Source: an optimization exercise on an open RTL-to-GDS flow (aim: small area, a short achievable clock period and few clock cycles per item). Production flows keep margins and buffers that such runs may drop.
Function was checked by simulation only, so behaviour that the tests miss may differ from the original.
Some runs may be left out. An edit can pass the tests and still lose a function that they never use.

**Run 1: close-up of the layout**

Window x 148 to 178, y 83 to 113 um. Cells in grey, sequential cells in the stronger grey; small squares are vias.
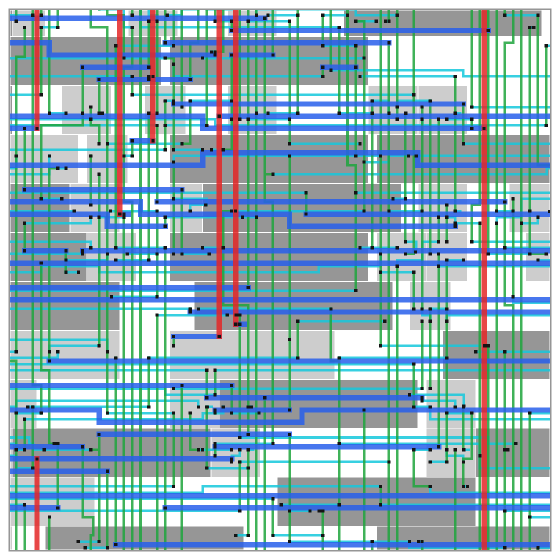
**Run 1: nets reached from selected ports**

(1 px per um)
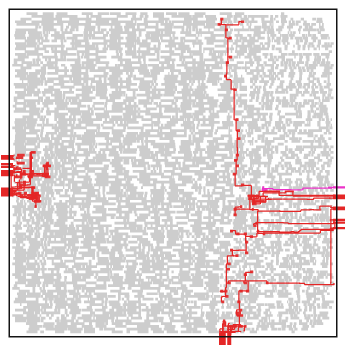
**Run 1: routed metal per tile**

(1 px per um) 33 x 33 tiles, from dark purple (low) to yellow (high), scaled to the fullest tile. Values are wire area over tile area, all layers added.
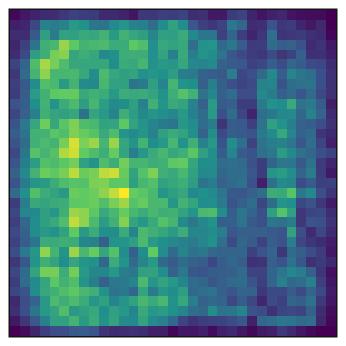
## flow/config.mk

```make
export PLATFORM = sky130hd
export DESIGN_NAME = basic_gpu
export DESIGN_NICKNAME = basic_gpu
export VERILOG_FILES = /design/flow/design.v
export SDC_FILE = /design/flow/constraint.sdc
export NUM_CORES = 4
export LEC_CHECK = 0
export CAP_MARGIN = 20
export CORE_MARGIN = 2
export CORE_UTILIZATION = 60
export SETUP_SLACK_MARGIN = 5
export SLEW_MARGIN = 20
export SYNTH_HIERARCHICAL = 1
```

## flow/constraint.sdc

```tcl
create_clock -name core_clock -period 12.0 [get_ports {clk}]
set_input_delay 2.4000 -clock core_clock [delete_from_list [all_inputs] [get_ports {clk}]]
set_output_delay 2.4000 -clock core_clock [all_outputs]
set_load 0.01 [all_outputs]
```

## flow/design.v

```verilog
module basic_gpu (
  input clk,
  input rst,
  input [31:0] instruction,
  input valid_instruction,
  output reg [31:0] result,
  output reg ready
);
  integer i;
  reg [1023:0] rf;         
  reg          wb_en;      
  reg [4:0]    wb_rd;
  reg [31:0]   mul_a;
  reg [15:0]   enc_one, enc_two, enc_neg;    
  wire [31:0] pend;        
  genvar k;
  generate
    for (k = 0; k < 32; k = k + 1) begin : g_pend
      assign pend[k] = wb_en & (wb_rd == k);
    end
  endgenerate
  wire accept   = valid_instruction & ready & ~rst;
  wire is_mul   = (instruction[31:28] == 4'd2);
  wire mul_done = ~ready;
  wire [31:0] a, b, prod, next_result;
  gpu_datapath u_dp (
    .instruction(instruction), .rf(rf), .pend(pend), .wb_en(wb_en),
    .wb_rd(wb_rd), .result(result), .accept(accept), .mul_done(mul_done),
    .prod(prod), .a(a), .b(b), .next_result(next_result)
  );
  gpu_mul u_mul (.mul_a(mul_a), .enc_one(enc_one), .enc_two(enc_two),
                 .enc_neg(enc_neg), .prod(prod));
  wire [32:0] bx = {b, 1'b0};
  reg  [15:0] b_one, b_two, b_neg;
  always @(*) begin
    for (i = 0; i < 16; i = i + 1) begin
      b_one[i] = bx[2*i+1] ^ bx[2*i];
      b_two[i] = (bx[2*i+2] & ~bx[2*i+1] & ~bx[2*i]) |
                 (~bx[2*i+2] & bx[2*i+1] & bx[2*i]);
      b_neg[i] = bx[2*i+2];
    end
  end
  always @(posedge clk) begin
    mul_a <= a;
    enc_one <= b_one;
    enc_two <= b_two;
    enc_neg <= b_neg;
    wb_rd <= instruction[27:23];
    for (i = 0; i < 32; i = i + 1)
      if (pend[i]) rf[32*i +: 32] <= result;
  end
  always @(posedge clk or posedge rst) begin
    if (rst) begin
      ready  <= 1'b1;
      result <= 32'd0;
      wb_en  <= 1'b0;
    end else begin
      result <= next_result;
      wb_en  <= (accept & ~is_mul) | mul_done;
      ready  <= ~(accept & is_mul);
    end
  end
endmodule
module gpu_datapath (
  input  [31:0]   instruction,
  input  [1023:0] rf,
  input  [31:0]   pend,
  input           wb_en,
  input  [4:0]    wb_rd,
  input  [31:0]   result,
  input           accept,
  input           mul_done,
  input  [31:0]   prod,
  output [31:0]   a,
  output [31:0]   b,
  output [31:0]   next_result
);
  wire [3:0]  opcode   = instruction[31:28];
  wire [12:0] imm      = instruction[12:0];
  wire [32:0] sel1, sel2;
  gpu_rdsel u_sel1 (.src(instruction[22:18]), .pend(pend), .wb_en(wb_en),
                    .wb_rd(wb_rd), .sel(sel1));
  gpu_rdsel u_sel2 (.src(instruction[17:13]), .pend(pend), .wb_en(wb_en),
                    .wb_rd(wb_rd), .sel(sel2));
  gpu_rdmux u_rd1 (.rf(rf), .result(result), .sel(sel1), .q(a));
  gpu_rdmux u_rd2 (.rf(rf), .result(result), .sel(sel2), .q(b));
  wire [31:0] sum;
  gpu_addsub u_add (.a(a), .b(b), .sub(opcode[0]), .s(sum));
  wire s_add  = accept & (opcode == 4'd0 || opcode == 4'd1);
  wire s_and  = accept & (opcode == 4'd3);
  wire s_or   = accept & (opcode == 4'd4);
  wire s_imm  = accept & (opcode == 4'd5);
  wire s_hold = ~mul_done & ~accept;
  assign next_result = ({32{s_add}}    & sum)
                     | ({32{s_and}}    & (a & b))
                     | ({32{s_or}}     & (a | b))
                     | ({32{s_imm}}    & {19'd0, imm})
                     | ({32{mul_done}} & prod)
                     | ({32{s_hold}}   & result);
endmodule
module gpu_rdsel (
  input  [4:0]  src,
  input  [31:0] pend,
  input         wb_en,
  input  [4:0]  wb_rd,
  output [32:0] sel
);
  genvar k;
  generate
    for (k = 0; k < 32; k = k + 1) begin : g_sel
      assign sel[k] = (src == k) & ~pend[k];
    end
  endgenerate
  assign sel[32] = wb_en & (wb_rd == src);
endmodule
module gpu_rdmux (
  input  [1023:0] rf,
  input  [31:0]   result,
  input  [32:0]   sel,
  output reg [31:0] q
);
  integer i;
  always @(*) begin
    q = {32{sel[32]}} & result;
    for (i = 0; i < 32; i = i + 1)
      q = q | ({32{sel[i]}} & rf[32*i +: 32]);
  end
endmodule
module gpu_addsub (
  input  [31:0] a,
  input  [31:0] b,
  input         sub,
  output [31:0] s
);
  wire [31:0] bb = b ^ {32{sub}};
  wire [32:0] g0 = {a & bb, sub};
  wire [32:0] p0 = {a ^ bb, 1'b0};
  wire [32:0] g1, p1, g2, p2, g3, p3, g4, p4, g5, p5;
  genvar i;
  generate
    for (i = 0; i < 33; i = i + 1) begin : g_pfx
      if ((i >> 0) & 1) begin : l0
        assign g1[i] = g0[i] | (p0[i] & g0[(i >> 1 << 1)]);
        assign p1[i] = p0[i] & p0[(i >> 1 << 1)];
      end else begin : l0n
        assign g1[i] = g0[i]; assign p1[i] = p0[i];
      end
      if ((i >> 1) & 1) begin : l1
        assign g2[i] = g1[i] | (p1[i] & g1[(i >> 2 << 2) + 1]);
        assign p2[i] = p1[i] & p1[(i >> 2 << 2) + 1];
      end else begin : l1n
        assign g2[i] = g1[i]; assign p2[i] = p1[i];
      end
      if ((i >> 2) & 1) begin : l2
        assign g3[i] = g2[i] | (p2[i] & g2[(i >> 3 << 3) + 3]);
        assign p3[i] = p2[i] & p2[(i >> 3 << 3) + 3];
      end else begin : l2n
        assign g3[i] = g2[i]; assign p3[i] = p2[i];
      end
      if ((i >> 3) & 1) begin : l3
        assign g4[i] = g3[i] | (p3[i] & g3[(i >> 4 << 4) + 7]);
        assign p4[i] = p3[i] & p3[(i >> 4 << 4) + 7];
      end else begin : l3n
        assign g4[i] = g3[i]; assign p4[i] = p3[i];
      end
      if ((i >> 4) & 1) begin : l4
        assign g5[i] = g4[i] | (p4[i] & g4[(i >> 5 << 5) + 15]);
        assign p5[i] = p4[i] & p4[(i >> 5 << 5) + 15];
      end else begin : l4n
        assign g5[i] = g4[i]; assign p5[i] = p4[i];
      end
    end
  endgenerate
  assign s = p0[32:1] ^ g5[31:0];
endmodule
module gpu_mul (
  input  [31:0] mul_a,
  input  [15:0] enc_one,
  input  [15:0] enc_two,
  input  [15:0] enc_neg,
  output [31:0] prod
);
  wire p0 = (enc_one[0] & mul_a[0]) ^ enc_neg[0];
  wire p1 = ((enc_one[0] & mul_a[1]) | (enc_two[0] & mul_a[0])) ^ enc_neg[0];
  wire p2 = ((enc_one[0] & mul_a[2]) | (enc_two[0] & mul_a[1])) ^ enc_neg[0];
  wire p3 = ((enc_one[0] & mul_a[3]) | (enc_two[0] & mul_a[2])) ^ enc_neg[0];
  wire p4 = ((enc_one[0] & mul_a[4]) | (enc_two[0] & mul_a[3])) ^ enc_neg[0];
  wire p5 = ((enc_one[0] & mul_a[5]) | (enc_two[0] & mul_a[4])) ^ enc_neg[0];
  wire p6 = ((enc_one[0] & mul_a[6]) | (enc_two[0] & mul_a[5])) ^ enc_neg[0];
  wire p7 = ((enc_one[0] & mul_a[7]) | (enc_two[0] & mul_a[6])) ^ enc_neg[0];
  wire p8 = ((enc_one[0] & mul_a[8]) | (enc_two[0] & mul_a[7])) ^ enc_neg[0];
  wire p9 = ((enc_one[0] & mul_a[9]) | (enc_two[0] & mul_a[8])) ^ enc_neg[0];
  wire p10 = ((enc_one[0] & mul_a[10]) | (enc_two[0] & mul_a[9])) ^ enc_neg[0];
  wire p11 = ((enc_one[0] & mul_a[11]) | (enc_two[0] & mul_a[10])) ^ enc_neg[0];
  wire p12 = ((enc_one[0] & mul_a[12]) | (enc_two[0] & mul_a[11])) ^ enc_neg[0];
  wire p13 = ((enc_one[0] & mul_a[13]) | (enc_two[0] & mul_a[12])) ^ enc_neg[0];
  wire p14 = ((enc_one[0] & mul_a[14]) | (enc_two[0] & mul_a[13])) ^ enc_neg[0];
  wire p15 = ((enc_one[0] & mul_a[15]) | (enc_two[0] & mul_a[14])) ^ enc_neg[0];
  wire p16 = ((enc_one[0] & mul_a[16]) | (enc_two[0] & mul_a[15])) ^ enc_neg[0];
  wire p17 = ((enc_one[0] & mul_a[17]) | (enc_two[0] & mul_a[16])) ^ enc_neg[0];
  wire p18 = ((enc_one[0] & mul_a[18]) | (enc_two[0] & mul_a[17])) ^ enc_neg[0];
  wire p19 = ((enc_one[0] & mul_a[19]) | (enc_two[0] & mul_a[18])) ^ enc_neg[0];
  wire p20 = ((enc_one[0] & mul_a[20]) | (enc_two[0] & mul_a[19])) ^ enc_neg[0];
  wire p21 = ((enc_one[0] & mul_a[21]) | (enc_two[0] & mul_a[20])) ^ enc_neg[0];
  wire p22 = ((enc_one[0] & mul_a[22]) | (enc_two[0] & mul_a[21])) ^ enc_neg[0];
  wire p23 = ((enc_one[0] & mul_a[23]) | (enc_two[0] & mul_a[22])) ^ enc_neg[0];
  wire p24 = ((enc_one[0] & mul_a[24]) | (enc_two[0] & mul_a[23])) ^ enc_neg[0];
  wire p25 = ((enc_one[0] & mul_a[25]) | (enc_two[0] & mul_a[24])) ^ enc_neg[0];
  wire p26 = ((enc_one[0] & mul_a[26]) | (enc_two[0] & mul_a[25])) ^ enc_neg[0];
  wire p27 = ((enc_one[0] & mul_a[27]) | (enc_two[0] & mul_a[26])) ^ enc_neg[0];
  wire p28 = ((enc_one[0] & mul_a[28]) | (enc_two[0] & mul_a[27])) ^ enc_neg[0];
  wire p29 = ((enc_one[0] & mul_a[29]) | (enc_two[0] & mul_a[28])) ^ enc_neg[0];
  wire p30 = ((enc_one[0] & mul_a[30]) | (enc_two[0] & mul_a[29])) ^ enc_neg[0];
  wire p31 = ((enc_one[0] & mul_a[31]) | (enc_two[0] & mul_a[30])) ^ enc_neg[0];
  wire p32 = (enc_one[1] & mul_a[0]) ^ enc_neg[1];
  wire p33 = ((enc_one[1] & mul_a[1]) | (enc_two[1] & mul_a[0])) ^ enc_neg[1];
  wire p34 = ((enc_one[1] & mul_a[2]) | (enc_two[1] & mul_a[1])) ^ enc_neg[1];
  wire p35 = ((enc_one[1] & mul_a[3]) | (enc_two[1] & mul_a[2])) ^ enc_neg[1];
  wire p36 = ((enc_one[1] & mul_a[4]) | (enc_two[1] & mul_a[3])) ^ enc_neg[1];
  wire p37 = ((enc_one[1] & mul_a[5]) | (enc_two[1] & mul_a[4])) ^ enc_neg[1];
  wire p38 = ((enc_one[1] & mul_a[6]) | (enc_two[1] & mul_a[5])) ^ enc_neg[1];
  wire p39 = ((enc_one[1] & mul_a[7]) | (enc_two[1] & mul_a[6])) ^ enc_neg[1];
  wire p40 = ((enc_one[1] & mul_a[8]) | (enc_two[1] & mul_a[7])) ^ enc_neg[1];
  wire p41 = ((enc_one[1] & mul_a[9]) | (enc_two[1] & mul_a[8])) ^ enc_neg[1];
  wire p42 = ((enc_one[1] & mul_a[10]) | (enc_two[1] & mul_a[9])) ^ enc_neg[1];
  wire p43 = ((enc_one[1] & mul_a[11]) | (enc_two[1] & mul_a[10])) ^ enc_neg[1];
  wire p44 = ((enc_one[1] & mul_a[12]) | (enc_two[1] & mul_a[11])) ^ enc_neg[1];
  wire p45 = ((enc_one[1] & mul_a[13]) | (enc_two[1] & mul_a[12])) ^ enc_neg[1];
  wire p46 = ((enc_one[1] & mul_a[14]) | (enc_two[1] & mul_a[13])) ^ enc_neg[1];
  wire p47 = ((enc_one[1] & mul_a[15]) | (enc_two[1] & mul_a[14])) ^ enc_neg[1];
  wire p48 = ((enc_one[1] & mul_a[16]) | (enc_two[1] & mul_a[15])) ^ enc_neg[1];
  wire p49 = ((enc_one[1] & mul_a[17]) | (enc_two[1] & mul_a[16])) ^ enc_neg[1];
  wire p50 = ((enc_one[1] & mul_a[18]) | (enc_two[1] & mul_a[17])) ^ enc_neg[1];
  wire p51 = ((enc_one[1] & mul_a[19]) | (enc_two[1] & mul_a[18])) ^ enc_neg[1];
  wire p52 = ((enc_one[1] & mul_a[20]) | (enc_two[1] & mul_a[19])) ^ enc_neg[1];
  wire p53 = ((enc_one[1] & mul_a[21]) | (enc_two[1] & mul_a[20])) ^ enc_neg[1];
  wire p54 = ((enc_one[1] & mul_a[22]) | (enc_two[1] & mul_a[21])) ^ enc_neg[1];
  wire p55 = ((enc_one[1] & mul_a[23]) | (enc_two[1] & mul_a[22])) ^ enc_neg[1];
  wire p56 = ((enc_one[1] & mul_a[24]) | (enc_two[1] & mul_a[23])) ^ enc_neg[1];
  wire p57 = ((enc_one[1] & mul_a[25]) | (enc_two[1] & mul_a[24])) ^ enc_neg[1];
  wire p58 = ((enc_one[1] & mul_a[26]) | (enc_two[1] & mul_a[25])) ^ enc_neg[1];
  wire p59 = ((enc_one[1] & mul_a[27]) | (enc_two[1] & mul_a[26])) ^ enc_neg[1];
  wire p60 = ((enc_one[1] & mul_a[28]) | (enc_two[1] & mul_a[27])) ^ enc_neg[1];
  wire p61 = ((enc_one[1] & mul_a[29]) | (enc_two[1] & mul_a[28])) ^ enc_neg[1];
  wire p62 = (enc_one[2] & mul_a[0]) ^ enc_neg[2];
  wire p63 = ((enc_one[2] & mul_a[1]) | (enc_two[2] & mul_a[0])) ^ enc_neg[2];
  wire p64 = ((enc_one[2] & mul_a[2]) | (enc_two[2] & mul_a[1])) ^ enc_neg[2];
  wire p65 = ((enc_one[2] & mul_a[3]) | (enc_two[2] & mul_a[2])) ^ enc_neg[2];
  wire p66 = ((enc_one[2] & mul_a[4]) | (enc_two[2] & mul_a[3])) ^ enc_neg[2];
  wire p67 = ((enc_one[2] & mul_a[5]) | (enc_two[2] & mul_a[4])) ^ enc_neg[2];
  wire p68 = ((enc_one[2] & mul_a[6]) | (enc_two[2] & mul_a[5])) ^ enc_neg[2];
  wire p69 = ((enc_one[2] & mul_a[7]) | (enc_two[2] & mul_a[6])) ^ enc_neg[2];
  wire p70 = ((enc_one[2] & mul_a[8]) | (enc_two[2] & mul_a[7])) ^ enc_neg[2];
  wire p71 = ((enc_one[2] & mul_a[9]) | (enc_two[2] & mul_a[8])) ^ enc_neg[2];
  wire p72 = ((enc_one[2] & mul_a[10]) | (enc_two[2] & mul_a[9])) ^ enc_neg[2];
  wire p73 = ((enc_one[2] & mul_a[11]) | (enc_two[2] & mul_a[10])) ^ enc_neg[2];
  wire p74 = ((enc_one[2] & mul_a[12]) | (enc_two[2] & mul_a[11])) ^ enc_neg[2];
  wire p75 = ((enc_one[2] & mul_a[13]) | (enc_two[2] & mul_a[12])) ^ enc_neg[2];
  wire p76 = ((enc_one[2] & mul_a[14]) | (enc_two[2] & mul_a[13])) ^ enc_neg[2];
  wire p77 = ((enc_one[2] & mul_a[15]) | (enc_two[2] & mul_a[14])) ^ enc_neg[2];
  wire p78 = ((enc_one[2] & mul_a[16]) | (enc_two[2] & mul_a[15])) ^ enc_neg[2];
  wire p79 = ((enc_one[2] & mul_a[17]) | (enc_two[2] & mul_a[16])) ^ enc_neg[2];
  wire p80 = ((enc_one[2] & mul_a[18]) | (enc_two[2] & mul_a[17])) ^ enc_neg[2];
  wire p81 = ((enc_one[2] & mul_a[19]) | (enc_two[2] & mul_a[18])) ^ enc_neg[2];
  wire p82 = ((enc_one[2] & mul_a[20]) | (enc_two[2] & mul_a[19])) ^ enc_neg[2];
  wire p83 = ((enc_one[2] & mul_a[21]) | (enc_two[2] & mul_a[20])) ^ enc_neg[2];
  wire p84 = ((enc_one[2] & mul_a[22]) | (enc_two[2] & mul_a[21])) ^ enc_neg[2];
  wire p85 = ((enc_one[2] & mul_a[23]) | (enc_two[2] & mul_a[22])) ^ enc_neg[2];
  wire p86 = ((enc_one[2] & mul_a[24]) | (enc_two[2] & mul_a[23])) ^ enc_neg[2];
  wire p87 = ((enc_one[2] & mul_a[25]) | (enc_two[2] & mul_a[24])) ^ enc_neg[2];
  wire p88 = ((enc_one[2] & mul_a[26]) | (enc_two[2] & mul_a[25])) ^ enc_neg[2];
  wire p89 = ((enc_one[2] & mul_a[27]) | (enc_two[2] & mul_a[26])) ^ enc_neg[2];
  wire p90 = (enc_one[3] & mul_a[0]) ^ enc_neg[3];
  wire p91 = ((enc_one[3] & mul_a[1]) | (enc_two[3] & mul_a[0])) ^ enc_neg[3];
  wire p92 = ((enc_one[3] & mul_a[2]) | (enc_two[3] & mul_a[1])) ^ enc_neg[3];
  wire p93 = ((enc_one[3] & mul_a[3]) | (enc_two[3] & mul_a[2])) ^ enc_neg[3];
  wire p94 = ((enc_one[3] & mul_a[4]) | (enc_two[3] & mul_a[3])) ^ enc_neg[3];
  wire p95 = ((enc_one[3] & mul_a[5]) | (enc_two[3] & mul_a[4])) ^ enc_neg[3];
  wire p96 = ((enc_one[3] & mul_a[6]) | (enc_two[3] & mul_a[5])) ^ enc_neg[3];
  wire p97 = ((enc_one[3] & mul_a[7]) | (enc_two[3] & mul_a[6])) ^ enc_neg[3];
  wire p98 = ((enc_one[3] & mul_a[8]) | (enc_two[3] & mul_a[7])) ^ enc_neg[3];
  wire p99 = ((enc_one[3] & mul_a[9]) | (enc_two[3] & mul_a[8])) ^ enc_neg[3];
  wire p100 = ((enc_one[3] & mul_a[10]) | (enc_two[3] & mul_a[9])) ^ enc_neg[3];
  wire p101 = ((enc_one[3] & mul_a[11]) | (enc_two[3] & mul_a[10])) ^ enc_neg[3];
  wire p102 = ((enc_one[3] & mul_a[12]) | (enc_two[3] & mul_a[11])) ^ enc_neg[3];
  wire p103 = ((enc_one[3] & mul_a[13]) | (enc_two[3] & mul_a[12])) ^ enc_neg[3];
  wire p104 = ((enc_one[3] & mul_a[14]) | (enc_two[3] & mul_a[13])) ^ enc_neg[3];
  wire p105 = ((enc_one[3] & mul_a[15]) | (enc_two[3] & mul_a[14])) ^ enc_neg[3];
  wire p106 = ((enc_one[3] & mul_a[16]) | (enc_two[3] & mul_a[15])) ^ enc_neg[3];
  wire p107 = ((enc_one[3] & mul_a[17]) | (enc_two[3] & mul_a[16])) ^ enc_neg[3];
  wire p108 = ((enc_one[3] & mul_a[18]) | (enc_two[3] & mul_a[17])) ^ enc_neg[3];
  wire p109 = ((enc_one[3] & mul_a[19]) | (enc_two[3] & mul_a[18])) ^ enc_neg[3];
  wire p110 = ((enc_one[3] & mul_a[20]) | (enc_two[3] & mul_a[19])) ^ enc_neg[3];
  wire p111 = ((enc_one[3] & mul_a[21]) | (enc_two[3] & mul_a[20])) ^ enc_neg[3];
  wire p112 = ((enc_one[3] & mul_a[22]) | (enc_two[3] & mul_a[21])) ^ enc_neg[3];
  wire p113 = ((enc_one[3] & mul_a[23]) | (enc_two[3] & mul_a[22])) ^ enc_neg[3];
  wire p114 = ((enc_one[3] & mul_a[24]) | (enc_two[3] & mul_a[23])) ^ enc_neg[3];
  wire p115 = ((enc_one[3] & mul_a[25]) | (enc_two[3] & mul_a[24])) ^ enc_neg[3];
  wire p116 = (enc_one[4] & mul_a[0]) ^ enc_neg[4];
  wire p117 = ((enc_one[4] & mul_a[1]) | (enc_two[4] & mul_a[0])) ^ enc_neg[4];
  wire p118 = ((enc_one[4] & mul_a[2]) | (enc_two[4] & mul_a[1])) ^ enc_neg[4];
  wire p119 = ((enc_one[4] & mul_a[3]) | (enc_two[4] & mul_a[2])) ^ enc_neg[4];
  wire p120 = ((enc_one[4] & mul_a[4]) | (enc_two[4] & mul_a[3])) ^ enc_neg[4];
  wire p121 = ((enc_one[4] & mul_a[5]) | (enc_two[4] & mul_a[4])) ^ enc_neg[4];
  wire p122 = ((enc_one[4] & mul_a[6]) | (enc_two[4] & mul_a[5])) ^ enc_neg[4];
  wire p123 = ((enc_one[4] & mul_a[7]) | (enc_two[4] & mul_a[6])) ^ enc_neg[4];
  wire p124 = ((enc_one[4] & mul_a[8]) | (enc_two[4] & mul_a[7])) ^ enc_neg[4];
  wire p125 = ((enc_one[4] & mul_a[9]) | (enc_two[4] & mul_a[8])) ^ enc_neg[4];
  wire p126 = ((enc_one[4] & mul_a[10]) | (enc_two[4] & mul_a[9])) ^ enc_neg[4];
  wire p127 = ((enc_one[4] & mul_a[11]) | (enc_two[4] & mul_a[10])) ^ enc_neg[4];
  wire p128 = ((enc_one[4] & mul_a[12]) | (enc_two[4] & mul_a[11])) ^ enc_neg[4];
  wire p129 = ((enc_one[4] & mul_a[13]) | (enc_two[4] & mul_a[12])) ^ enc_neg[4];
  wire p130 = ((enc_one[4] & mul_a[14]) | (enc_two[4] & mul_a[13])) ^ enc_neg[4];
  wire p131 = ((enc_one[4] & mul_a[15]) | (enc_two[4] & mul_a[14])) ^ enc_neg[4];
  wire p132 = ((enc_one[4] & mul_a[16]) | (enc_two[4] & mul_a[15])) ^ enc_neg[4];
  wire p133 = ((enc_one[4] & mul_a[17]) | (enc_two[4] & mul_a[16])) ^ enc_neg[4];
  wire p134 = ((enc_one[4] & mul_a[18]) | (enc_two[4] & mul_a[17])) ^ enc_neg[4];
  wire p135 = ((enc_one[4] & mul_a[19]) | (enc_two[4] & mul_a[18])) ^ enc_neg[4];
  wire p136 = ((enc_one[4] & mul_a[20]) | (enc_two[4] & mul_a[19])) ^ enc_neg[4];
  wire p137 = ((enc_one[4] & mul_a[21]) | (enc_two[4] & mul_a[20])) ^ enc_neg[4];
  wire p138 = ((enc_one[4] & mul_a[22]) | (enc_two[4] & mul_a[21])) ^ enc_neg[4];
  wire p139 = ((enc_one[4] & mul_a[23]) | (enc_two[4] & mul_a[22])) ^ enc_neg[4];
  wire p140 = (enc_one[5] & mul_a[0]) ^ enc_neg[5];
  wire p141 = ((enc_one[5] & mul_a[1]) | (enc_two[5] & mul_a[0])) ^ enc_neg[5];
  wire p142 = ((enc_one[5] & mul_a[2]) | (enc_two[5] & mul_a[1])) ^ enc_neg[5];
  wire p143 = ((enc_one[5] & mul_a[3]) | (enc_two[5] & mul_a[2])) ^ enc_neg[5];
  wire p144 = ((enc_one[5] & mul_a[4]) | (enc_two[5] & mul_a[3])) ^ enc_neg[5];
  wire p145 = ((enc_one[5] & mul_a[5]) | (enc_two[5] & mul_a[4])) ^ enc_neg[5];
  wire p146 = ((enc_one[5] & mul_a[6]) | (enc_two[5] & mul_a[5])) ^ enc_neg[5];
  wire p147 = ((enc_one[5] & mul_a[7]) | (enc_two[5] & mul_a[6])) ^ enc_neg[5];
  wire p148 = ((enc_one[5] & mul_a[8]) | (enc_two[5] & mul_a[7])) ^ enc_neg[5];
  wire p149 = ((enc_one[5] & mul_a[9]) | (enc_two[5] & mul_a[8])) ^ enc_neg[5];
  wire p150 = ((enc_one[5] & mul_a[10]) | (enc_two[5] & mul_a[9])) ^ enc_neg[5];
  wire p151 = ((enc_one[5] & mul_a[11]) | (enc_two[5] & mul_a[10])) ^ enc_neg[5];
  wire p152 = ((enc_one[5] & mul_a[12]) | (enc_two[5] & mul_a[11])) ^ enc_neg[5];
  wire p153 = ((enc_one[5] & mul_a[13]) | (enc_two[5] & mul_a[12])) ^ enc_neg[5];
  wire p154 = ((enc_one[5] & mul_a[14]) | (enc_two[5] & mul_a[13])) ^ enc_neg[5];
  wire p155 = ((enc_one[5] & mul_a[15]) | (enc_two[5] & mul_a[14])) ^ enc_neg[5];
  wire p156 = ((enc_one[5] & mul_a[16]) | (enc_two[5] & mul_a[15])) ^ enc_neg[5];
  wire p157 = ((enc_one[5] & mul_a[17]) | (enc_two[5] & mul_a[16])) ^ enc_neg[5];
  wire p158 = ((enc_one[5] & mul_a[18]) | (enc_two[5] & mul_a[17])) ^ enc_neg[5];
  wire p159 = ((enc_one[5] & mul_a[19]) | (enc_two[5] & mul_a[18])) ^ enc_neg[5];
  wire p160 = ((enc_one[5] & mul_a[20]) | (enc_two[5] & mul_a[19])) ^ enc_neg[5];
  wire p161 = ((enc_one[5] & mul_a[21]) | (enc_two[5] & mul_a[20])) ^ enc_neg[5];
  wire p162 = (enc_one[6] & mul_a[0]) ^ enc_neg[6];
  wire p163 = ((enc_one[6] & mul_a[1]) | (enc_two[6] & mul_a[0])) ^ enc_neg[6];
  wire p164 = ((enc_one[6] & mul_a[2]) | (enc_two[6] & mul_a[1])) ^ enc_neg[6];
  wire p165 = ((enc_one[6] & mul_a[3]) | (enc_two[6] & mul_a[2])) ^ enc_neg[6];
  wire p166 = ((enc_one[6] & mul_a[4]) | (enc_two[6] & mul_a[3])) ^ enc_neg[6];
  wire p167 = ((enc_one[6] & mul_a[5]) | (enc_two[6] & mul_a[4])) ^ enc_neg[6];
  wire p168 = ((enc_one[6] & mul_a[6]) | (enc_two[6] & mul_a[5])) ^ enc_neg[6];
  wire p169 = ((enc_one[6] & mul_a[7]) | (enc_two[6] & mul_a[6])) ^ enc_neg[6];
  wire p170 = ((enc_one[6] & mul_a[8]) | (enc_two[6] & mul_a[7])) ^ enc_neg[6];
  wire p171 = ((enc_one[6] & mul_a[9]) | (enc_two[6] & mul_a[8])) ^ enc_neg[6];
  wire p172 = ((enc_one[6] & mul_a[10]) | (enc_two[6] & mul_a[9])) ^ enc_neg[6];
  wire p173 = ((enc_one[6] & mul_a[11]) | (enc_two[6] & mul_a[10])) ^ enc_neg[6];
  wire p174 = ((enc_one[6] & mul_a[12]) | (enc_two[6] & mul_a[11])) ^ enc_neg[6];
  wire p175 = ((enc_one[6] & mul_a[13]) | (enc_two[6] & mul_a[12])) ^ enc_neg[6];
  wire p176 = ((enc_one[6] & mul_a[14]) | (enc_two[6] & mul_a[13])) ^ enc_neg[6];
  wire p177 = ((enc_one[6] & mul_a[15]) | (enc_two[6] & mul_a[14])) ^ enc_neg[6];
  wire p178 = ((enc_one[6] & mul_a[16]) | (enc_two[6] & mul_a[15])) ^ enc_neg[6];
  wire p179 = ((enc_one[6] & mul_a[17]) | (enc_two[6] & mul_a[16])) ^ enc_neg[6];
  wire p180 = ((enc_one[6] & mul_a[18]) | (enc_two[6] & mul_a[17])) ^ enc_neg[6];
  wire p181 = ((enc_one[6] & mul_a[19]) | (enc_two[6] & mul_a[18])) ^ enc_neg[6];
  wire p182 = (enc_one[7] & mul_a[0]) ^ enc_neg[7];
  wire p183 = ((enc_one[7] & mul_a[1]) | (enc_two[7] & mul_a[0])) ^ enc_neg[7];
  wire p184 = ((enc_one[7] & mul_a[2]) | (enc_two[7] & mul_a[1])) ^ enc_neg[7];
  wire p185 = ((enc_one[7] & mul_a[3]) | (enc_two[7] & mul_a[2])) ^ enc_neg[7];
  wire p186 = ((enc_one[7] & mul_a[4]) | (enc_two[7] & mul_a[3])) ^ enc_neg[7];
  wire p187 = ((enc_one[7] & mul_a[5]) | (enc_two[7] & mul_a[4])) ^ enc_neg[7];
  wire p188 = ((enc_one[7] & mul_a[6]) | (enc_two[7] & mul_a[5])) ^ enc_neg[7];
  wire p189 = ((enc_one[7] & mul_a[7]) | (enc_two[7] & mul_a[6])) ^ enc_neg[7];
  wire p190 = ((enc_one[7] & mul_a[8]) | (enc_two[7] & mul_a[7])) ^ enc_neg[7];
  wire p191 = ((enc_one[7] & mul_a[9]) | (enc_two[7] & mul_a[8])) ^ enc_neg[7];
  wire p192 = ((enc_one[7] & mul_a[10]) | (enc_two[7] & mul_a[9])) ^ enc_neg[7];
  wire p193 = ((enc_one[7] & mul_a[11]) | (enc_two[7] & mul_a[10])) ^ enc_neg[7];
  wire p194 = ((enc_one[7] & mul_a[12]) | (enc_two[7] & mul_a[11])) ^ enc_neg[7];
  wire p195 = ((enc_one[7] & mul_a[13]) | (enc_two[7] & mul_a[12])) ^ enc_neg[7];
  wire p196 = ((enc_one[7] & mul_a[14]) | (enc_two[7] & mul_a[13])) ^ enc_neg[7];
  wire p197 = ((enc_one[7] & mul_a[15]) | (enc_two[7] & mul_a[14])) ^ enc_neg[7];
  wire p198 = ((enc_one[7] & mul_a[16]) | (enc_two[7] & mul_a[15])) ^ enc_neg[7];
  wire p199 = ((enc_one[7] & mul_a[17]) | (enc_two[7] & mul_a[16])) ^ enc_neg[7];
  wire p200 = (enc_one[8] & mul_a[0]) ^ enc_neg[8];
  wire p201 = ((enc_one[8] & mul_a[1]) | (enc_two[8] & mul_a[0])) ^ enc_neg[8];
  wire p202 = ((enc_one[8] & mul_a[2]) | (enc_two[8] & mul_a[1])) ^ enc_neg[8];
  wire p203 = ((enc_one[8] & mul_a[3]) | (enc_two[8] & mul_a[2])) ^ enc_neg[8];
  wire p204 = ((enc_one[8] & mul_a[4]) | (enc_two[8] & mul_a[3])) ^ enc_neg[8];
  wire p205 = ((enc_one[8] & mul_a[5]) | (enc_two[8] & mul_a[4])) ^ enc_neg[8];
  wire p206 = ((enc_one[8] & mul_a[6]) | (enc_two[8] & mul_a[5])) ^ enc_neg[8];
  wire p207 = ((enc_one[8] & mul_a[7]) | (enc_two[8] & mul_a[6])) ^ enc_neg[8];
  wire p208 = ((enc_one[8] & mul_a[8]) | (enc_two[8] & mul_a[7])) ^ enc_neg[8];
  wire p209 = ((enc_one[8] & mul_a[9]) | (enc_two[8] & mul_a[8])) ^ enc_neg[8];
  wire p210 = ((enc_one[8] & mul_a[10]) | (enc_two[8] & mul_a[9])) ^ enc_neg[8];
  wire p211 = ((enc_one[8] & mul_a[11]) | (enc_two[8] & mul_a[10])) ^ enc_neg[8];
  wire p212 = ((enc_one[8] & mul_a[12]) | (enc_two[8] & mul_a[11])) ^ enc_neg[8];
  wire p213 = ((enc_one[8] & mul_a[13]) | (enc_two[8] & mul_a[12])) ^ enc_neg[8];
  wire p214 = ((enc_one[8] & mul_a[14]) | (enc_two[8] & mul_a[13])) ^ enc_neg[8];
  wire p215 = ((enc_one[8] & mul_a[15]) | (enc_two[8] & mul_a[14])) ^ enc_neg[8];
  wire p216 = (enc_one[9] & mul_a[0]) ^ enc_neg[9];
  wire p217 = ((enc_one[9] & mul_a[1]) | (enc_two[9] & mul_a[0])) ^ enc_neg[9];
  wire p218 = ((enc_one[9] & mul_a[2]) | (enc_two[9] & mul_a[1])) ^ enc_neg[9];
  wire p219 = ((enc_one[9] & mul_a[3]) | (enc_two[9] & mul_a[2])) ^ enc_neg[9];
  wire p220 = ((enc_one[9] & mul_a[4]) | (enc_two[9] & mul_a[3])) ^ enc_neg[9];
  wire p221 = ((enc_one[9] & mul_a[5]) | (enc_two[9] & mul_a[4])) ^ enc_neg[9];
  wire p222 = ((enc_one[9] & mul_a[6]) | (enc_two[9] & mul_a[5])) ^ enc_neg[9];
  wire p223 = ((enc_one[9] & mul_a[7]) | (enc_two[9] & mul_a[6])) ^ enc_neg[9];
  wire p224 = ((enc_one[9] & mul_a[8]) | (enc_two[9] & mul_a[7])) ^ enc_neg[9];
  wire p225 = ((enc_one[9] & mul_a[9]) | (enc_two[9] & mul_a[8])) ^ enc_neg[9];
  wire p226 = ((enc_one[9] & mul_a[10]) | (enc_two[9] & mul_a[9])) ^ enc_neg[9];
  wire p227 = ((enc_one[9] & mul_a[11]) | (enc_two[9] & mul_a[10])) ^ enc_neg[9];
  wire p228 = ((enc_one[9] & mul_a[12]) | (enc_two[9] & mul_a[11])) ^ enc_neg[9];
  wire p229 = ((enc_one[9] & mul_a[13]) | (enc_two[9] & mul_a[12])) ^ enc_neg[9];
  wire p230 = (enc_one[10] & mul_a[0]) ^ enc_neg[10];
  wire p231 = ((enc_one[10] & mul_a[1]) | (enc_two[10] & mul_a[0])) ^ enc_neg[10];
  wire p232 = ((enc_one[10] & mul_a[2]) | (enc_two[10] & mul_a[1])) ^ enc_neg[10];
  wire p233 = ((enc_one[10] & mul_a[3]) | (enc_two[10] & mul_a[2])) ^ enc_neg[10];
  wire p234 = ((enc_one[10] & mul_a[4]) | (enc_two[10] & mul_a[3])) ^ enc_neg[10];
  wire p235 = ((enc_one[10] & mul_a[5]) | (enc_two[10] & mul_a[4])) ^ enc_neg[10];
  wire p236 = ((enc_one[10] & mul_a[6]) | (enc_two[10] & mul_a[5])) ^ enc_neg[10];
  wire p237 = ((enc_one[10] & mul_a[7]) | (enc_two[10] & mul_a[6])) ^ enc_neg[10];
  wire p238 = ((enc_one[10] & mul_a[8]) | (enc_two[10] & mul_a[7])) ^ enc_neg[10];
  wire p239 = ((enc_one[10] & mul_a[9]) | (enc_two[10] & mul_a[8])) ^ enc_neg[10];
  wire p240 = ((enc_one[10] & mul_a[10]) | (enc_two[10] & mul_a[9])) ^ enc_neg[10];
  wire p241 = ((enc_one[10] & mul_a[11]) | (enc_two[10] & mul_a[10])) ^ enc_neg[10];
  wire p242 = (enc_one[11] & mul_a[0]) ^ enc_neg[11];
  wire p243 = ((enc_one[11] & mul_a[1]) | (enc_two[11] & mul_a[0])) ^ enc_neg[11];
  wire p244 = ((enc_one[11] & mul_a[2]) | (enc_two[11] & mul_a[1])) ^ enc_neg[11];
  wire p245 = ((enc_one[11] & mul_a[3]) | (enc_two[11] & mul_a[2])) ^ enc_neg[11];
  wire p246 = ((enc_one[11] & mul_a[4]) | (enc_two[11] & mul_a[3])) ^ enc_neg[11];
  wire p247 = ((enc_one[11] & mul_a[5]) | (enc_two[11] & mul_a[4])) ^ enc_neg[11];
  wire p248 = ((enc_one[11] & mul_a[6]) | (enc_two[11] & mul_a[5])) ^ enc_neg[11];
  wire p249 = ((enc_one[11] & mul_a[7]) | (enc_two[11] & mul_a[6])) ^ enc_neg[11];
  wire p250 = ((enc_one[11] & mul_a[8]) | (enc_two[11] & mul_a[7])) ^ enc_neg[11];
  wire p251 = ((enc_one[11] & mul_a[9]) | (enc_two[11] & mul_a[8])) ^ enc_neg[11];
  wire p252 = (enc_one[12] & mul_a[0]) ^ enc_neg[12];
  wire p253 = ((enc_one[12] & mul_a[1]) | (enc_two[12] & mul_a[0])) ^ enc_neg[12];
  wire p254 = ((enc_one[12] & mul_a[2]) | (enc_two[12] & mul_a[1])) ^ enc_neg[12];
  wire p255 = ((enc_one[12] & mul_a[3]) | (enc_two[12] & mul_a[2])) ^ enc_neg[12];
  wire p256 = ((enc_one[12] & mul_a[4]) | (enc_two[12] & mul_a[3])) ^ enc_neg[12];
  wire p257 = ((enc_one[12] & mul_a[5]) | (enc_two[12] & mul_a[4])) ^ enc_neg[12];
  wire p258 = ((enc_one[12] & mul_a[6]) | (enc_two[12] & mul_a[5])) ^ enc_neg[12];
  wire p259 = ((enc_one[12] & mul_a[7]) | (enc_two[12] & mul_a[6])) ^ enc_neg[12];
  wire p260 = (enc_one[13] & mul_a[0]) ^ enc_neg[13];
  wire p261 = ((enc_one[13] & mul_a[1]) | (enc_two[13] & mul_a[0])) ^ enc_neg[13];
  wire p262 = ((enc_one[13] & mul_a[2]) | (enc_two[13] & mul_a[1])) ^ enc_neg[13];
  wire p263 = ((enc_one[13] & mul_a[3]) | (enc_two[13] & mul_a[2])) ^ enc_neg[13];
  wire p264 = ((enc_one[13] & mul_a[4]) | (enc_two[13] & mul_a[3])) ^ enc_neg[13];
  wire p265 = ((enc_one[13] & mul_a[5]) | (enc_two[13] & mul_a[4])) ^ enc_neg[13];
  wire p266 = (enc_one[14] & mul_a[0]) ^ enc_neg[14];
  wire p267 = ((enc_one[14] & mul_a[1]) | (enc_two[14] & mul_a[0])) ^ enc_neg[14];
  wire p268 = ((enc_one[14] & mul_a[2]) | (enc_two[14] & mul_a[1])) ^ enc_neg[14];
  wire p269 = ((enc_one[14] & mul_a[3]) | (enc_two[14] & mul_a[2])) ^ enc_neg[14];
  wire p270 = (enc_one[15] & mul_a[0]) ^ enc_neg[15];
  wire p271 = ((enc_one[15] & mul_a[1]) | (enc_two[15] & mul_a[0])) ^ enc_neg[15];
  wire x272 = p2 ^ p32;
  wire s273 = x272 ^ enc_neg[1];
  wire c274 = x272 ? enc_neg[1] : p2;
  wire x275 = p4 ^ p34;
  wire x276 = p62 ^ enc_neg[2];
  wire x277 = x275 ^ x276;
  wire o278 = x275 ? p62 : p4;
  wire s279 = x277 ^ 1'b0;
  wire c280 = x277 ? 1'b0 : enc_neg[2];
  wire x281 = p5 ^ p35;
  wire s282 = x281 ^ p63;
  wire c283 = x281 ? p63 : p5;
  wire x284 = p6 ^ p36;
  wire x285 = p64 ^ p90;
  wire x286 = x284 ^ x285;
  wire o287 = x284 ? p64 : p6;
  wire s288 = x286 ^ 1'b0;
  wire c289 = x286 ? 1'b0 : p90;
  wire x290 = p7 ^ p37;
  wire x291 = p65 ^ p91;
  wire x292 = x290 ^ x291;
  wire o293 = x290 ? p65 : p7;
  wire s294 = x292 ^ o287;
  wire c295 = x292 ? o287 : p91;
  wire x296 = p8 ^ p38;
  wire x297 = p66 ^ p92;
  wire x298 = x296 ^ x297;
  wire o299 = x296 ? p66 : p8;
  wire s300 = x298 ^ o293;
  wire c301 = x298 ? o293 : p92;
  wire x302 = p9 ^ p39;
  wire x303 = p67 ^ p93;
  wire x304 = x302 ^ x303;
  wire o305 = x302 ? p67 : p9;
  wire s306 = x304 ^ o299;
  wire c307 = x304 ? o299 : p93;
  wire x308 = p10 ^ p40;
  wire x309 = p68 ^ p94;
  wire x310 = x308 ^ x309;
  wire o311 = x308 ? p68 : p10;
  wire s312 = x310 ^ o305;
  wire c313 = x310 ? o305 : p94;
  wire x314 = p118 ^ p140;
  wire s315 = x314 ^ enc_neg[5];
  wire c316 = x314 ? enc_neg[5] : p118;
  wire x317 = p11 ^ p41;
  wire x318 = p69 ^ p95;
  wire x319 = x317 ^ x318;
  wire o320 = x317 ? p69 : p11;
  wire s321 = x319 ^ o311;
  wire c322 = x319 ? o311 : p95;
  wire x323 = p12 ^ p42;
  wire x324 = p70 ^ p96;
  wire x325 = x323 ^ x324;
  wire o326 = x323 ? p70 : p12;
  wire s327 = x325 ^ o320;
  wire c328 = x325 ? o320 : p96;
  wire x329 = p120 ^ p142;
  wire x330 = p162 ^ enc_neg[6];
  wire x331 = x329 ^ x330;
  wire o332 = x329 ? p162 : p120;
  wire s333 = x331 ^ 1'b0;
  wire c334 = x331 ? 1'b0 : enc_neg[6];
  wire x335 = p13 ^ p43;
  wire x336 = p71 ^ p97;
  wire x337 = x335 ^ x336;
  wire o338 = x335 ? p71 : p13;
  wire s339 = x337 ^ o326;
  wire c340 = x337 ? o326 : p97;
  wire x341 = p121 ^ p143;
  wire s342 = x341 ^ p163;
  wire c343 = x341 ? p163 : p121;
  wire x344 = p14 ^ p44;
  wire x345 = p72 ^ p98;
  wire x346 = x344 ^ x345;
  wire o347 = x344 ? p72 : p14;
  wire s348 = x346 ^ o338;
  wire c349 = x346 ? o338 : p98;
  wire x350 = p122 ^ p144;
  wire x351 = p164 ^ p182;
  wire x352 = x350 ^ x351;
  wire o353 = x350 ? p164 : p122;
  wire s354 = x352 ^ 1'b0;
  wire c355 = x352 ? 1'b0 : p182;
  wire x356 = p15 ^ p45;
  wire x357 = p73 ^ p99;
  wire x358 = x356 ^ x357;
  wire o359 = x356 ? p73 : p15;
  wire s360 = x358 ^ o347;
  wire c361 = x358 ? o347 : p99;
  wire x362 = p123 ^ p145;
  wire x363 = p165 ^ p183;
  wire x364 = x362 ^ x363;
  wire o365 = x362 ? p165 : p123;
  wire s366 = x364 ^ o353;
  wire c367 = x364 ? o353 : p183;
  wire x368 = p16 ^ p46;
  wire x369 = p74 ^ p100;
  wire x370 = x368 ^ x369;
  wire o371 = x368 ? p74 : p16;
  wire s372 = x370 ^ o359;
  wire c373 = x370 ? o359 : p100;
  wire x374 = p124 ^ p146;
  wire x375 = p166 ^ p184;
  wire x376 = x374 ^ x375;
  wire o377 = x374 ? p166 : p124;
  wire s378 = x376 ^ o365;
  wire c379 = x376 ? o365 : p184;
  wire x380 = p17 ^ p47;
  wire x381 = p75 ^ p101;
  wire x382 = x380 ^ x381;
  wire o383 = x380 ? p75 : p17;
  wire s384 = x382 ^ o371;
  wire c385 = x382 ? o371 : p101;
  wire x386 = p125 ^ p147;
  wire x387 = p167 ^ p185;
  wire x388 = x386 ^ x387;
  wire o389 = x386 ? p167 : p125;
  wire s390 = x388 ^ o377;
  wire c391 = x388 ? o377 : p185;
  wire x392 = p18 ^ p48;
  wire x393 = p76 ^ p102;
  wire x394 = x392 ^ x393;
  wire o395 = x392 ? p76 : p18;
  wire s396 = x394 ^ o383;
  wire c397 = x394 ? o383 : p102;
  wire x398 = p126 ^ p148;
  wire x399 = p168 ^ p186;
  wire x400 = x398 ^ x399;
  wire o401 = x398 ? p168 : p126;
  wire s402 = x400 ^ o389;
  wire c403 = x400 ? o389 : p186;
  wire x404 = p202 ^ p216;
  wire s405 = x404 ^ enc_neg[9];
  wire c406 = x404 ? enc_neg[9] : p202;
  wire x407 = p19 ^ p49;
  wire x408 = p77 ^ p103;
  wire x409 = x407 ^ x408;
  wire o410 = x407 ? p77 : p19;
  wire s411 = x409 ^ o395;
  wire c412 = x409 ? o395 : p103;
  wire x413 = p127 ^ p149;
  wire x414 = p169 ^ p187;
  wire x415 = x413 ^ x414;
  wire o416 = x413 ? p169 : p127;
  wire s417 = x415 ^ o401;
  wire c418 = x415 ? o401 : p187;
  wire x419 = p20 ^ p50;
  wire x420 = p78 ^ p104;
  wire x421 = x419 ^ x420;
  wire o422 = x419 ? p78 : p20;
  wire s423 = x421 ^ o410;
  wire c424 = x421 ? o410 : p104;
  wire x425 = p128 ^ p150;
  wire x426 = p170 ^ p188;
  wire x427 = x425 ^ x426;
  wire o428 = x425 ? p170 : p128;
  wire s429 = x427 ^ o416;
  wire c430 = x427 ? o416 : p188;
  wire x431 = p204 ^ p218;
  wire x432 = p230 ^ enc_neg[10];
  wire x433 = x431 ^ x432;
  wire o434 = x431 ? p230 : p204;
  wire s435 = x433 ^ 1'b0;
  wire c436 = x433 ? 1'b0 : enc_neg[10];
  wire x437 = p21 ^ p51;
  wire x438 = p79 ^ p105;
  wire x439 = x437 ^ x438;
  wire o440 = x437 ? p79 : p21;
  wire s441 = x439 ^ o422;
  wire c442 = x439 ? o422 : p105;
  wire x443 = p129 ^ p151;
  wire x444 = p171 ^ p189;
  wire x445 = x443 ^ x444;
  wire o446 = x443 ? p171 : p129;
  wire s447 = x445 ^ o428;
  wire c448 = x445 ? o428 : p189;
  wire x449 = p205 ^ p219;
  wire s450 = x449 ^ p231;
  wire c451 = x449 ? p231 : p205;
  wire x452 = p22 ^ p52;
  wire x453 = p80 ^ p106;
  wire x454 = x452 ^ x453;
  wire o455 = x452 ? p80 : p22;
  wire s456 = x454 ^ o440;
  wire c457 = x454 ? o440 : p106;
  wire x458 = p130 ^ p152;
  wire x459 = p172 ^ p190;
  wire x460 = x458 ^ x459;
  wire o461 = x458 ? p172 : p130;
  wire s462 = x460 ^ o446;
  wire c463 = x460 ? o446 : p190;
  wire x464 = p206 ^ p220;
  wire x465 = p232 ^ p242;
  wire x466 = x464 ^ x465;
  wire o467 = x464 ? p232 : p206;
  wire s468 = x466 ^ 1'b0;
  wire c469 = x466 ? 1'b0 : p242;
  wire x470 = p23 ^ p53;
  wire x471 = p81 ^ p107;
  wire x472 = x470 ^ x471;
  wire o473 = x470 ? p81 : p23;
  wire s474 = x472 ^ o455;
  wire c475 = x472 ? o455 : p107;
  wire x476 = p131 ^ p153;
  wire x477 = p173 ^ p191;
  wire x478 = x476 ^ x477;
  wire o479 = x476 ? p173 : p131;
  wire s480 = x478 ^ o461;
  wire c481 = x478 ? o461 : p191;
  wire x482 = p207 ^ p221;
  wire x483 = p233 ^ p243;
  wire x484 = x482 ^ x483;
  wire o485 = x482 ? p233 : p207;
  wire s486 = x484 ^ o467;
  wire c487 = x484 ? o467 : p243;
  wire x488 = p24 ^ p54;
  wire x489 = p82 ^ p108;
  wire x490 = x488 ^ x489;
  wire o491 = x488 ? p82 : p24;
  wire s492 = x490 ^ o473;
  wire c493 = x490 ? o473 : p108;
  wire x494 = p132 ^ p154;
  wire x495 = p174 ^ p192;
  wire x496 = x494 ^ x495;
  wire o497 = x494 ? p174 : p132;
  wire s498 = x496 ^ o479;
  wire c499 = x496 ? o479 : p192;
  wire x500 = p208 ^ p222;
  wire x501 = p234 ^ p244;
  wire x502 = x500 ^ x501;
  wire o503 = x500 ? p234 : p208;
  wire s504 = x502 ^ o485;
  wire c505 = x502 ? o485 : p244;
  wire x506 = p25 ^ p55;
  wire x507 = p83 ^ p109;
  wire x508 = x506 ^ x507;
  wire o509 = x506 ? p83 : p25;
  wire s510 = x508 ^ o491;
  wire c511 = x508 ? o491 : p109;
  wire x512 = p133 ^ p155;
  wire x513 = p175 ^ p193;
  wire x514 = x512 ^ x513;
  wire o515 = x512 ? p175 : p133;
  wire s516 = x514 ^ o497;
  wire c517 = x514 ? o497 : p193;
  wire x518 = p209 ^ p223;
  wire x519 = p235 ^ p245;
  wire x520 = x518 ^ x519;
  wire o521 = x518 ? p235 : p209;
  wire s522 = x520 ^ o503;
  wire c523 = x520 ? o503 : p245;
  wire x524 = p26 ^ p56;
  wire x525 = p84 ^ p110;
  wire x526 = x524 ^ x525;
  wire o527 = x524 ? p84 : p26;
  wire s528 = x526 ^ o509;
  wire c529 = x526 ? o509 : p110;
  wire x530 = p134 ^ p156;
  wire x531 = p176 ^ p194;
  wire x532 = x530 ^ x531;
  wire o533 = x530 ? p176 : p134;
  wire s534 = x532 ^ o515;
  wire c535 = x532 ? o515 : p194;
  wire x536 = p210 ^ p224;
  wire x537 = p236 ^ p246;
  wire x538 = x536 ^ x537;
  wire o539 = x536 ? p236 : p210;
  wire s540 = x538 ^ o521;
  wire c541 = x538 ? o521 : p246;
  wire x542 = p254 ^ p260;
  wire s543 = x542 ^ enc_neg[13];
  wire c544 = x542 ? enc_neg[13] : p254;
  wire x545 = p27 ^ p57;
  wire x546 = p85 ^ p111;
  wire x547 = x545 ^ x546;
  wire o548 = x545 ? p85 : p27;
  wire s549 = x547 ^ o527;
  wire c550 = x547 ? o527 : p111;
  wire x551 = p135 ^ p157;
  wire x552 = p177 ^ p195;
  wire x553 = x551 ^ x552;
  wire o554 = x551 ? p177 : p135;
  wire s555 = x553 ^ o533;
  wire c556 = x553 ? o533 : p195;
  wire x557 = p211 ^ p225;
  wire x558 = p237 ^ p247;
  wire x559 = x557 ^ x558;
  wire o560 = x557 ? p237 : p211;
  wire s561 = x559 ^ o539;
  wire c562 = x559 ? o539 : p247;
  wire x563 = p28 ^ p58;
  wire x564 = p86 ^ p112;
  wire x565 = x563 ^ x564;
  wire o566 = x563 ? p86 : p28;
  wire s567 = x565 ^ o548;
  wire c568 = x565 ? o548 : p112;
  wire x569 = p136 ^ p158;
  wire x570 = p178 ^ p196;
  wire x571 = x569 ^ x570;
  wire o572 = x569 ? p178 : p136;
  wire s573 = x571 ^ o554;
  wire c574 = x571 ? o554 : p196;
  wire x575 = p212 ^ p226;
  wire x576 = p238 ^ p248;
  wire x577 = x575 ^ x576;
  wire o578 = x575 ? p238 : p212;
  wire s579 = x577 ^ o560;
  wire c580 = x577 ? o560 : p248;
  wire x581 = p256 ^ p262;
  wire x582 = p266 ^ enc_neg[14];
  wire x583 = x581 ^ x582;
  wire o584 = x581 ? p266 : p256;
  wire s585 = x583 ^ 1'b0;
  wire c586 = x583 ? 1'b0 : enc_neg[14];
  wire x587 = p29 ^ p59;
  wire x588 = p87 ^ p113;
  wire x589 = x587 ^ x588;
  wire o590 = x587 ? p87 : p29;
  wire s591 = x589 ^ o566;
  wire c592 = x589 ? o566 : p113;
  wire x593 = p137 ^ p159;
  wire x594 = p179 ^ p197;
  wire x595 = x593 ^ x594;
  wire o596 = x593 ? p179 : p137;
  wire s597 = x595 ^ o572;
  wire c598 = x595 ? o572 : p197;
  wire x599 = p213 ^ p227;
  wire x600 = p239 ^ p249;
  wire x601 = x599 ^ x600;
  wire o602 = x599 ? p239 : p213;
  wire s603 = x601 ^ o578;
  wire c604 = x601 ? o578 : p249;
  wire x605 = p257 ^ p263;
  wire s606 = x605 ^ p267;
  wire c607 = x605 ? p267 : p257;
  wire x608 = p30 ^ p60;
  wire x609 = p88 ^ p114;
  wire x610 = x608 ^ x609;
  wire o611 = x608 ? p88 : p30;
  wire s612 = x610 ^ o590;
  wire c613 = x610 ? o590 : p114;
  wire x614 = p138 ^ p160;
  wire x615 = p180 ^ p198;
  wire x616 = x614 ^ x615;
  wire o617 = x614 ? p180 : p138;
  wire s618 = x616 ^ o596;
  wire c619 = x616 ? o596 : p198;
  wire x620 = p214 ^ p228;
  wire x621 = p240 ^ p250;
  wire x622 = x620 ^ x621;
  wire o623 = x620 ? p240 : p214;
  wire s624 = x622 ^ o602;
  wire c625 = x622 ? o602 : p250;
  wire x626 = p258 ^ p264;
  wire x627 = p268 ^ p270;
  wire x628 = x626 ^ x627;
  wire o629 = x626 ? p268 : p258;
  wire s630 = x628 ^ 1'b0;
  wire c631 = x628 ? 1'b0 : p270;
  wire x632 = p31 ^ p61;
  wire x633 = p89 ^ p115;
  wire x634 = x632 ^ x633;
  wire o635 = x632 ? p89 : p31;
  wire s636 = x634 ^ o611;
  wire c637 = x634 ? o611 : p115;
  wire x638 = p139 ^ p161;
  wire x639 = p181 ^ p199;
  wire x640 = x638 ^ x639;
  wire o641 = x638 ? p181 : p139;
  wire s642 = x640 ^ o617;
  wire c643 = x640 ? o617 : p199;
  wire x644 = p215 ^ p229;
  wire x645 = p241 ^ p251;
  wire x646 = x644 ^ x645;
  wire o647 = x644 ? p241 : p215;
  wire s648 = x646 ^ o623;
  wire c649 = x646 ? o623 : p251;
  wire x650 = p259 ^ p265;
  wire x651 = p269 ^ p271;
  wire x652 = x650 ^ x651;
  wire o653 = x650 ? p269 : p259;
  wire s654 = x652 ^ o629;
  wire c655 = x652 ? o629 : p271;
  wire x656 = c274 ^ p3;
  wire s657 = x656 ^ p33;
  wire c658 = x656 ? p33 : c274;
  wire x659 = c280 ^ s282;
  wire s660 = x659 ^ o278;
  wire c661 = x659 ? o278 : c280;
  wire x662 = c283 ^ s288;
  wire s663 = x662 ^ enc_neg[3];
  wire c664 = x662 ? enc_neg[3] : c283;
  wire x665 = c295 ^ s300;
  wire x666 = p116 ^ enc_neg[4];
  wire x667 = x665 ^ x666;
  wire o668 = x665 ? p116 : c295;
  wire s669 = x667 ^ 1'b0;
  wire c670 = x667 ? 1'b0 : enc_neg[4];
  wire x671 = c301 ^ s306;
  wire s672 = x671 ^ p117;
  wire c673 = x671 ? p117 : c301;
  wire x674 = c307 ^ s312;
  wire s675 = x674 ^ s315;
  wire c676 = x674 ? s315 : c307;
  wire x677 = c313 ^ c316;
  wire x678 = s321 ^ p119;
  wire x679 = x677 ^ x678;
  wire o680 = x677 ? s321 : c313;
  wire s681 = x679 ^ 1'b0;
  wire c682 = x679 ? 1'b0 : p119;
  wire x683 = c322 ^ s327;
  wire s684 = x683 ^ s333;
  wire c685 = x683 ? s333 : c322;
  wire x686 = c328 ^ c334;
  wire x687 = s339 ^ s342;
  wire x688 = x686 ^ x687;
  wire o689 = x686 ? s339 : c328;
  wire s690 = x688 ^ 1'b0;
  wire c691 = x688 ? 1'b0 : s342;
  wire x692 = c340 ^ c343;
  wire x693 = s348 ^ s354;
  wire x694 = x692 ^ x693;
  wire o695 = x692 ? s348 : c340;
  wire s696 = x694 ^ o689;
  wire c697 = x694 ? o689 : s354;
  wire x698 = c349 ^ c355;
  wire x699 = s360 ^ s366;
  wire x700 = x698 ^ x699;
  wire o701 = x698 ? s360 : c349;
  wire s702 = x700 ^ o695;
  wire c703 = x700 ? o695 : s366;
  wire x704 = c361 ^ c367;
  wire x705 = s372 ^ s378;
  wire x706 = x704 ^ x705;
  wire o707 = x704 ? s372 : c361;
  wire s708 = x706 ^ o701;
  wire c709 = x706 ? o701 : s378;
  wire x710 = c373 ^ c379;
  wire x711 = s384 ^ s390;
  wire x712 = x710 ^ x711;
  wire o713 = x710 ? s384 : c373;
  wire s714 = x712 ^ o707;
  wire c715 = x712 ? o707 : s390;
  wire x716 = c385 ^ c391;
  wire x717 = s396 ^ s402;
  wire x718 = x716 ^ x717;
  wire o719 = x716 ? s396 : c385;
  wire s720 = x718 ^ o713;
  wire c721 = x718 ? o713 : s402;
  wire x722 = c397 ^ c403;
  wire x723 = c406 ^ s411;
  wire x724 = x722 ^ x723;
  wire o725 = x722 ? c406 : c397;
  wire s726 = x724 ^ o719;
  wire c727 = x724 ? o719 : s411;
  wire x728 = s417 ^ p203;
  wire s729 = x728 ^ p217;
  wire c730 = x728 ? p217 : s417;
  wire x731 = c412 ^ c418;
  wire x732 = s423 ^ s429;
  wire x733 = x731 ^ x732;
  wire o734 = x731 ? s423 : c412;
  wire s735 = x733 ^ o725;
  wire c736 = x733 ? o725 : s429;
  wire x737 = c424 ^ c430;
  wire x738 = c436 ^ s441;
  wire x739 = x737 ^ x738;
  wire o740 = x737 ? c436 : c424;
  wire s741 = x739 ^ o734;
  wire c742 = x739 ? o734 : s441;
  wire x743 = s447 ^ s450;
  wire s744 = x743 ^ o434;
  wire c745 = x743 ? o434 : s447;
  wire x746 = c442 ^ c448;
  wire x747 = c451 ^ s456;
  wire x748 = x746 ^ x747;
  wire o749 = x746 ? c451 : c442;
  wire s750 = x748 ^ o740;
  wire c751 = x748 ? o740 : s456;
  wire x752 = s462 ^ s468;
  wire s753 = x752 ^ enc_neg[11];
  wire c754 = x752 ? enc_neg[11] : s462;
  wire x755 = c457 ^ c463;
  wire x756 = c469 ^ s474;
  wire x757 = x755 ^ x756;
  wire o758 = x755 ? c469 : c457;
  wire s759 = x757 ^ o749;
  wire c760 = x757 ? o749 : s474;
  wire x761 = c475 ^ c481;
  wire x762 = c487 ^ s492;
  wire x763 = x761 ^ x762;
  wire o764 = x761 ? c487 : c475;
  wire s765 = x763 ^ o758;
  wire c766 = x763 ? o758 : s492;
  wire x767 = s498 ^ s504;
  wire x768 = p252 ^ enc_neg[12];
  wire x769 = x767 ^ x768;
  wire o770 = x767 ? p252 : s498;
  wire s771 = x769 ^ 1'b0;
  wire c772 = x769 ? 1'b0 : enc_neg[12];
  wire x773 = c493 ^ c499;
  wire x774 = c505 ^ s510;
  wire x775 = x773 ^ x774;
  wire o776 = x773 ? c505 : c493;
  wire s777 = x775 ^ o764;
  wire c778 = x775 ? o764 : s510;
  wire x779 = s516 ^ s522;
  wire s780 = x779 ^ p253;
  wire c781 = x779 ? p253 : s516;
  wire x782 = c511 ^ c517;
  wire x783 = c523 ^ s528;
  wire x784 = x782 ^ x783;
  wire o785 = x782 ? c523 : c511;
  wire s786 = x784 ^ o776;
  wire c787 = x784 ? o776 : s528;
  wire x788 = s534 ^ s540;
  wire s789 = x788 ^ s543;
  wire c790 = x788 ? s543 : s534;
  wire x791 = c529 ^ c535;
  wire x792 = c541 ^ c544;
  wire x793 = x791 ^ x792;
  wire o794 = x791 ? c541 : c529;
  wire s795 = x793 ^ o785;
  wire c796 = x793 ? o785 : c544;
  wire x797 = s549 ^ s555;
  wire x798 = s561 ^ p255;
  wire x799 = x797 ^ x798;
  wire o800 = x797 ? s561 : s549;
  wire s801 = x799 ^ 1'b0;
  wire c802 = x799 ? 1'b0 : p255;
  wire x803 = c550 ^ c556;
  wire x804 = c562 ^ s567;
  wire x805 = x803 ^ x804;
  wire o806 = x803 ? c562 : c550;
  wire s807 = x805 ^ o794;
  wire c808 = x805 ? o794 : s567;
  wire x809 = s573 ^ s579;
  wire s810 = x809 ^ s585;
  wire c811 = x809 ? s585 : s573;
  wire x812 = c568 ^ c574;
  wire x813 = c580 ^ c586;
  wire x814 = x812 ^ x813;
  wire o815 = x812 ? c580 : c568;
  wire s816 = x814 ^ o806;
  wire c817 = x814 ? o806 : c586;
  wire x818 = s591 ^ s597;
  wire x819 = s603 ^ s606;
  wire x820 = x818 ^ x819;
  wire o821 = x818 ? s603 : s591;
  wire s822 = x820 ^ 1'b0;
  wire c823 = x820 ? 1'b0 : s606;
  wire x824 = c592 ^ c598;
  wire x825 = c604 ^ c607;
  wire x826 = x824 ^ x825;
  wire o827 = x824 ? c604 : c592;
  wire s828 = x826 ^ o815;
  wire c829 = x826 ? o815 : c607;
  wire x830 = s612 ^ s618;
  wire x831 = s624 ^ s630;
  wire x832 = x830 ^ x831;
  wire o833 = x830 ? s624 : s612;
  wire s834 = x832 ^ o821;
  wire c835 = x832 ? o821 : s630;
  wire x836 = c613 ^ c619;
  wire x837 = c625 ^ c631;
  wire x838 = x836 ^ x837;
  wire o839 = x836 ? c625 : c613;
  wire s840 = x838 ^ o827;
  wire c841 = x838 ? o827 : c631;
  wire x842 = s636 ^ s642;
  wire x843 = s648 ^ s654;
  wire x844 = x842 ^ x843;
  wire o845 = x842 ? s648 : s636;
  wire s846 = x844 ^ o833;
  wire c847 = x844 ? o833 : s654;
  wire x848 = c664 ^ c289;
  wire s849 = x848 ^ s294;
  wire c850 = x848 ? s294 : c664;
  wire x851 = c670 ^ s672;
  wire s852 = x851 ^ o668;
  wire c853 = x851 ? o668 : c670;
  wire x854 = c676 ^ s681;
  wire s855 = x854 ^ p141;
  wire c856 = x854 ? p141 : c676;
  wire x857 = c682 ^ s684;
  wire s858 = x857 ^ o680;
  wire c859 = x857 ? o680 : c682;
  wire x860 = c685 ^ s690;
  wire s861 = x860 ^ o332;
  wire c862 = x860 ? o332 : c685;
  wire x863 = c691 ^ s696;
  wire s864 = x863 ^ enc_neg[7];
  wire c865 = x863 ? enc_neg[7] : c691;
  wire x866 = c703 ^ s708;
  wire x867 = p200 ^ enc_neg[8];
  wire x868 = x866 ^ x867;
  wire o869 = x866 ? p200 : c703;
  wire s870 = x868 ^ 1'b0;
  wire c871 = x868 ? 1'b0 : enc_neg[8];
  wire x872 = c709 ^ s714;
  wire s873 = x872 ^ p201;
  wire c874 = x872 ? p201 : c709;
  wire x875 = c715 ^ s720;
  wire s876 = x875 ^ s405;
  wire c877 = x875 ? s405 : c715;
  wire x878 = c721 ^ s726;
  wire s879 = x878 ^ s729;
  wire c880 = x878 ? s729 : c721;
  wire x881 = c727 ^ c730;
  wire x882 = s735 ^ s435;
  wire x883 = x881 ^ x882;
  wire o884 = x881 ? s735 : c727;
  wire s885 = x883 ^ 1'b0;
  wire c886 = x883 ? 1'b0 : s435;
  wire x887 = c736 ^ s741;
  wire s888 = x887 ^ s744;
  wire c889 = x887 ? s744 : c736;
  wire x890 = c742 ^ c745;
  wire x891 = s750 ^ s753;
  wire x892 = x890 ^ x891;
  wire o893 = x890 ? s750 : c742;
  wire s894 = x892 ^ 1'b0;
  wire c895 = x892 ? 1'b0 : s753;
  wire x896 = c751 ^ c754;
  wire x897 = s759 ^ s480;
  wire x898 = x896 ^ x897;
  wire o899 = x896 ? s759 : c751;
  wire s900 = x898 ^ o893;
  wire c901 = x898 ? o893 : s480;
  wire x902 = c760 ^ s765;
  wire s903 = x902 ^ s771;
  wire c904 = x902 ? s771 : c760;
  wire x905 = c766 ^ c772;
  wire x906 = s777 ^ s780;
  wire x907 = x905 ^ x906;
  wire o908 = x905 ? s777 : c766;
  wire s909 = x907 ^ 1'b0;
  wire c910 = x907 ? 1'b0 : s780;
  wire x911 = c778 ^ c781;
  wire x912 = s786 ^ s789;
  wire x913 = x911 ^ x912;
  wire o914 = x911 ? s786 : c778;
  wire s915 = x913 ^ o908;
  wire c916 = x913 ? o908 : s789;
  wire x917 = c787 ^ c790;
  wire x918 = s795 ^ s801;
  wire x919 = x917 ^ x918;
  wire o920 = x917 ? s795 : c787;
  wire s921 = x919 ^ o914;
  wire c922 = x919 ? o914 : s801;
  wire x923 = c796 ^ c802;
  wire x924 = s807 ^ s810;
  wire x925 = x923 ^ x924;
  wire o926 = x923 ? s807 : c796;
  wire s927 = x925 ^ o920;
  wire c928 = x925 ? o920 : s810;
  wire x929 = c808 ^ c811;
  wire x930 = s816 ^ s822;
  wire x931 = x929 ^ x930;
  wire o932 = x929 ? s816 : c808;
  wire s933 = x931 ^ o926;
  wire c934 = x931 ? o926 : s822;
  wire x935 = c817 ^ c823;
  wire x936 = s828 ^ s834;
  wire x937 = x935 ^ x936;
  wire o938 = x935 ? s828 : c817;
  wire s939 = x937 ^ o932;
  wire c940 = x937 ? o932 : s834;
  wire x941 = c829 ^ c835;
  wire x942 = s840 ^ s846;
  wire x943 = x941 ^ x942;
  wire o944 = x941 ? s840 : c829;
  wire s945 = x943 ^ o938;
  wire c946 = x943 ? o938 : s846;
  wire x947 = c853 ^ c673;
  wire s948 = x947 ^ s675;
  wire c949 = x947 ? s675 : c853;
  wire x950 = c865 ^ c697;
  wire s951 = x950 ^ s702;
  wire c952 = x950 ? s702 : c865;
  wire x953 = c871 ^ s873;
  wire s954 = x953 ^ o869;
  wire c955 = x953 ? o869 : c871;
  wire x956 = c886 ^ s888;
  wire s957 = x956 ^ o884;
  wire c958 = x956 ? o884 : c886;
  wire x959 = c895 ^ s900;
  wire s960 = x959 ^ s486;
  wire c961 = x959 ? s486 : c895;
  wire x962 = c901 ^ s903;
  wire s963 = x962 ^ o899;
  wire c964 = x962 ? o899 : c901;
  wire x965 = c904 ^ s909;
  wire s966 = x965 ^ o770;
  wire c967 = x965 ? o770 : c904;
  wire x968 = c916 ^ s921;
  wire s969 = x968 ^ p261;
  wire c970 = x968 ? p261 : c916;
  wire x971 = c922 ^ s927;
  wire s972 = x971 ^ o800;
  wire c973 = x971 ? o800 : c922;
  wire x974 = c928 ^ s933;
  wire s975 = x974 ^ o584;
  wire c976 = x974 ? o584 : c928;
  wire x977 = c934 ^ s939;
  wire s978 = x977 ^ enc_neg[15];
  wire c979 = x977 ? enc_neg[15] : c934;
  wire x980 = c955 ^ c874;
  wire s981 = x980 ^ s876;
  wire c982 = x980 ? s876 : c955;
  wire x983 = c958 ^ c889;
  wire s984 = x983 ^ s894;
  wire c985 = x983 ? s894 : c958;
  wire x986 = c967 ^ c910;
  wire s987 = x986 ^ s915;
  wire c988 = x986 ? s915 : c967;
  wire x989 = c979 ^ c940;
  wire s990 = x989 ^ s945;
  wire c991 = x989 ? s945 : c979;
  wire x992 = c982 ^ c877;
  wire s993 = x992 ^ s879;
  wire c994 = x992 ? s879 : c982;
  wire x995 = c994 ^ c880;
  wire s996 = x995 ^ s885;
  wire c997 = x995 ? s885 : c994;
  wire g998 = p0 & enc_neg[0];
  wire g999 = p1 & 1'b0;
  wire g1000 = s273 & 1'b0;
  wire g1001 = s657 & 1'b0;
  wire g1002 = c658 & s279;
  wire g1003 = s660 & 1'b0;
  wire g1004 = c661 & s663;
  wire g1005 = s849 & 1'b0;
  wire g1006 = c850 & s669;
  wire g1007 = s852 & 1'b0;
  wire g1008 = s948 & 1'b0;
  wire g1009 = c949 & s855;
  wire g1010 = c856 & s858;
  wire g1011 = c859 & s861;
  wire g1012 = c862 & s864;
  wire g1013 = s951 & 1'b0;
  wire g1014 = c952 & s870;
  wire g1015 = s954 & 1'b0;
  wire g1016 = s981 & 1'b0;
  wire g1017 = s993 & 1'b0;
  wire g1018 = s996 & 1'b0;
  wire g1019 = c997 & s957;
  wire g1020 = s984 & 1'b0;
  wire g1021 = c985 & s960;
  wire g1022 = c961 & s963;
  wire g1023 = c964 & s966;
  wire g1024 = s987 & 1'b0;
  wire g1025 = c988 & s969;
  wire g1026 = c970 & s972;
  wire g1027 = c973 & s975;
  wire g1028 = c976 & s978;
  wire g1029 = s990 & 1'b0;
  wire h1030 = p0 ^ enc_neg[0];
  wire h1031 = p1 ^ 1'b0;
  wire h1032 = s273 ^ 1'b0;
  wire h1033 = s657 ^ 1'b0;
  wire h1034 = c658 ^ s279;
  wire h1035 = s660 ^ 1'b0;
  wire h1036 = c661 ^ s663;
  wire h1037 = s849 ^ 1'b0;
  wire h1038 = c850 ^ s669;
  wire h1039 = s852 ^ 1'b0;
  wire h1040 = s948 ^ 1'b0;
  wire h1041 = c949 ^ s855;
  wire h1042 = c856 ^ s858;
  wire h1043 = c859 ^ s861;
  wire h1044 = c862 ^ s864;
  wire h1045 = s951 ^ 1'b0;
  wire h1046 = c952 ^ s870;
  wire h1047 = s954 ^ 1'b0;
  wire h1048 = s981 ^ 1'b0;
  wire h1049 = s993 ^ 1'b0;
  wire h1050 = s996 ^ 1'b0;
  wire h1051 = c997 ^ s957;
  wire h1052 = s984 ^ 1'b0;
  wire h1053 = c985 ^ s960;
  wire h1054 = c961 ^ s963;
  wire h1055 = c964 ^ s966;
  wire h1056 = s987 ^ 1'b0;
  wire h1057 = c988 ^ s969;
  wire h1058 = c970 ^ s972;
  wire h1059 = c973 ^ s975;
  wire h1060 = c976 ^ s978;
  wire h1061 = s990 ^ 1'b0;
  wire G1062 = g999 | (h1031 & g998);
  wire P1063 = h1031 & h1030;
  wire G1064 = g1001 | (h1033 & g1000);
  wire P1065 = h1033 & h1032;
  wire G1066 = g1003 | (h1035 & g1002);
  wire P1067 = h1035 & h1034;
  wire G1068 = g1005 | (h1037 & g1004);
  wire P1069 = h1037 & h1036;
  wire G1070 = g1007 | (h1039 & g1006);
  wire P1071 = h1039 & h1038;
  wire G1072 = g1009 | (h1041 & g1008);
  wire P1073 = h1041 & h1040;
  wire G1074 = g1011 | (h1043 & g1010);
  wire P1075 = h1043 & h1042;
  wire G1076 = g1013 | (h1045 & g1012);
  wire P1077 = h1045 & h1044;
  wire G1078 = g1015 | (h1047 & g1014);
  wire P1079 = h1047 & h1046;
  wire G1080 = g1017 | (h1049 & g1016);
  wire P1081 = h1049 & h1048;
  wire G1082 = g1019 | (h1051 & g1018);
  wire P1083 = h1051 & h1050;
  wire G1084 = g1021 | (h1053 & g1020);
  wire P1085 = h1053 & h1052;
  wire G1086 = g1023 | (h1055 & g1022);
  wire P1087 = h1055 & h1054;
  wire G1088 = g1025 | (h1057 & g1024);
  wire P1089 = h1057 & h1056;
  wire G1090 = g1027 | (h1059 & g1026);
  wire P1091 = h1059 & h1058;
  wire G1092 = g1029 | (h1061 & g1028);
  wire P1093 = h1061 & h1060;
  wire G1094 = g1000 | (h1032 & G1062);
  wire P1095 = h1032 & P1063;
  wire G1096 = G1064 | (P1065 & G1062);
  wire P1097 = P1065 & P1063;
  wire G1098 = g1004 | (h1036 & G1066);
  wire P1099 = h1036 & P1067;
  wire G1100 = G1068 | (P1069 & G1066);
  wire P1101 = P1069 & P1067;
  wire G1102 = g1008 | (h1040 & G1070);
  wire P1103 = h1040 & P1071;
  wire G1104 = G1072 | (P1073 & G1070);
  wire P1105 = P1073 & P1071;
  wire G1106 = g1012 | (h1044 & G1074);
  wire P1107 = h1044 & P1075;
  wire G1108 = G1076 | (P1077 & G1074);
  wire P1109 = P1077 & P1075;
  wire G1110 = g1016 | (h1048 & G1078);
  wire P1111 = h1048 & P1079;
  wire G1112 = G1080 | (P1081 & G1078);
  wire P1113 = P1081 & P1079;
  wire G1114 = g1020 | (h1052 & G1082);
  wire P1115 = h1052 & P1083;
  wire G1116 = G1084 | (P1085 & G1082);
  wire P1117 = P1085 & P1083;
  wire G1118 = g1024 | (h1056 & G1086);
  wire P1119 = h1056 & P1087;
  wire G1120 = G1088 | (P1089 & G1086);
  wire P1121 = P1089 & P1087;
  wire G1122 = g1028 | (h1060 & G1090);
  wire P1123 = h1060 & P1091;
  wire G1124 = G1092 | (P1093 & G1090);
  wire P1125 = P1093 & P1091;
  wire G1126 = g1002 | (h1034 & G1096);
  wire P1127 = h1034 & P1097;
  wire G1128 = G1066 | (P1067 & G1096);
  wire P1129 = P1067 & P1097;
  wire G1130 = G1098 | (P1099 & G1096);
  wire P1131 = P1099 & P1097;
  wire G1132 = G1100 | (P1101 & G1096);
  wire P1133 = P1101 & P1097;
  wire G1134 = g1010 | (h1042 & G1104);
  wire P1135 = h1042 & P1105;
  wire G1136 = G1074 | (P1075 & G1104);
  wire P1137 = P1075 & P1105;
  wire G1138 = G1106 | (P1107 & G1104);
  wire P1139 = P1107 & P1105;
  wire G1140 = G1108 | (P1109 & G1104);
  wire P1141 = P1109 & P1105;
  wire G1142 = g1018 | (h1050 & G1112);
  wire P1143 = h1050 & P1113;
  wire G1144 = G1082 | (P1083 & G1112);
  wire P1145 = P1083 & P1113;
  wire G1146 = G1114 | (P1115 & G1112);
  wire P1147 = P1115 & P1113;
  wire G1148 = G1116 | (P1117 & G1112);
  wire P1149 = P1117 & P1113;
  wire G1150 = g1026 | (h1058 & G1120);
  wire P1151 = h1058 & P1121;
  wire G1152 = G1090 | (P1091 & G1120);
  wire P1153 = P1091 & P1121;
  wire G1154 = G1122 | (P1123 & G1120);
  wire P1155 = P1123 & P1121;
  wire G1156 = G1124 | (P1125 & G1120);
  wire P1157 = P1125 & P1121;
  wire G1158 = g1006 | (h1038 & G1132);
  wire P1159 = h1038 & P1133;
  wire G1160 = G1070 | (P1071 & G1132);
  wire P1161 = P1071 & P1133;
  wire G1162 = G1102 | (P1103 & G1132);
  wire P1163 = P1103 & P1133;
  wire G1164 = G1104 | (P1105 & G1132);
  wire P1165 = P1105 & P1133;
  wire G1166 = G1134 | (P1135 & G1132);
  wire P1167 = P1135 & P1133;
  wire G1168 = G1136 | (P1137 & G1132);
  wire P1169 = P1137 & P1133;
  wire G1170 = G1138 | (P1139 & G1132);
  wire P1171 = P1139 & P1133;
  wire G1172 = G1140 | (P1141 & G1132);
  wire P1173 = P1141 & P1133;
  wire G1174 = g1022 | (h1054 & G1148);
  wire P1175 = h1054 & P1149;
  wire G1176 = G1086 | (P1087 & G1148);
  wire P1177 = P1087 & P1149;
  wire G1178 = G1118 | (P1119 & G1148);
  wire P1179 = P1119 & P1149;
  wire G1180 = G1120 | (P1121 & G1148);
  wire P1181 = P1121 & P1149;
  wire G1182 = G1150 | (P1151 & G1148);
  wire P1183 = P1151 & P1149;
  wire G1184 = G1152 | (P1153 & G1148);
  wire P1185 = P1153 & P1149;
  wire G1186 = G1154 | (P1155 & G1148);
  wire P1187 = P1155 & P1149;
  wire G1188 = G1156 | (P1157 & G1148);
  wire P1189 = P1157 & P1149;
  wire G1190 = g1014 | (h1046 & G1172);
  wire P1191 = h1046 & P1173;
  wire G1192 = G1078 | (P1079 & G1172);
  wire P1193 = P1079 & P1173;
  wire G1194 = G1110 | (P1111 & G1172);
  wire P1195 = P1111 & P1173;
  wire G1196 = G1112 | (P1113 & G1172);
  wire P1197 = P1113 & P1173;
  wire G1198 = G1142 | (P1143 & G1172);
  wire P1199 = P1143 & P1173;
  wire G1200 = G1144 | (P1145 & G1172);
  wire P1201 = P1145 & P1173;
  wire G1202 = G1146 | (P1147 & G1172);
  wire P1203 = P1147 & P1173;
  wire G1204 = G1148 | (P1149 & G1172);
  wire P1205 = P1149 & P1173;
  wire G1206 = G1174 | (P1175 & G1172);
  wire P1207 = P1175 & P1173;
  wire G1208 = G1176 | (P1177 & G1172);
  wire P1209 = P1177 & P1173;
  wire G1210 = G1178 | (P1179 & G1172);
  wire P1211 = P1179 & P1173;
  wire G1212 = G1180 | (P1181 & G1172);
  wire P1213 = P1181 & P1173;
  wire G1214 = G1182 | (P1183 & G1172);
  wire P1215 = P1183 & P1173;
  wire G1216 = G1184 | (P1185 & G1172);
  wire P1217 = P1185 & P1173;
  wire G1218 = G1186 | (P1187 & G1172);
  wire P1219 = P1187 & P1173;
  wire G1220 = G1188 | (P1189 & G1172);
  wire P1221 = P1189 & P1173;
  assign prod[0] = h1030;
  assign prod[1] = h1031 ^ g998;
  assign prod[2] = h1032 ^ G1062;
  assign prod[3] = h1033 ^ G1094;
  assign prod[4] = h1034 ^ G1096;
  assign prod[5] = h1035 ^ G1126;
  assign prod[6] = h1036 ^ G1128;
  assign prod[7] = h1037 ^ G1130;
  assign prod[8] = h1038 ^ G1132;
  assign prod[9] = h1039 ^ G1158;
  assign prod[10] = h1040 ^ G1160;
  assign prod[11] = h1041 ^ G1162;
  assign prod[12] = h1042 ^ G1164;
  assign prod[13] = h1043 ^ G1166;
  assign prod[14] = h1044 ^ G1168;
  assign prod[15] = h1045 ^ G1170;
  assign prod[16] = h1046 ^ G1172;
  assign prod[17] = h1047 ^ G1190;
  assign prod[18] = h1048 ^ G1192;
  assign prod[19] = h1049 ^ G1194;
  assign prod[20] = h1050 ^ G1196;
  assign prod[21] = h1051 ^ G1198;
  assign prod[22] = h1052 ^ G1200;
  assign prod[23] = h1053 ^ G1202;
  assign prod[24] = h1054 ^ G1204;
  assign prod[25] = h1055 ^ G1206;
  assign prod[26] = h1056 ^ G1208;
  assign prod[27] = h1057 ^ G1210;
  assign prod[28] = h1058 ^ G1212;
  assign prod[29] = h1059 ^ G1214;
  assign prod[30] = h1060 ^ G1216;
  assign prod[31] = h1061 ^ G1218;
endmodule
```

## flow/run.sh

```bash
#!/bin/bash
# synth_recipe.tcl (not shown) runs the flow's synth.tcl, then flattens the netlist and writes it again
# the make line also repeats each setting of config.mk as NAME=value (left out here)
make -C /OpenROAD-flow-scripts/flow DESIGN_CONFIG=/design/flow/config.mk WORK_HOME=/design/flow/orfs CLKGATE_MAP_FILE= SYNTH_SCRIPT=/design/flow/synth_recipe.tcl finish
```

==> flow_metrics.env, run 1 <==
export IMPL_firstDrtPassIters=11
export IMPL_crit_slowest_cell="nor4_1"
export IMPL_setup_worst_path_start="instruction[21]"
export IMPL_die_area_um2=106000
export IMPL_top_usage_layer="met2"
export IMPL_top_layer="met5"
export IMPL_coreArea_um2=103000
export IMPL_hpwlAfterDp_mm=143
export IMPL_status="timing/DRC/antenna clean"
export IMPL_largest_register_ffs=1024
export IMPL_cp_num_cells=19
export IMPL_synth_area_leaders="edfxtp_1, a22oi_1, xnor2_1"
export IMPL_ys_flop_type="edfxtp_1"
export IMPL_clock_latency_ps=720
export IMPL_r2r_setup_slack_ps=5150
export IMPL_antenna_cells=1
export IMPL_synth_xor_area_share_pct=12.0
export IMPL_async_flop_share_pct=2.97
export IMPL_cp_end_kind="flip-flop"
export IMPL_drc=0
export IMPL_yosysMostFrequentCell="a22oi_1"
export IMPL_nClkBuffers=136
export IMPL_synth_top_family_by_area="compound AO/OA/AOI/OAI gates"
export IMPL_grt_pass1_vias=48222
export IMPL_min_path_type="reg2reg"
export IMPL_finalCoreUtilization_pct=67.0
export IMPL_min_period_ps=6900
export IMPL_synth_edff_count=1024
export IMPL_synth_top_area_share_pct=49.5
export IMPL_start_kind="primary input"
Testbench counts for the RTL of run 1, summed over its fixed seeds: cycles 4,491, instructions 4,000.
-- 'close-up of the layout' (at the start) --
Blue marks metal 3. Cyan marks metal 1. Green marks metal 2. Red marks metal 4.
38 logic cells have their middle in the window. Sequential cells in the window: 13. Most frequent: a22oi_1 (16), edfxtp_1 (13), nand4_1 (4). Netlist names of flops here include rf (13).

-- 'nets reached from selected ports' (at the start) --
Magenta marks rst, bits 1, direction input, edge right, end cells 3, buffers 1, wire 86.6 um. Red marks instruction, bits 32, direction input, edge 15 left, 9 bottom, 8 right, end cells 108, buffers 33, wire 2320 um.

-- 'routed metal per tile' (at the start) --
The mean over all tiles is 0.43. The densest ninth of the die: left middle. 39% of the tiles are over half the peak. 0.60% of the tiles are nearly empty. The fullest tile reaches 1.0.

--- run 2: outline of the changes from run 1 ---
flow/design.v: 1437 -> 1458 lines; modules unchanged: 2
  basic_gpu: edited, 63 -> 96 lines
  gpu_pre: new, 204 lines
  gpu_post: new, 114 lines
  gpu_xor32: new, 7 lines
  gpu_mul: edited, 1262 -> 1009 lines
  removed: gpu_datapath, gpu_addsub
==> module gpu_pre as of run 2 <==
module gpu_pre (
  input  [31:0] a,
  input  [31:0] b,
  input         cin,
  output [31:0] x,
  output [31:0] g,
  output [31:0] p
);
  wire [31:0] h;
  gpu_xor32 u_h (.a(a), .b(b), .y(h));
  assign x = {h[31:1], h[0] ^ cin};
  wire n0 = (a[0] & b[0]) | ((a[0] | b[0]) & cin);
  wire n1 = a[1] & b[1];
  wire n2 = a[2] & b[2];
  wire n3 = a[3] & b[3];
  wire n4 = a[4] & b[4];
  wire n5 = a[5] & b[5];
  wire n6 = a[6] & b[6];
  wire n7 = a[7] & b[7];
  wire n8 = a[8] & b[8];
  wire n9 = a[9] & b[9];
  wire n10 = a[10] & b[10];
  wire n11 = a[11] & b[11];
  wire n12 = a[12] & b[12];
  wire n13 = a[13] & b[13];
  wire n14 = a[14] & b[14];
  wire n15 = a[15] & b[15];
  wire n16 = a[16] & b[16];
  wire n17 = a[17] & b[17];
  wire n18 = a[18] & b[18];
  wire n19 = a[19] & b[19];
  wire n20 = a[20] & b[20];
  wire n21 = a[21] & b[21];
  wire n22 = a[22] & b[22];
  wire n23 = a[23] & b[23];
  wire n24 = a[24] & b[24];
  wire n25 = a[25] & b[25];
  wire n26 = a[26] & b[26];
  wire n27 = a[27] & b[27];
  wire n28 = a[28] & b[28];
  wire n29 = a[29] & b[29];
  wire n30 = a[30] & b[30];
  wire n31 = a[31] & b[31];
  wire n32 = a[0] | b[0];
  wire n33 = a[1] | b[1];
  wire n34 = a[2] | b[2];
  wire n35 = a[3] | b[3];
  wire n36 = a[4] | b[4];
  wire n37 = a[5] | b[5];
  wire n38 = a[6] | b[6];
  wire n39 = a[7] | b[7];
  wire n40 = a[8] | b[8];
  wire n41 = a[9] | b[9];
  wire n42 = a[10] | b[10];
  wire n43 = a[11] | b[11];
  wire n44 = a[12] | b[12];
  wire n45 = a[13] | b[13];
  wire n46 = a[14] | b[14];
  wire n47 = a[15] | b[15];
  wire n48 = a[16] | b[16];
  wire n49 = a[17] | b[17];
  wire n50 = a[18] | b[18];
  wire n51 = a[19] | b[19];
  wire n52 = a[20] | b[20];
  wire n53 = a[21] | b[21];
  wire n54 = a[22] | b[22];
  wire n55 = a[23] | b[23];
  wire n56 = a[24] | b[24];
  wire n57 = a[25] | b[25];
  wire n58 = a[26] | b[26];
  wire n59 = a[27] | b[27];
  wire n60 = a[28] | b[28];
  wire n61 = a[29] | b[29];
  wire n62 = a[30] | b[30];
  wire n63 = a[31] | b[31];
  wire n64 = n1 | (n33 & n0);
  wire n65 = n33 & n32;
  wire n66 = n3 | (n35 & n2);
  wire n67 = n35 & n34;
  wire n68 = n5 | (n37 & n4);
  wire n69 = n37 & n36;
  wire n70 = n7 | (n39 & n6);
  wire n71 = n39 & n38;
  wire n72 = n9 | (n41 & n8);
  wire n73 = n41 & n40;
  wire n74 = n11 | (n43 & n10);
  wire n75 = n43 & n42;
  wire n76 = n13 | (n45 & n12);
  wire n77 = n45 & n44;
  wire n78 = n15 | (n47 & n14);
  wire n79 = n47 & n46;
  wire n80 = n17 | (n49 & n16);
  wire n81 = n49 & n48;
  wire n82 = n19 | (n51 & n18);
  wire n83 = n51 & n50;
  wire n84 = n21 | (n53 & n20);
  wire n85 = n53 & n52;
  wire n86 = n23 | (n55 & n22);
  wire n87 = n55 & n54;
  wire n88 = n25 | (n57 & n24);
  wire n89 = n57 & n56;
  wire n90 = n27 | (n59 & n26);
  wire n91 = n59 & n58;
  wire n92 = n29 | (n61 & n28);
  wire n93 = n61 & n60;
  wire n94 = n31 | (n63 & n30);
  wire n95 = n63 & n62;
  wire n96 = n2 | (n34 & n64);
  wire n97 = n34 & n65;
  wire n98 = n66 | (n67 & n64);
  wire n99 = n67 & n65;
  wire n100 = n6 | (n38 & n68);
  wire n101 = n38 & n69;
  wire n102 = n70 | (n71 & n68);
  wire n103 = n71 & n69;
  wire n104 = n10 | (n42 & n72);
  wire n105 = n42 & n73;
  wire n106 = n74 | (n75 & n72);
  wire n107 = n75 & n73;
  wire n108 = n14 | (n46 & n76);
  wire n109 = n46 & n77;
  wire n110 = n78 | (n79 & n76);
  wire n111 = n79 & n77;
  wire n112 = n18 | (n50 & n80);
  wire n113 = n50 & n81;
  wire n114 = n82 | (n83 & n80);
  wire n115 = n83 & n81;
  wire n116 = n22 | (n54 & n84);
  wire n117 = n54 & n85;
  wire n118 = n86 | (n87 & n84);
  wire n119 = n87 & n85;
  wire n120 = n26 | (n58 & n88);
  wire n121 = n58 & n89;
  wire n122 = n90 | (n91 & n88);
  wire n123 = n91 & n89;
  wire n124 = n30 | (n62 & n92);
  wire n125 = n62 & n93;
  wire n126 = n94 | (n95 & n92);
  wire n127 = n95 & n93;
  assign g[0] = n0;
  assign p[0] = n32;
  assign g[1] = n64;
  assign p[1] = n65;
  assign g[2] = n96;
  assign p[2] = n97;
  assign g[3] = n98;
  assign p[3] = n99;
  assign g[4] = n4;
  assign p[4] = n36;
  assign g[5] = n68;
  assign p[5] = n69;
  assign g[6] = n100;
  assign p[6] = n101;
  assign g[7] = n102;
  assign p[7] = n103;
  assign g[8] = n8;
  assign p[8] = n40;
  assign g[9] = n72;
  assign p[9] = n73;
  assign g[10] = n104;
  assign p[10] = n105;
  assign g[11] = n106;
  assign p[11] = n107;
  assign g[12] = n12;
  assign p[12] = n44;
  assign g[13] = n76;
  assign p[13] = n77;
  assign g[14] = n108;
  assign p[14] = n109;
  assign g[15] = n110;
  assign p[15] = n111;
  assign g[16] = n16;
  assign p[16] = n48;
  assign g[17] = n80;
  assign p[17] = n81;
  assign g[18] = n112;
  assign p[18] = n113;
  assign g[19] = n114;
  assign p[19] = n115;
  assign g[20] = n20;
  assign p[20] = n52;
  assign g[21] = n84;
  assign p[21] = n85;
  assign g[22] = n116;
  assign p[22] = n117;
  assign g[23] = n118;
  assign p[23] = n119;
  assign g[24] = n24;
  assign p[24] = n56;
  assign g[25] = n88;
  assign p[25] = n89;
  assign g[26] = n120;
  assign p[26] = n121;
  assign g[27] = n122;
  assign p[27] = n123;
  assign g[28] = n28;
  assign p[28] = n60;
  assign g[29] = n92;
  assign p[29] = n93;
  assign g[30] = n124;
  assign p[30] = n125;
  assign g[31] = n126;
  assign p[31] = n127;
endmodule
==> module gpu_post as of run 2 <==
module gpu_post (
  input  [31:0] x,
  input  [31:0] g,
  input  [31:0] p,
  output [31:0] s
);
  wire n0 = g[4] | (p[4] & g[3]);
  wire n1 = p[4] & p[3];
  wire n2 = g[5] | (p[5] & g[3]);
  wire n3 = p[5] & p[3];
  wire n4 = g[6] | (p[6] & g[3]);
  wire n5 = p[6] & p[3];
  wire n6 = g[7] | (p[7] & g[3]);
  wire n7 = p[7] & p[3];
  wire n8 = g[12] | (p[12] & g[11]);
  wire n9 = p[12] & p[11];
  wire n10 = g[13] | (p[13] & g[11]);
  wire n11 = p[13] & p[11];
  wire n12 = g[14] | (p[14] & g[11]);
  wire n13 = p[14] & p[11];
  wire n14 = g[15] | (p[15] & g[11]);
  wire n15 = p[15] & p[11];
  wire n16 = g[20] | (p[20] & g[19]);
  wire n17 = p[20] & p[19];
  wire n18 = g[21] | (p[21] & g[19]);
  wire n19 = p[21] & p[19];
  wire n20 = g[22] | (p[22] & g[19]);
  wire n21 = p[22] & p[19];
  wire n22 = g[23] | (p[23] & g[19]);
  wire n23 = p[23] & p[19];
  wire n24 = g[28] | (p[28] & g[27]);
  wire n25 = p[28] & p[27];
  wire n26 = g[29] | (p[29] & g[27]);
  wire n27 = p[29] & p[27];
  wire n28 = g[30] | (p[30] & g[27]);
  wire n29 = p[30] & p[27];
  wire n30 = g[8] | (p[8] & n6);
  wire n31 = p[8] & n7;
  wire n32 = g[9] | (p[9] & n6);
  wire n33 = p[9] & n7;
  wire n34 = g[10] | (p[10] & n6);
  wire n35 = p[10] & n7;
  wire n36 = g[11] | (p[11] & n6);
  wire n37 = p[11] & n7;
  wire n38 = n8 | (n9 & n6);
  wire n39 = n9 & n7;
  wire n40 = n10 | (n11 & n6);
  wire n41 = n11 & n7;
  wire n42 = n12 | (n13 & n6);
  wire n43 = n13 & n7;
  wire n44 = n14 | (n15 & n6);
  wire n45 = n15 & n7;
  wire n46 = g[24] | (p[24] & n22);
  wire n47 = p[24] & n23;
  wire n48 = g[25] | (p[25] & n22);
  wire n49 = p[25] & n23;
  wire n50 = g[26] | (p[26] & n22);
  wire n51 = p[26] & n23;
  wire n52 = g[27] | (p[27] & n22);
  wire n53 = p[27] & n23;
  wire n54 = n24 | (n25 & n22);
  wire n55 = n25 & n23;
  wire n56 = n26 | (n27 & n22);
  wire n57 = n27 & n23;
  wire n58 = n28 | (n29 & n22);
  wire n59 = n29 & n23;
  wire n60 = g[16] | (p[16] & n44);
  wire n61 = g[17] | (p[17] & n44);
  wire n62 = g[18] | (p[18] & n44);
  wire n63 = g[19] | (p[19] & n44);
  wire n64 = n16 | (n17 & n44);
  wire n65 = n18 | (n19 & n44);
  wire n66 = n20 | (n21 & n44);
  wire n67 = n22 | (n23 & n44);
  wire n68 = n46 | (n47 & n44);
  wire n69 = n48 | (n49 & n44);
  wire n70 = n50 | (n51 & n44);
  wire n71 = n52 | (n53 & n44);
  wire n72 = n54 | (n55 & n44);
  wire n73 = n56 | (n57 & n44);
  wire n74 = n58 | (n59 & n44);
  assign s[0] = x[0];
  assign s[1] = x[1] ^ g[0];
  assign s[2] = x[2] ^ g[1];
  assign s[3] = x[3] ^ g[2];
  assign s[4] = x[4] ^ g[3];
  assign s[5] = x[5] ^ n0;
  assign s[6] = x[6] ^ n2;
  assign s[7] = x[7] ^ n4;
  assign s[8] = x[8] ^ n6;
  assign s[9] = x[9] ^ n30;
  assign s[10] = x[10] ^ n32;
  assign s[11] = x[11] ^ n34;
  assign s[12] = x[12] ^ n36;
  assign s[13] = x[13] ^ n38;
  assign s[14] = x[14] ^ n40;
  assign s[15] = x[15] ^ n42;
  assign s[16] = x[16] ^ n44;
  assign s[17] = x[17] ^ n60;
  assign s[18] = x[18] ^ n61;
  assign s[19] = x[19] ^ n62;
  assign s[20] = x[20] ^ n63;
  assign s[21] = x[21] ^ n64;
  assign s[22] = x[22] ^ n65;
  assign s[23] = x[23] ^ n66;
  assign s[24] = x[24] ^ n67;
  assign s[25] = x[25] ^ n68;
  assign s[26] = x[26] ^ n69;
  assign s[27] = x[27] ^ n70;
  assign s[28] = x[28] ^ n71;
  assign s[29] = x[29] ^ n72;
  assign s[30] = x[30] ^ n73;
  assign s[31] = x[31] ^ n74;
endmodule
==> module gpu_xor32 as of run 2 <==
module gpu_xor32 (
  input  [31:0] a,
  input  [31:0] b,
  output [31:0] y
);
  assign y = a ^ b;
endmodule
==> flow/flow/run.sh (new file) <==
#!/bin/bash
# The standard layout (standard.sh, standard synthesis unchanged),
# with these changes to how the layout is optimised:
#  - repair_timing may resize cells to any footprint,
#  - ports are buffered with buf_4 instead of the flow's default buffer,
#  - repair_timing aims for more setup slack.
set -euo pipefail
bash standard.sh \
  MATCH_CELL_FOOTPRINT=0 \
  "BUFFER_PORTS_ARGS=-buffer_cell sky130_fd_sc_hd__buf_4" \
  SETUP_SLACK_MARGIN=7 \
  finish > flow.log 2>&1
==> flow/standard.sh (new file) <==
#!/bin/bash
# synth_recipe.tcl (not shown) runs the flow's synth.tcl, then flattens the netlist and writes it again
# the make line also repeats each setting of config.mk as NAME=value (left out here)
make -C /OpenROAD-flow-scripts/flow DESIGN_CONFIG=/design/flow/config.mk WORK_HOME=/design/flow/orfs CLKGATE_MAP_FILE= SYNTH_SCRIPT=/design/flow/synth_recipe.tcl "${@:-finish}"
removed: flow/run.sh
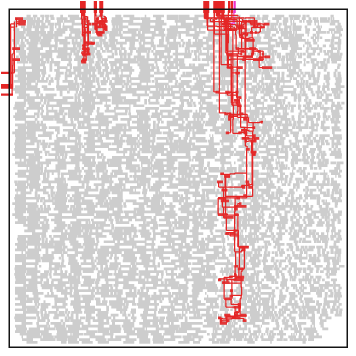
**Above:** run 2 (nets reached from selected ports).
(1 px per um)
Red marks instruction, bits 32, direction input, edge 27 top, 5 left, end cells 179, buffers 33, wire 3950 um. Magenta marks rst, bits 1, direction input, edge top, end cells 2, buffers 1, wire 19.2 um.

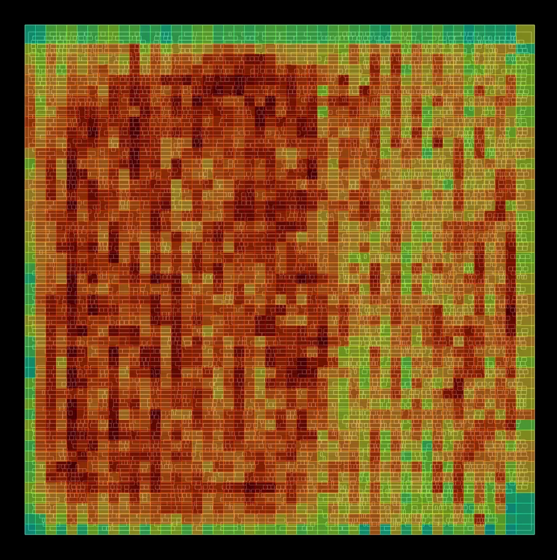
**Above:** run 2 (track usage over the die).
most utilized layer in the global route result: met2
met1 Use GR: 58.0%
routing usage on met3: 15.1%
final core occ: 68.0%

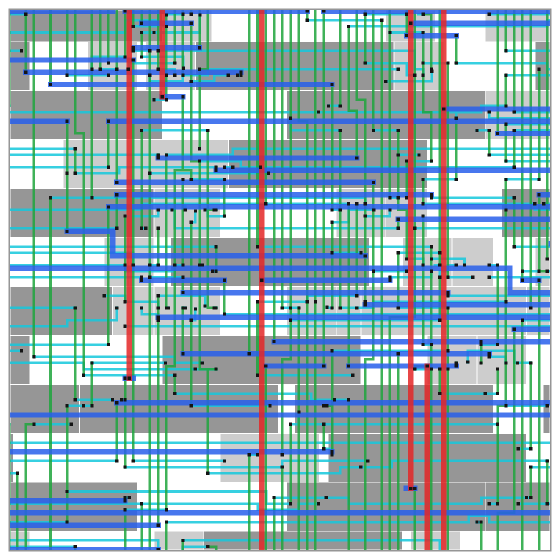
**Above:** run 2 (close-up of the layout).
Window x 153 to 183, y 86 to 116 um. Cells in grey, sequential cells in the stronger grey; small squares are vias.
Green marks metal 2. Red marks metal 4. Blue marks metal 3. Cyan marks metal 1.
35 logic cells have their middle in the window. Netlist names of flops here include rf (14). Most frequent: edfxtp_1 (14), a22oi_1 (10). Sequential cells in the window: 14.

==> run 2 against run 1 <==
  * Critical path depth is 13 lower
  * Non-clock buffer count is 33 higher
  * Flip-flop and latch count is 58 higher
  * Still clean on timing, DRC and antenna
  * Final cell count is 7.1% higher
  * Critical path type is now reg2out
==> flow_metrics.env, run 2 <==
export IMPL_status="timing/DRC/antenna clean"
export IMPL_cp_num_cells=6
export IMPL_largest_register_ffs=1024
export IMPL_ios=68
export IMPL_hpwlAfterDp_mm=150
export IMPL_crit_slowest_cell="a221o_2"
export IMPL_r2r_setup_slack_ps=7090
export IMPL_clock_latency_ps=750
export IMPL_die_area_um2=113000
export IMPL_port_buffers=67
export IMPL_rr_worst_depth=18
export IMPL_num_vias=53664
export IMPL_largest_cell_class="flip-flops and latches"
export IMPL_design_seq_count=1201
export IMPL_clk_path_buf_depth=3
export IMPL_min_path_type="reg2reg"
export IMPL_start_kind="flip-flop"
export IMPL_drc=0
export IMPL_grt_pass1_vias=50548
export IMPL_nClkBuffers=148
export IMPL_whs_endpoint="mul_a[31]$_DFF_P_"
export IMPL_antenna_cells=4
export IMPL_synth_area_um2=66300
export IMPL_setup_worst_path_start="g[3]$_DFF_PP0_"
export IMPL_drt_wirelength_per_cell_um=38.3
export IMPL_clk_pin_slew_worst_paths_ps=60
export IMPL_coreArea_um2=109000
export IMPL_min_period_ps=5070
Testbench counts for the RTL of run 2, summed over its fixed seeds: cycles 4,491, instructions 4,000.
==> run 3, diff against run 2 <==
--- a/flow/design.v
+++ b/flow/design.v
@@ -17,3 +17,5 @@
   wire [12:0] imm      = instruction[12:0];
-  gpu_post u_post (.x(x), .g(g), .p(p), .s(result));
+  wire [31:0] res;
+  gpu_post u_post_out (.x(x), .g(g), .p(p), .s(result));
+  gpu_post u_post     (.x(x), .g(g), .p(p), .s(res));
   wire [31:0] pend;        
@@ -31,4 +33,4 @@
                     .wb_rd(wb_rd), .sel(sel2));
-  gpu_rdmux u_rd1 (.rf(rf), .result(result), .sel(sel1), .q(a));
-  gpu_rdmux u_rd2 (.rf(rf), .result(result), .sel(sel2), .q(b));
+  gpu_rdmux u_rd1 (.rf(rf), .result(res), .sel(sel1), .q(a));
+  gpu_rdmux u_rd2 (.rf(rf), .result(res), .sel(sel2), .q(b));
   wire        sub = opcode[0];
@@ -72,3 +74,3 @@
     for (i = 0; i < 32; i = i + 1)
-      if (pend[i]) rf[32*i +: 32] <= result;
+      if (pend[i]) rf[32*i +: 32] <= res;
   end
@@ -88,3 +90,3 @@
       end else begin
-        x <= result;
+        x <= res;
         g <= 32'd0;
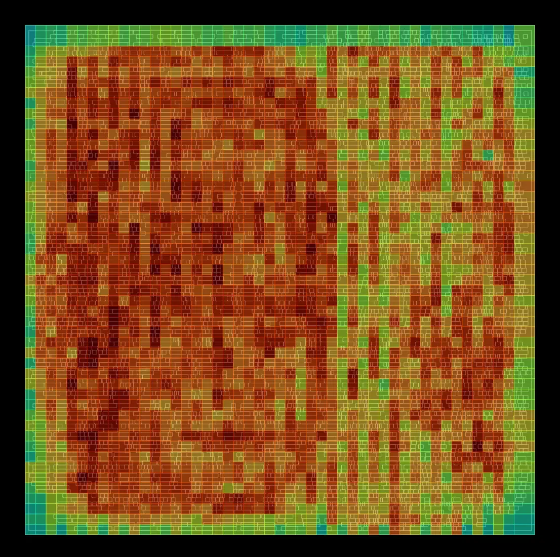
**Above:** run 3 (track usage over the die).
DR WL/cell: 37.8 um
met1 Use GR: 59.0%
Total Routing Usage GR: 45.7%

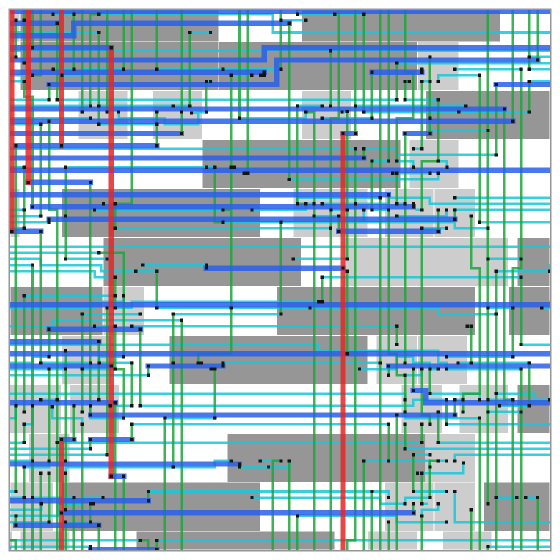
**Above:** run 3 (close-up of the layout).
Window x 154 to 184, y 86 to 116 um. Cells in grey, sequential cells in the stronger grey; small squares are vias.
Blue marks metal 3. Cyan marks metal 1. Red marks metal 4. Green marks metal 2.
Netlist names of flops here include rf (12). Sequential cells in the window: 12. Most frequent: a22oi_1 (14), edfxtp_1 (12), nand4_1 (5). 35 logic cells have their middle in the window.

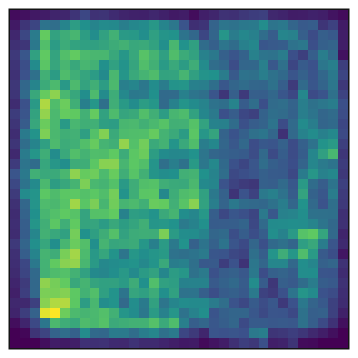
**Above:** run 3 (routed metal per tile).
(1 px per um) 34 x 34 tiles, from dark purple (low) to yellow (high), scaled to the fullest tile. Values are wire area over tile area, all layers added.
37% of the tiles are over half the peak. The mean over all tiles is 0.43. The densest ninth of the die: left middle. 0.80% of the tiles are nearly empty. The fullest tile reaches 1.0.

==> run 3 against run 2 <==
  * Cell area hardly changed
  * Final cell count is 0.94% higher
  * Routed wire length is 0.60% lower
  * Highest routed layer unchanged
  * Sequential share of layout area is 0.053 points lower
  * Largest cell class unchanged
  * Fmax is 0.15% lower
  * Setup slack worse by 7.4 ps
  * Hold slack better by 27 ps
  * Still clean on timing, DRC and antenna
==> flow_metrics.env, run 3 <==
export IMPL_status="timing/DRC/antenna clean"
export IMPL_min_period_ps=5080
export IMPL_rr_worst_depth=14
export IMPL_period_share_pct=42.3
export IMPL_n_all_inverters=95
export IMPL_clock_latency_ps=760
export IMPL_design_seq_count=1201
export IMPL_hp_start="rf[928]$_DFFE_PP_"
export IMPL_cp_end_kind="output pin"
export IMPL_setup_worst_path_start="p[19]$_DFF_P_"
export IMPL_top_usage_layer="met2"
export IMPL_largest_register_ffs=1024
export IMPL_coreArea_um2=111000
export IMPL_most_common_layout_cells="a22oi_1, edfxtp_1, xnor2_1, buf_4, xor2_1"
export IMPL_setup_viol=0
export IMPL_antenna_cells=5
export IMPL_globalRouteMet3Util_pct=16.5
export IMPL_cp_num_cells=6
export IMPL_nClkBuffers=147
export IMPL_num_vias=53850
export IMPL_whs_endpoint="enc_one[0]$_DFF_P_"
export IMPL_drt_vias_per_instance=7.63
export IMPL_rows=122
export IMPL_numCtsBuffers=117
export IMPL_finalCoreUtilization_pct=67.3
export IMPL_clk_path_buf_depth=3
export IMPL_port_buffers=67
export IMPL_min_path_type="reg2reg"
export IMPL_ios=68
export IMPL_clk_pin_slew_worst_paths_ps=70
export IMPL_report_final_slew_viol_count=0
export IMPL_synth_area_um2=66900
export IMPL_crit_slowest_cell="o311ai_4"
export IMPL_grt_pass1_vias=50528
export IMPL_die_area_um2=114000
export IMPL_r2r_setup_slack_ps=7090
export IMPL_final_cell_area_um2=74400
Testbench counts for the RTL of run 3, summed over its fixed seeds: cycles 4,491, instructions 4,000.
--- run 4: outline of the changes from run 3 ---
flow/design.v: 1460 -> 1422 lines; modules unchanged: 5
  basic_gpu: edited, 98 -> 96 lines
  gpu_mul: edited, 1009 -> 973 lines
==> module basic_gpu as of run 4 <==
module basic_gpu (
  input clk,
  input rst,
  input [31:0] instruction,
  input valid_instruction,
  output [31:0] result,
  output reg ready
);
  integer i;
  reg [1023:0] rf;         
  reg [31:0]   x, g, p;    
  reg          wb_en;      
  reg [4:0]    wb_rd;
  reg [31:0]   mul_a;
  reg [15:0]   enc_one, enc_two, enc_neg;    
  wire [3:0]  opcode   = instruction[31:28];
  wire [12:0] imm      = instruction[12:0];
  gpu_post u_post (.x(x), .g(g), .p(p), .s(result));
  wire [31:0] pend;        
  genvar k;
  generate
    for (k = 0; k < 32; k = k + 1) begin : g_pend
      assign pend[k] = wb_en & (wb_rd == k);
    end
  endgenerate
  wire [32:0] sel1, sel2;
  wire [31:0] a, b;
  gpu_rdsel u_sel1 (.src(instruction[22:18]), .pend(pend), .wb_en(wb_en),
                    .wb_rd(wb_rd), .sel(sel1));
  gpu_rdsel u_sel2 (.src(instruction[17:13]), .pend(pend), .wb_en(wb_en),
                    .wb_rd(wb_rd), .sel(sel2));
  gpu_rdmux u_rd1 (.rf(rf), .result(result), .sel(sel1), .q(a));
  gpu_rdmux u_rd2 (.rf(rf), .result(result), .sel(sel2), .q(b));
  wire        sub = opcode[0];
  wire [31:0] xa, ga, pa;
  gpu_pre u_pre_alu (.a(a), .b(b ^ {32{sub}}), .cin(sub), .x(xa), .g(ga), .p(pa));
  wire is_add = (opcode == 4'd0) || (opcode == 4'd1);
  reg [31:0] logic_val;
  always @(*) begin
    case (opcode)
      4'd3:    logic_val = a & b;
      4'd4:    logic_val = a | b;
      4'd5:    logic_val = {19'd0, imm};
      default: logic_val = 32'd0;
    endcase
  end
  wire [32:0] bx = {b, 1'b0};
  reg  [15:0] b_one, b_two, b_neg;
  always @(*) begin
    for (i = 0; i < 16; i = i + 1) begin
      b_one[i] = bx[2*i+1] ^ bx[2*i];
      b_two[i] = (bx[2*i+2] & ~bx[2*i+1] & ~bx[2*i]) |
                 (~bx[2*i+2] & bx[2*i+1] & bx[2*i]);
      b_neg[i] = bx[2*i+2];
    end
  end
  wire [31:0] r0, r1, xm, gm, pm;
  gpu_mul u_mul (.mul_a(mul_a), .enc_one(enc_one), .enc_two(enc_two),
                 .enc_neg(enc_neg), .r0(r0), .r1(r1));
  gpu_pre u_pre_mul (.a(r0), .b(r1), .cin(1'b0), .x(xm), .g(gm), .p(pm));
  wire accept   = valid_instruction & ready & ~rst;
  wire is_mul   = (opcode == 4'd2);
  wire acc_alu  = accept & ~is_mul;
  wire mul_done = ~ready;
  always @(posedge clk) begin
    mul_a   <= a;
    enc_one <= b_one;
    enc_two <= b_two;
    enc_neg <= b_neg;
    wb_rd   <= instruction[27:23];
    p       <= acc_alu ? pa : pm;
    for (i = 0; i < 32; i = i + 1)
      if (pend[i]) rf[32*i +: 32] <= result;
  end
  always @(posedge clk or posedge rst) begin
    if (rst) begin
      ready <= 1'b1;
      wb_en <= 1'b0;
      x     <= 32'd0;
      g     <= 32'd0;
    end else begin
      if (acc_alu) begin
        x <= is_add ? xa : logic_val;
        g <= is_add ? ga : 32'd0;
      end else if (mul_done) begin
        x <= xm;
        g <= gm;
      end else begin
        x <= result;
        g <= 32'd0;
      end
      wb_en <= acc_alu | mul_done;
      ready <= ~(accept & is_mul);
    end
  end
endmodule
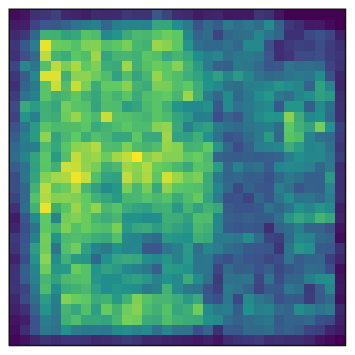
**Above:** run 4 (routed metal per tile).
(1 px per um) 33 x 33 tiles, from dark purple (low) to yellow (high), scaled to the fullest tile. Values are wire area over tile area, all layers added.
0.80% of the tiles are nearly empty. 43% of the tiles are over half the peak. The fullest tile reaches 0.95. The mean over all tiles is 0.45.

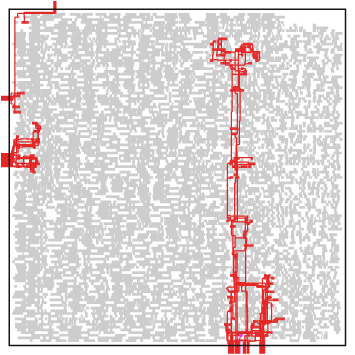
**Above:** run 4 (nets reached from selected ports).
(1 px per um)
Red marks instruction, bits 32, direction input, edge 17 bottom, 13 left, 2 top, end cells 179, buffers 33, wire 3550 um. Magenta marks rst, bits 1, direction input, edge bottom, end cells 2, buffers 1, wire 10.1 um.

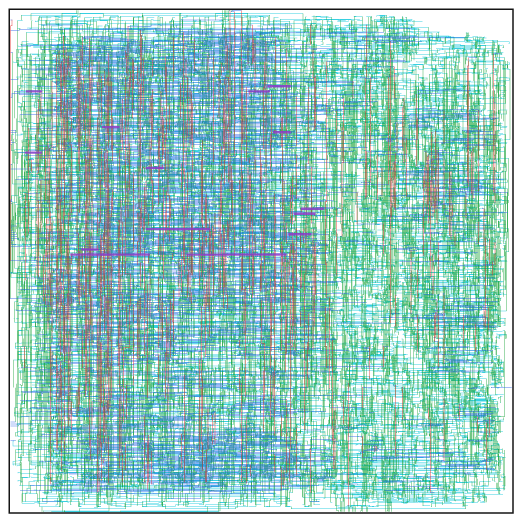
**Above:** run 4 (signal wires by layer).
(1.5 px per um)
Cyan marks metal 1, wire length 91.3 mm. Red marks metal 4, wire length 19000 um. Green marks metal 2, wire length 112 mm. Purple marks metal 5, wire length 285 um. Blue marks metal 3, wire length 45.4 mm.

==> run 4 against run 3 <==
  * Area after synthesis down 1.9%
  * Sequential share of layout area is 0.25 points higher
  * Critical endpoint is now result[25]
  * Non-clock buffer count is 64 higher
  * Utilization increased by 0.78 points
  * Global-route usage increased by 0.55 points
  * Clock skew is 8.6 ps lower
  * Cell area fell by 0.64%
  * Die area down 1.9%
==> flow_metrics.env, run 4 <==
export IMPL_finalCoreUtilization_pct=68.0
export IMPL_final_cell_area_um2=74000
export IMPL_die_area_um2=112000
export IMPL_top_usage_layer="met2"
export IMPL_min_period_ps=5100
export IMPL_port_buffers=67
export IMPL_design_seq_count=1201
export IMPL_status="timing/DRC/antenna clean"
export IMPL_num_vias=53364
export IMPL_rows=121
export IMPL_cp_num_cells=7
export IMPL_ios=68
export IMPL_nClkBuffers=139
export IMPL_grt_pass1_vias=50049
export IMPL_numCtsBuffers=115
export IMPL_drt_wirelength_per_cell_um=39.1
export IMPL_report_final_slew_viol_count=0
export IMPL_rr_worst_depth=13
export IMPL_synth_area_um2=65600
export IMPL_n_all_inverters=75
export IMPL_largest_register_ffs=1024
export IMPL_antenna_cells=6
export IMPL_period_share_pct=42.5
export IMPL_globalRouteMet3Util_pct=17.9
export IMPL_setup_viol=0
export IMPL_drt_vias_per_instance=7.80
export IMPL_use_met1_pct=59.2
export IMPL_whs_endpoint="mul_a[31]$_DFF_P_"
Testbench counts for the RTL of run 4, summed over its fixed seeds: cycles 4,491, instructions 4,000.
==> run 5, diff against run 4 <==
--- a/flow/design.v
+++ b/flow/design.v
@@ -17,3 +17,5 @@
   wire [12:0] imm      = instruction[12:0];
-  gpu_post u_post (.x(x), .g(g), .p(p), .s(result));
+  wire [31:0] res;
+  gpu_post u_post_out (.x(x), .g(g), .p(p), .s(result));
+  gpu_post u_post     (.x(x), .g(g), .p(p), .s(res));
   wire [31:0] pend;        
@@ -31,4 +33,4 @@
                     .wb_rd(wb_rd), .sel(sel2));
-  gpu_rdmux u_rd1 (.rf(rf), .result(result), .sel(sel1), .q(a));
-  gpu_rdmux u_rd2 (.rf(rf), .result(result), .sel(sel2), .q(b));
+  gpu_rdmux u_rd1 (.rf(rf), .result(res), .sel(sel1), .q(a));
+  gpu_rdmux u_rd2 (.rf(rf), .result(res), .sel(sel2), .q(b));
   wire        sub = opcode[0];
@@ -72,3 +74,3 @@
     for (i = 0; i < 32; i = i + 1)
-      if (pend[i]) rf[32*i +: 32] <= result;
+      if (pend[i]) rf[32*i +: 32] <= res;
   end
@@ -88,3 +90,3 @@
       end else begin
-        x <= result;
+        x <= res;
         g <= 32'd0;
--- a/flow/flow/run.sh
+++ b/flow/flow/run.sh
@@ -10,3 +10,3 @@
   "BUFFER_PORTS_ARGS=-buffer_cell sky130_fd_sc_hd__buf_4" \
-  SETUP_SLACK_MARGIN=7 \
+  SETUP_SLACK_MARGIN=7.2 \
   finish > flow.log 2>&1
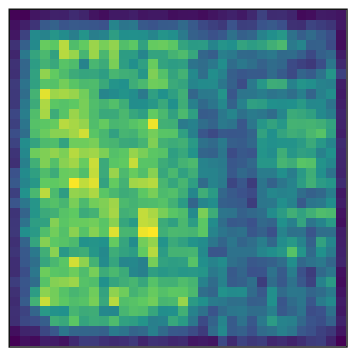
**Above:** run 5 (routed metal per tile).
(1 px per um) 34 x 34 tiles, from dark purple (low) to yellow (high), scaled to the fullest tile. Values are wire area over tile area, all layers added.
0.30% of the tiles are nearly empty. 46% of the tiles are over half the peak. The fullest tile reaches 0.91. The mean over all tiles is 0.44. The densest ninth of the die: left middle.

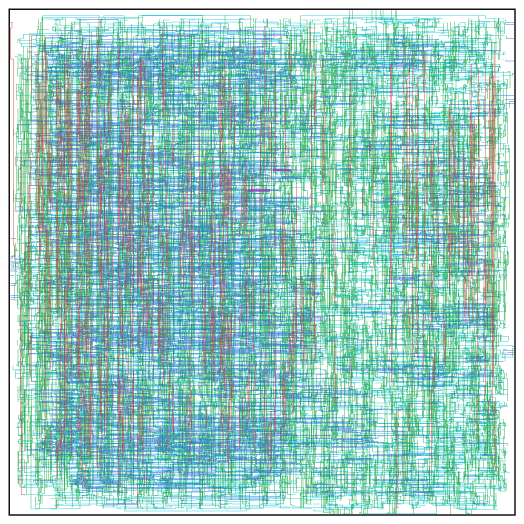
**Above:** run 5 (signal wires by layer).
(1.5 px per um)
Blue marks metal 3, wire length 44.5 mm. Green marks metal 2, wire length 112 mm. Cyan marks metal 1, wire length 91.1 mm. Purple marks metal 5, wire length 23.0 um. Red marks metal 4, wire length 19600 um.

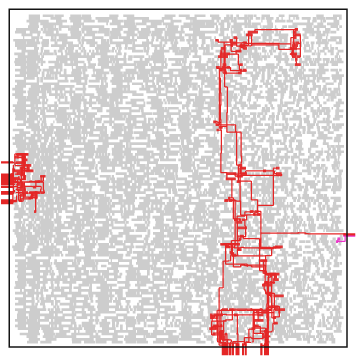
**Above:** run 5 (nets reached from selected ports).
(1 px per um)
Magenta marks rst, bits 1, direction input, edge right, end cells 2, buffers 1, wire 18.1 um. Red marks instruction, bits 32, direction input, edge 16 bottom, 15 left, 1 right, end cells 179, buffers 33, wire 4010 um.

==> run 5 against run 4 <==
  * Area after synthesis rose by 0.89%
  * Highest routed layer unchanged
  * Synthesized cell count is 1.5% higher
  * Clock skew decreased by 13 ps
  * Still clean on timing, DRC and antenna
  * Clock-buffer cell count down 4
  * Critical endpoint is now x[0]$_DFF_PP0_
  * Fmax up 3.0%
==> flow_metrics.env, run 5 <==
export IMPL_globalRouteMet3Util_pct=16.5
export IMPL_period_share_pct=41.3
export IMPL_maxCapViolCount=0
export IMPL_report_final_slew_viol_count=0
export IMPL_numCtsBuffers=119
export IMPL_antenna_cells=6
export IMPL_port_buffers=67
export IMPL_status="timing/DRC/antenna clean"
export IMPL_rr_worst_depth=16
export IMPL_ios=68
export IMPL_min_period_ps=4950
export IMPL_use_met1_pct=59.1
export IMPL_finalCoreUtilization_pct=68.7
export IMPL_cp_num_cells=15
export IMPL_n_all_inverters=81
export IMPL_drt_vias_per_instance=7.74
export IMPL_drt_wirelength_per_cell_um=38.4
export IMPL_largest_register_ffs=1024
export IMPL_rows=121
export IMPL_whs_endpoint="mul_a[31]$_DFF_P_"
export IMPL_grt_pass1_vias=50808
export IMPL_top_usage_layer="met2"
export IMPL_synth_area_um2=66200
export IMPL_design_seq_count=1201
export IMPL_nClkBuffers=135
export IMPL_die_area_um2=113000
export IMPL_num_vias=53863
export IMPL_tightest_slew_ps=1150
Testbench counts for the RTL of run 5, summed over its fixed seeds: cycles 4,491, instructions 4,000.

## Gallery

Signal wires by layer.
(a)
(1.5 px per um)
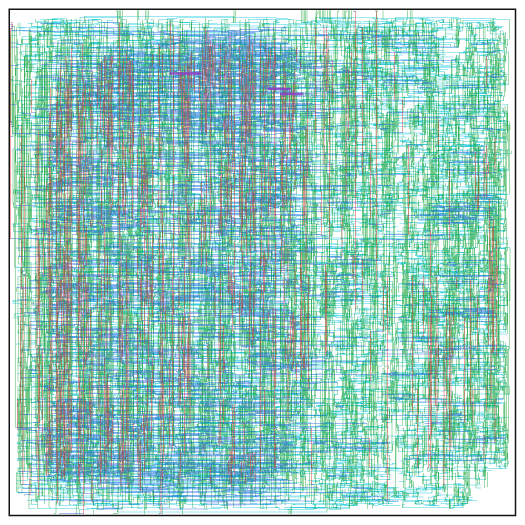
(b)
(2 px per um)
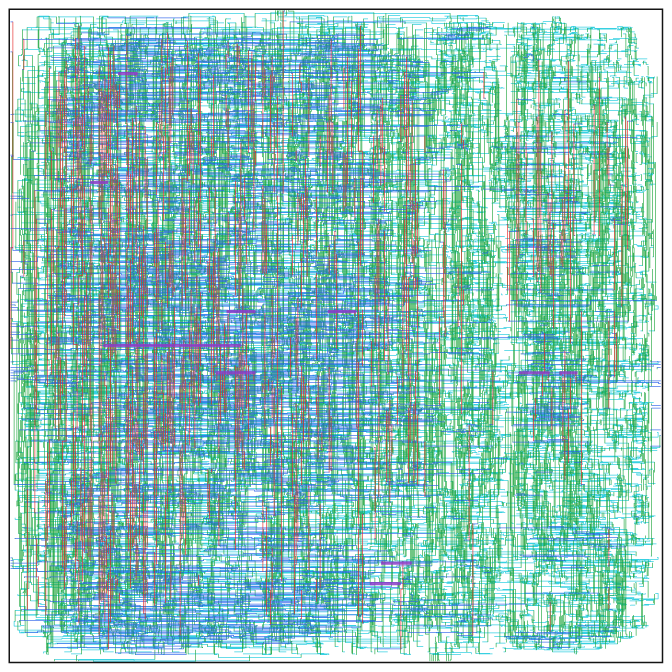
Run 2 is (a).
Run 1 is (b).

Key to (b):
Purple marks metal 5, wire length 176 um. Red marks metal 4, wire length 17700 um. Green marks metal 2, wire length 105 mm. Blue marks metal 3, wire length 42.1 mm. Cyan marks metal 1, wire length 81.7 mm.

[separate check: timing with driven ports]
The results above use ideal ports. As a check the final layouts listed here were re-extracted and re-timed, cells and wires unchanged. Step 1 (the two cells are an assumption about what drives the block):
set clk [get_ports {clk}]
set_driving_cell -lib_cell sky130_fd_sc_hd__clkbuf_16 $clk
set_driving_cell -lib_cell sky130_fd_sc_hd__buf_2 [delete_from_list [all_inputs] $clk]
Step 2, shift: input delay + t, output delay - t, t = (earliest + latest rising clock arrival at the registers) / 2. This alone moves slack from input paths to output paths. Three values: ideal ports, drivers, drivers and shift; two values: the first two.
run	shift t [ns]	setup slack, ns	worst setup path at the end	slew at the worst register clock pin (ns)
run 1	0.770	5.101 / 5.146 / 4.376	input to register	0.07 / 0.07
run 2	0.807	6.928 / 6.854 / 6.193	input to register	0.07 / 0.07
run 3	0.800	6.921 / 6.849 / 6.180	input to register	0.07 / 0.07
run 4	0.807	6.900 / 6.822 / 6.181	input to register	0.07 / 0.07
run 5	0.810	7.047 / 7.058 / 6.272	input to register	0.07 / 0.07
After both steps setup and hold are still met in every run listed. The setup slack of run 5, which loses most, moves by +0.011 ns with the drivers and by -0.775 ns with both steps.
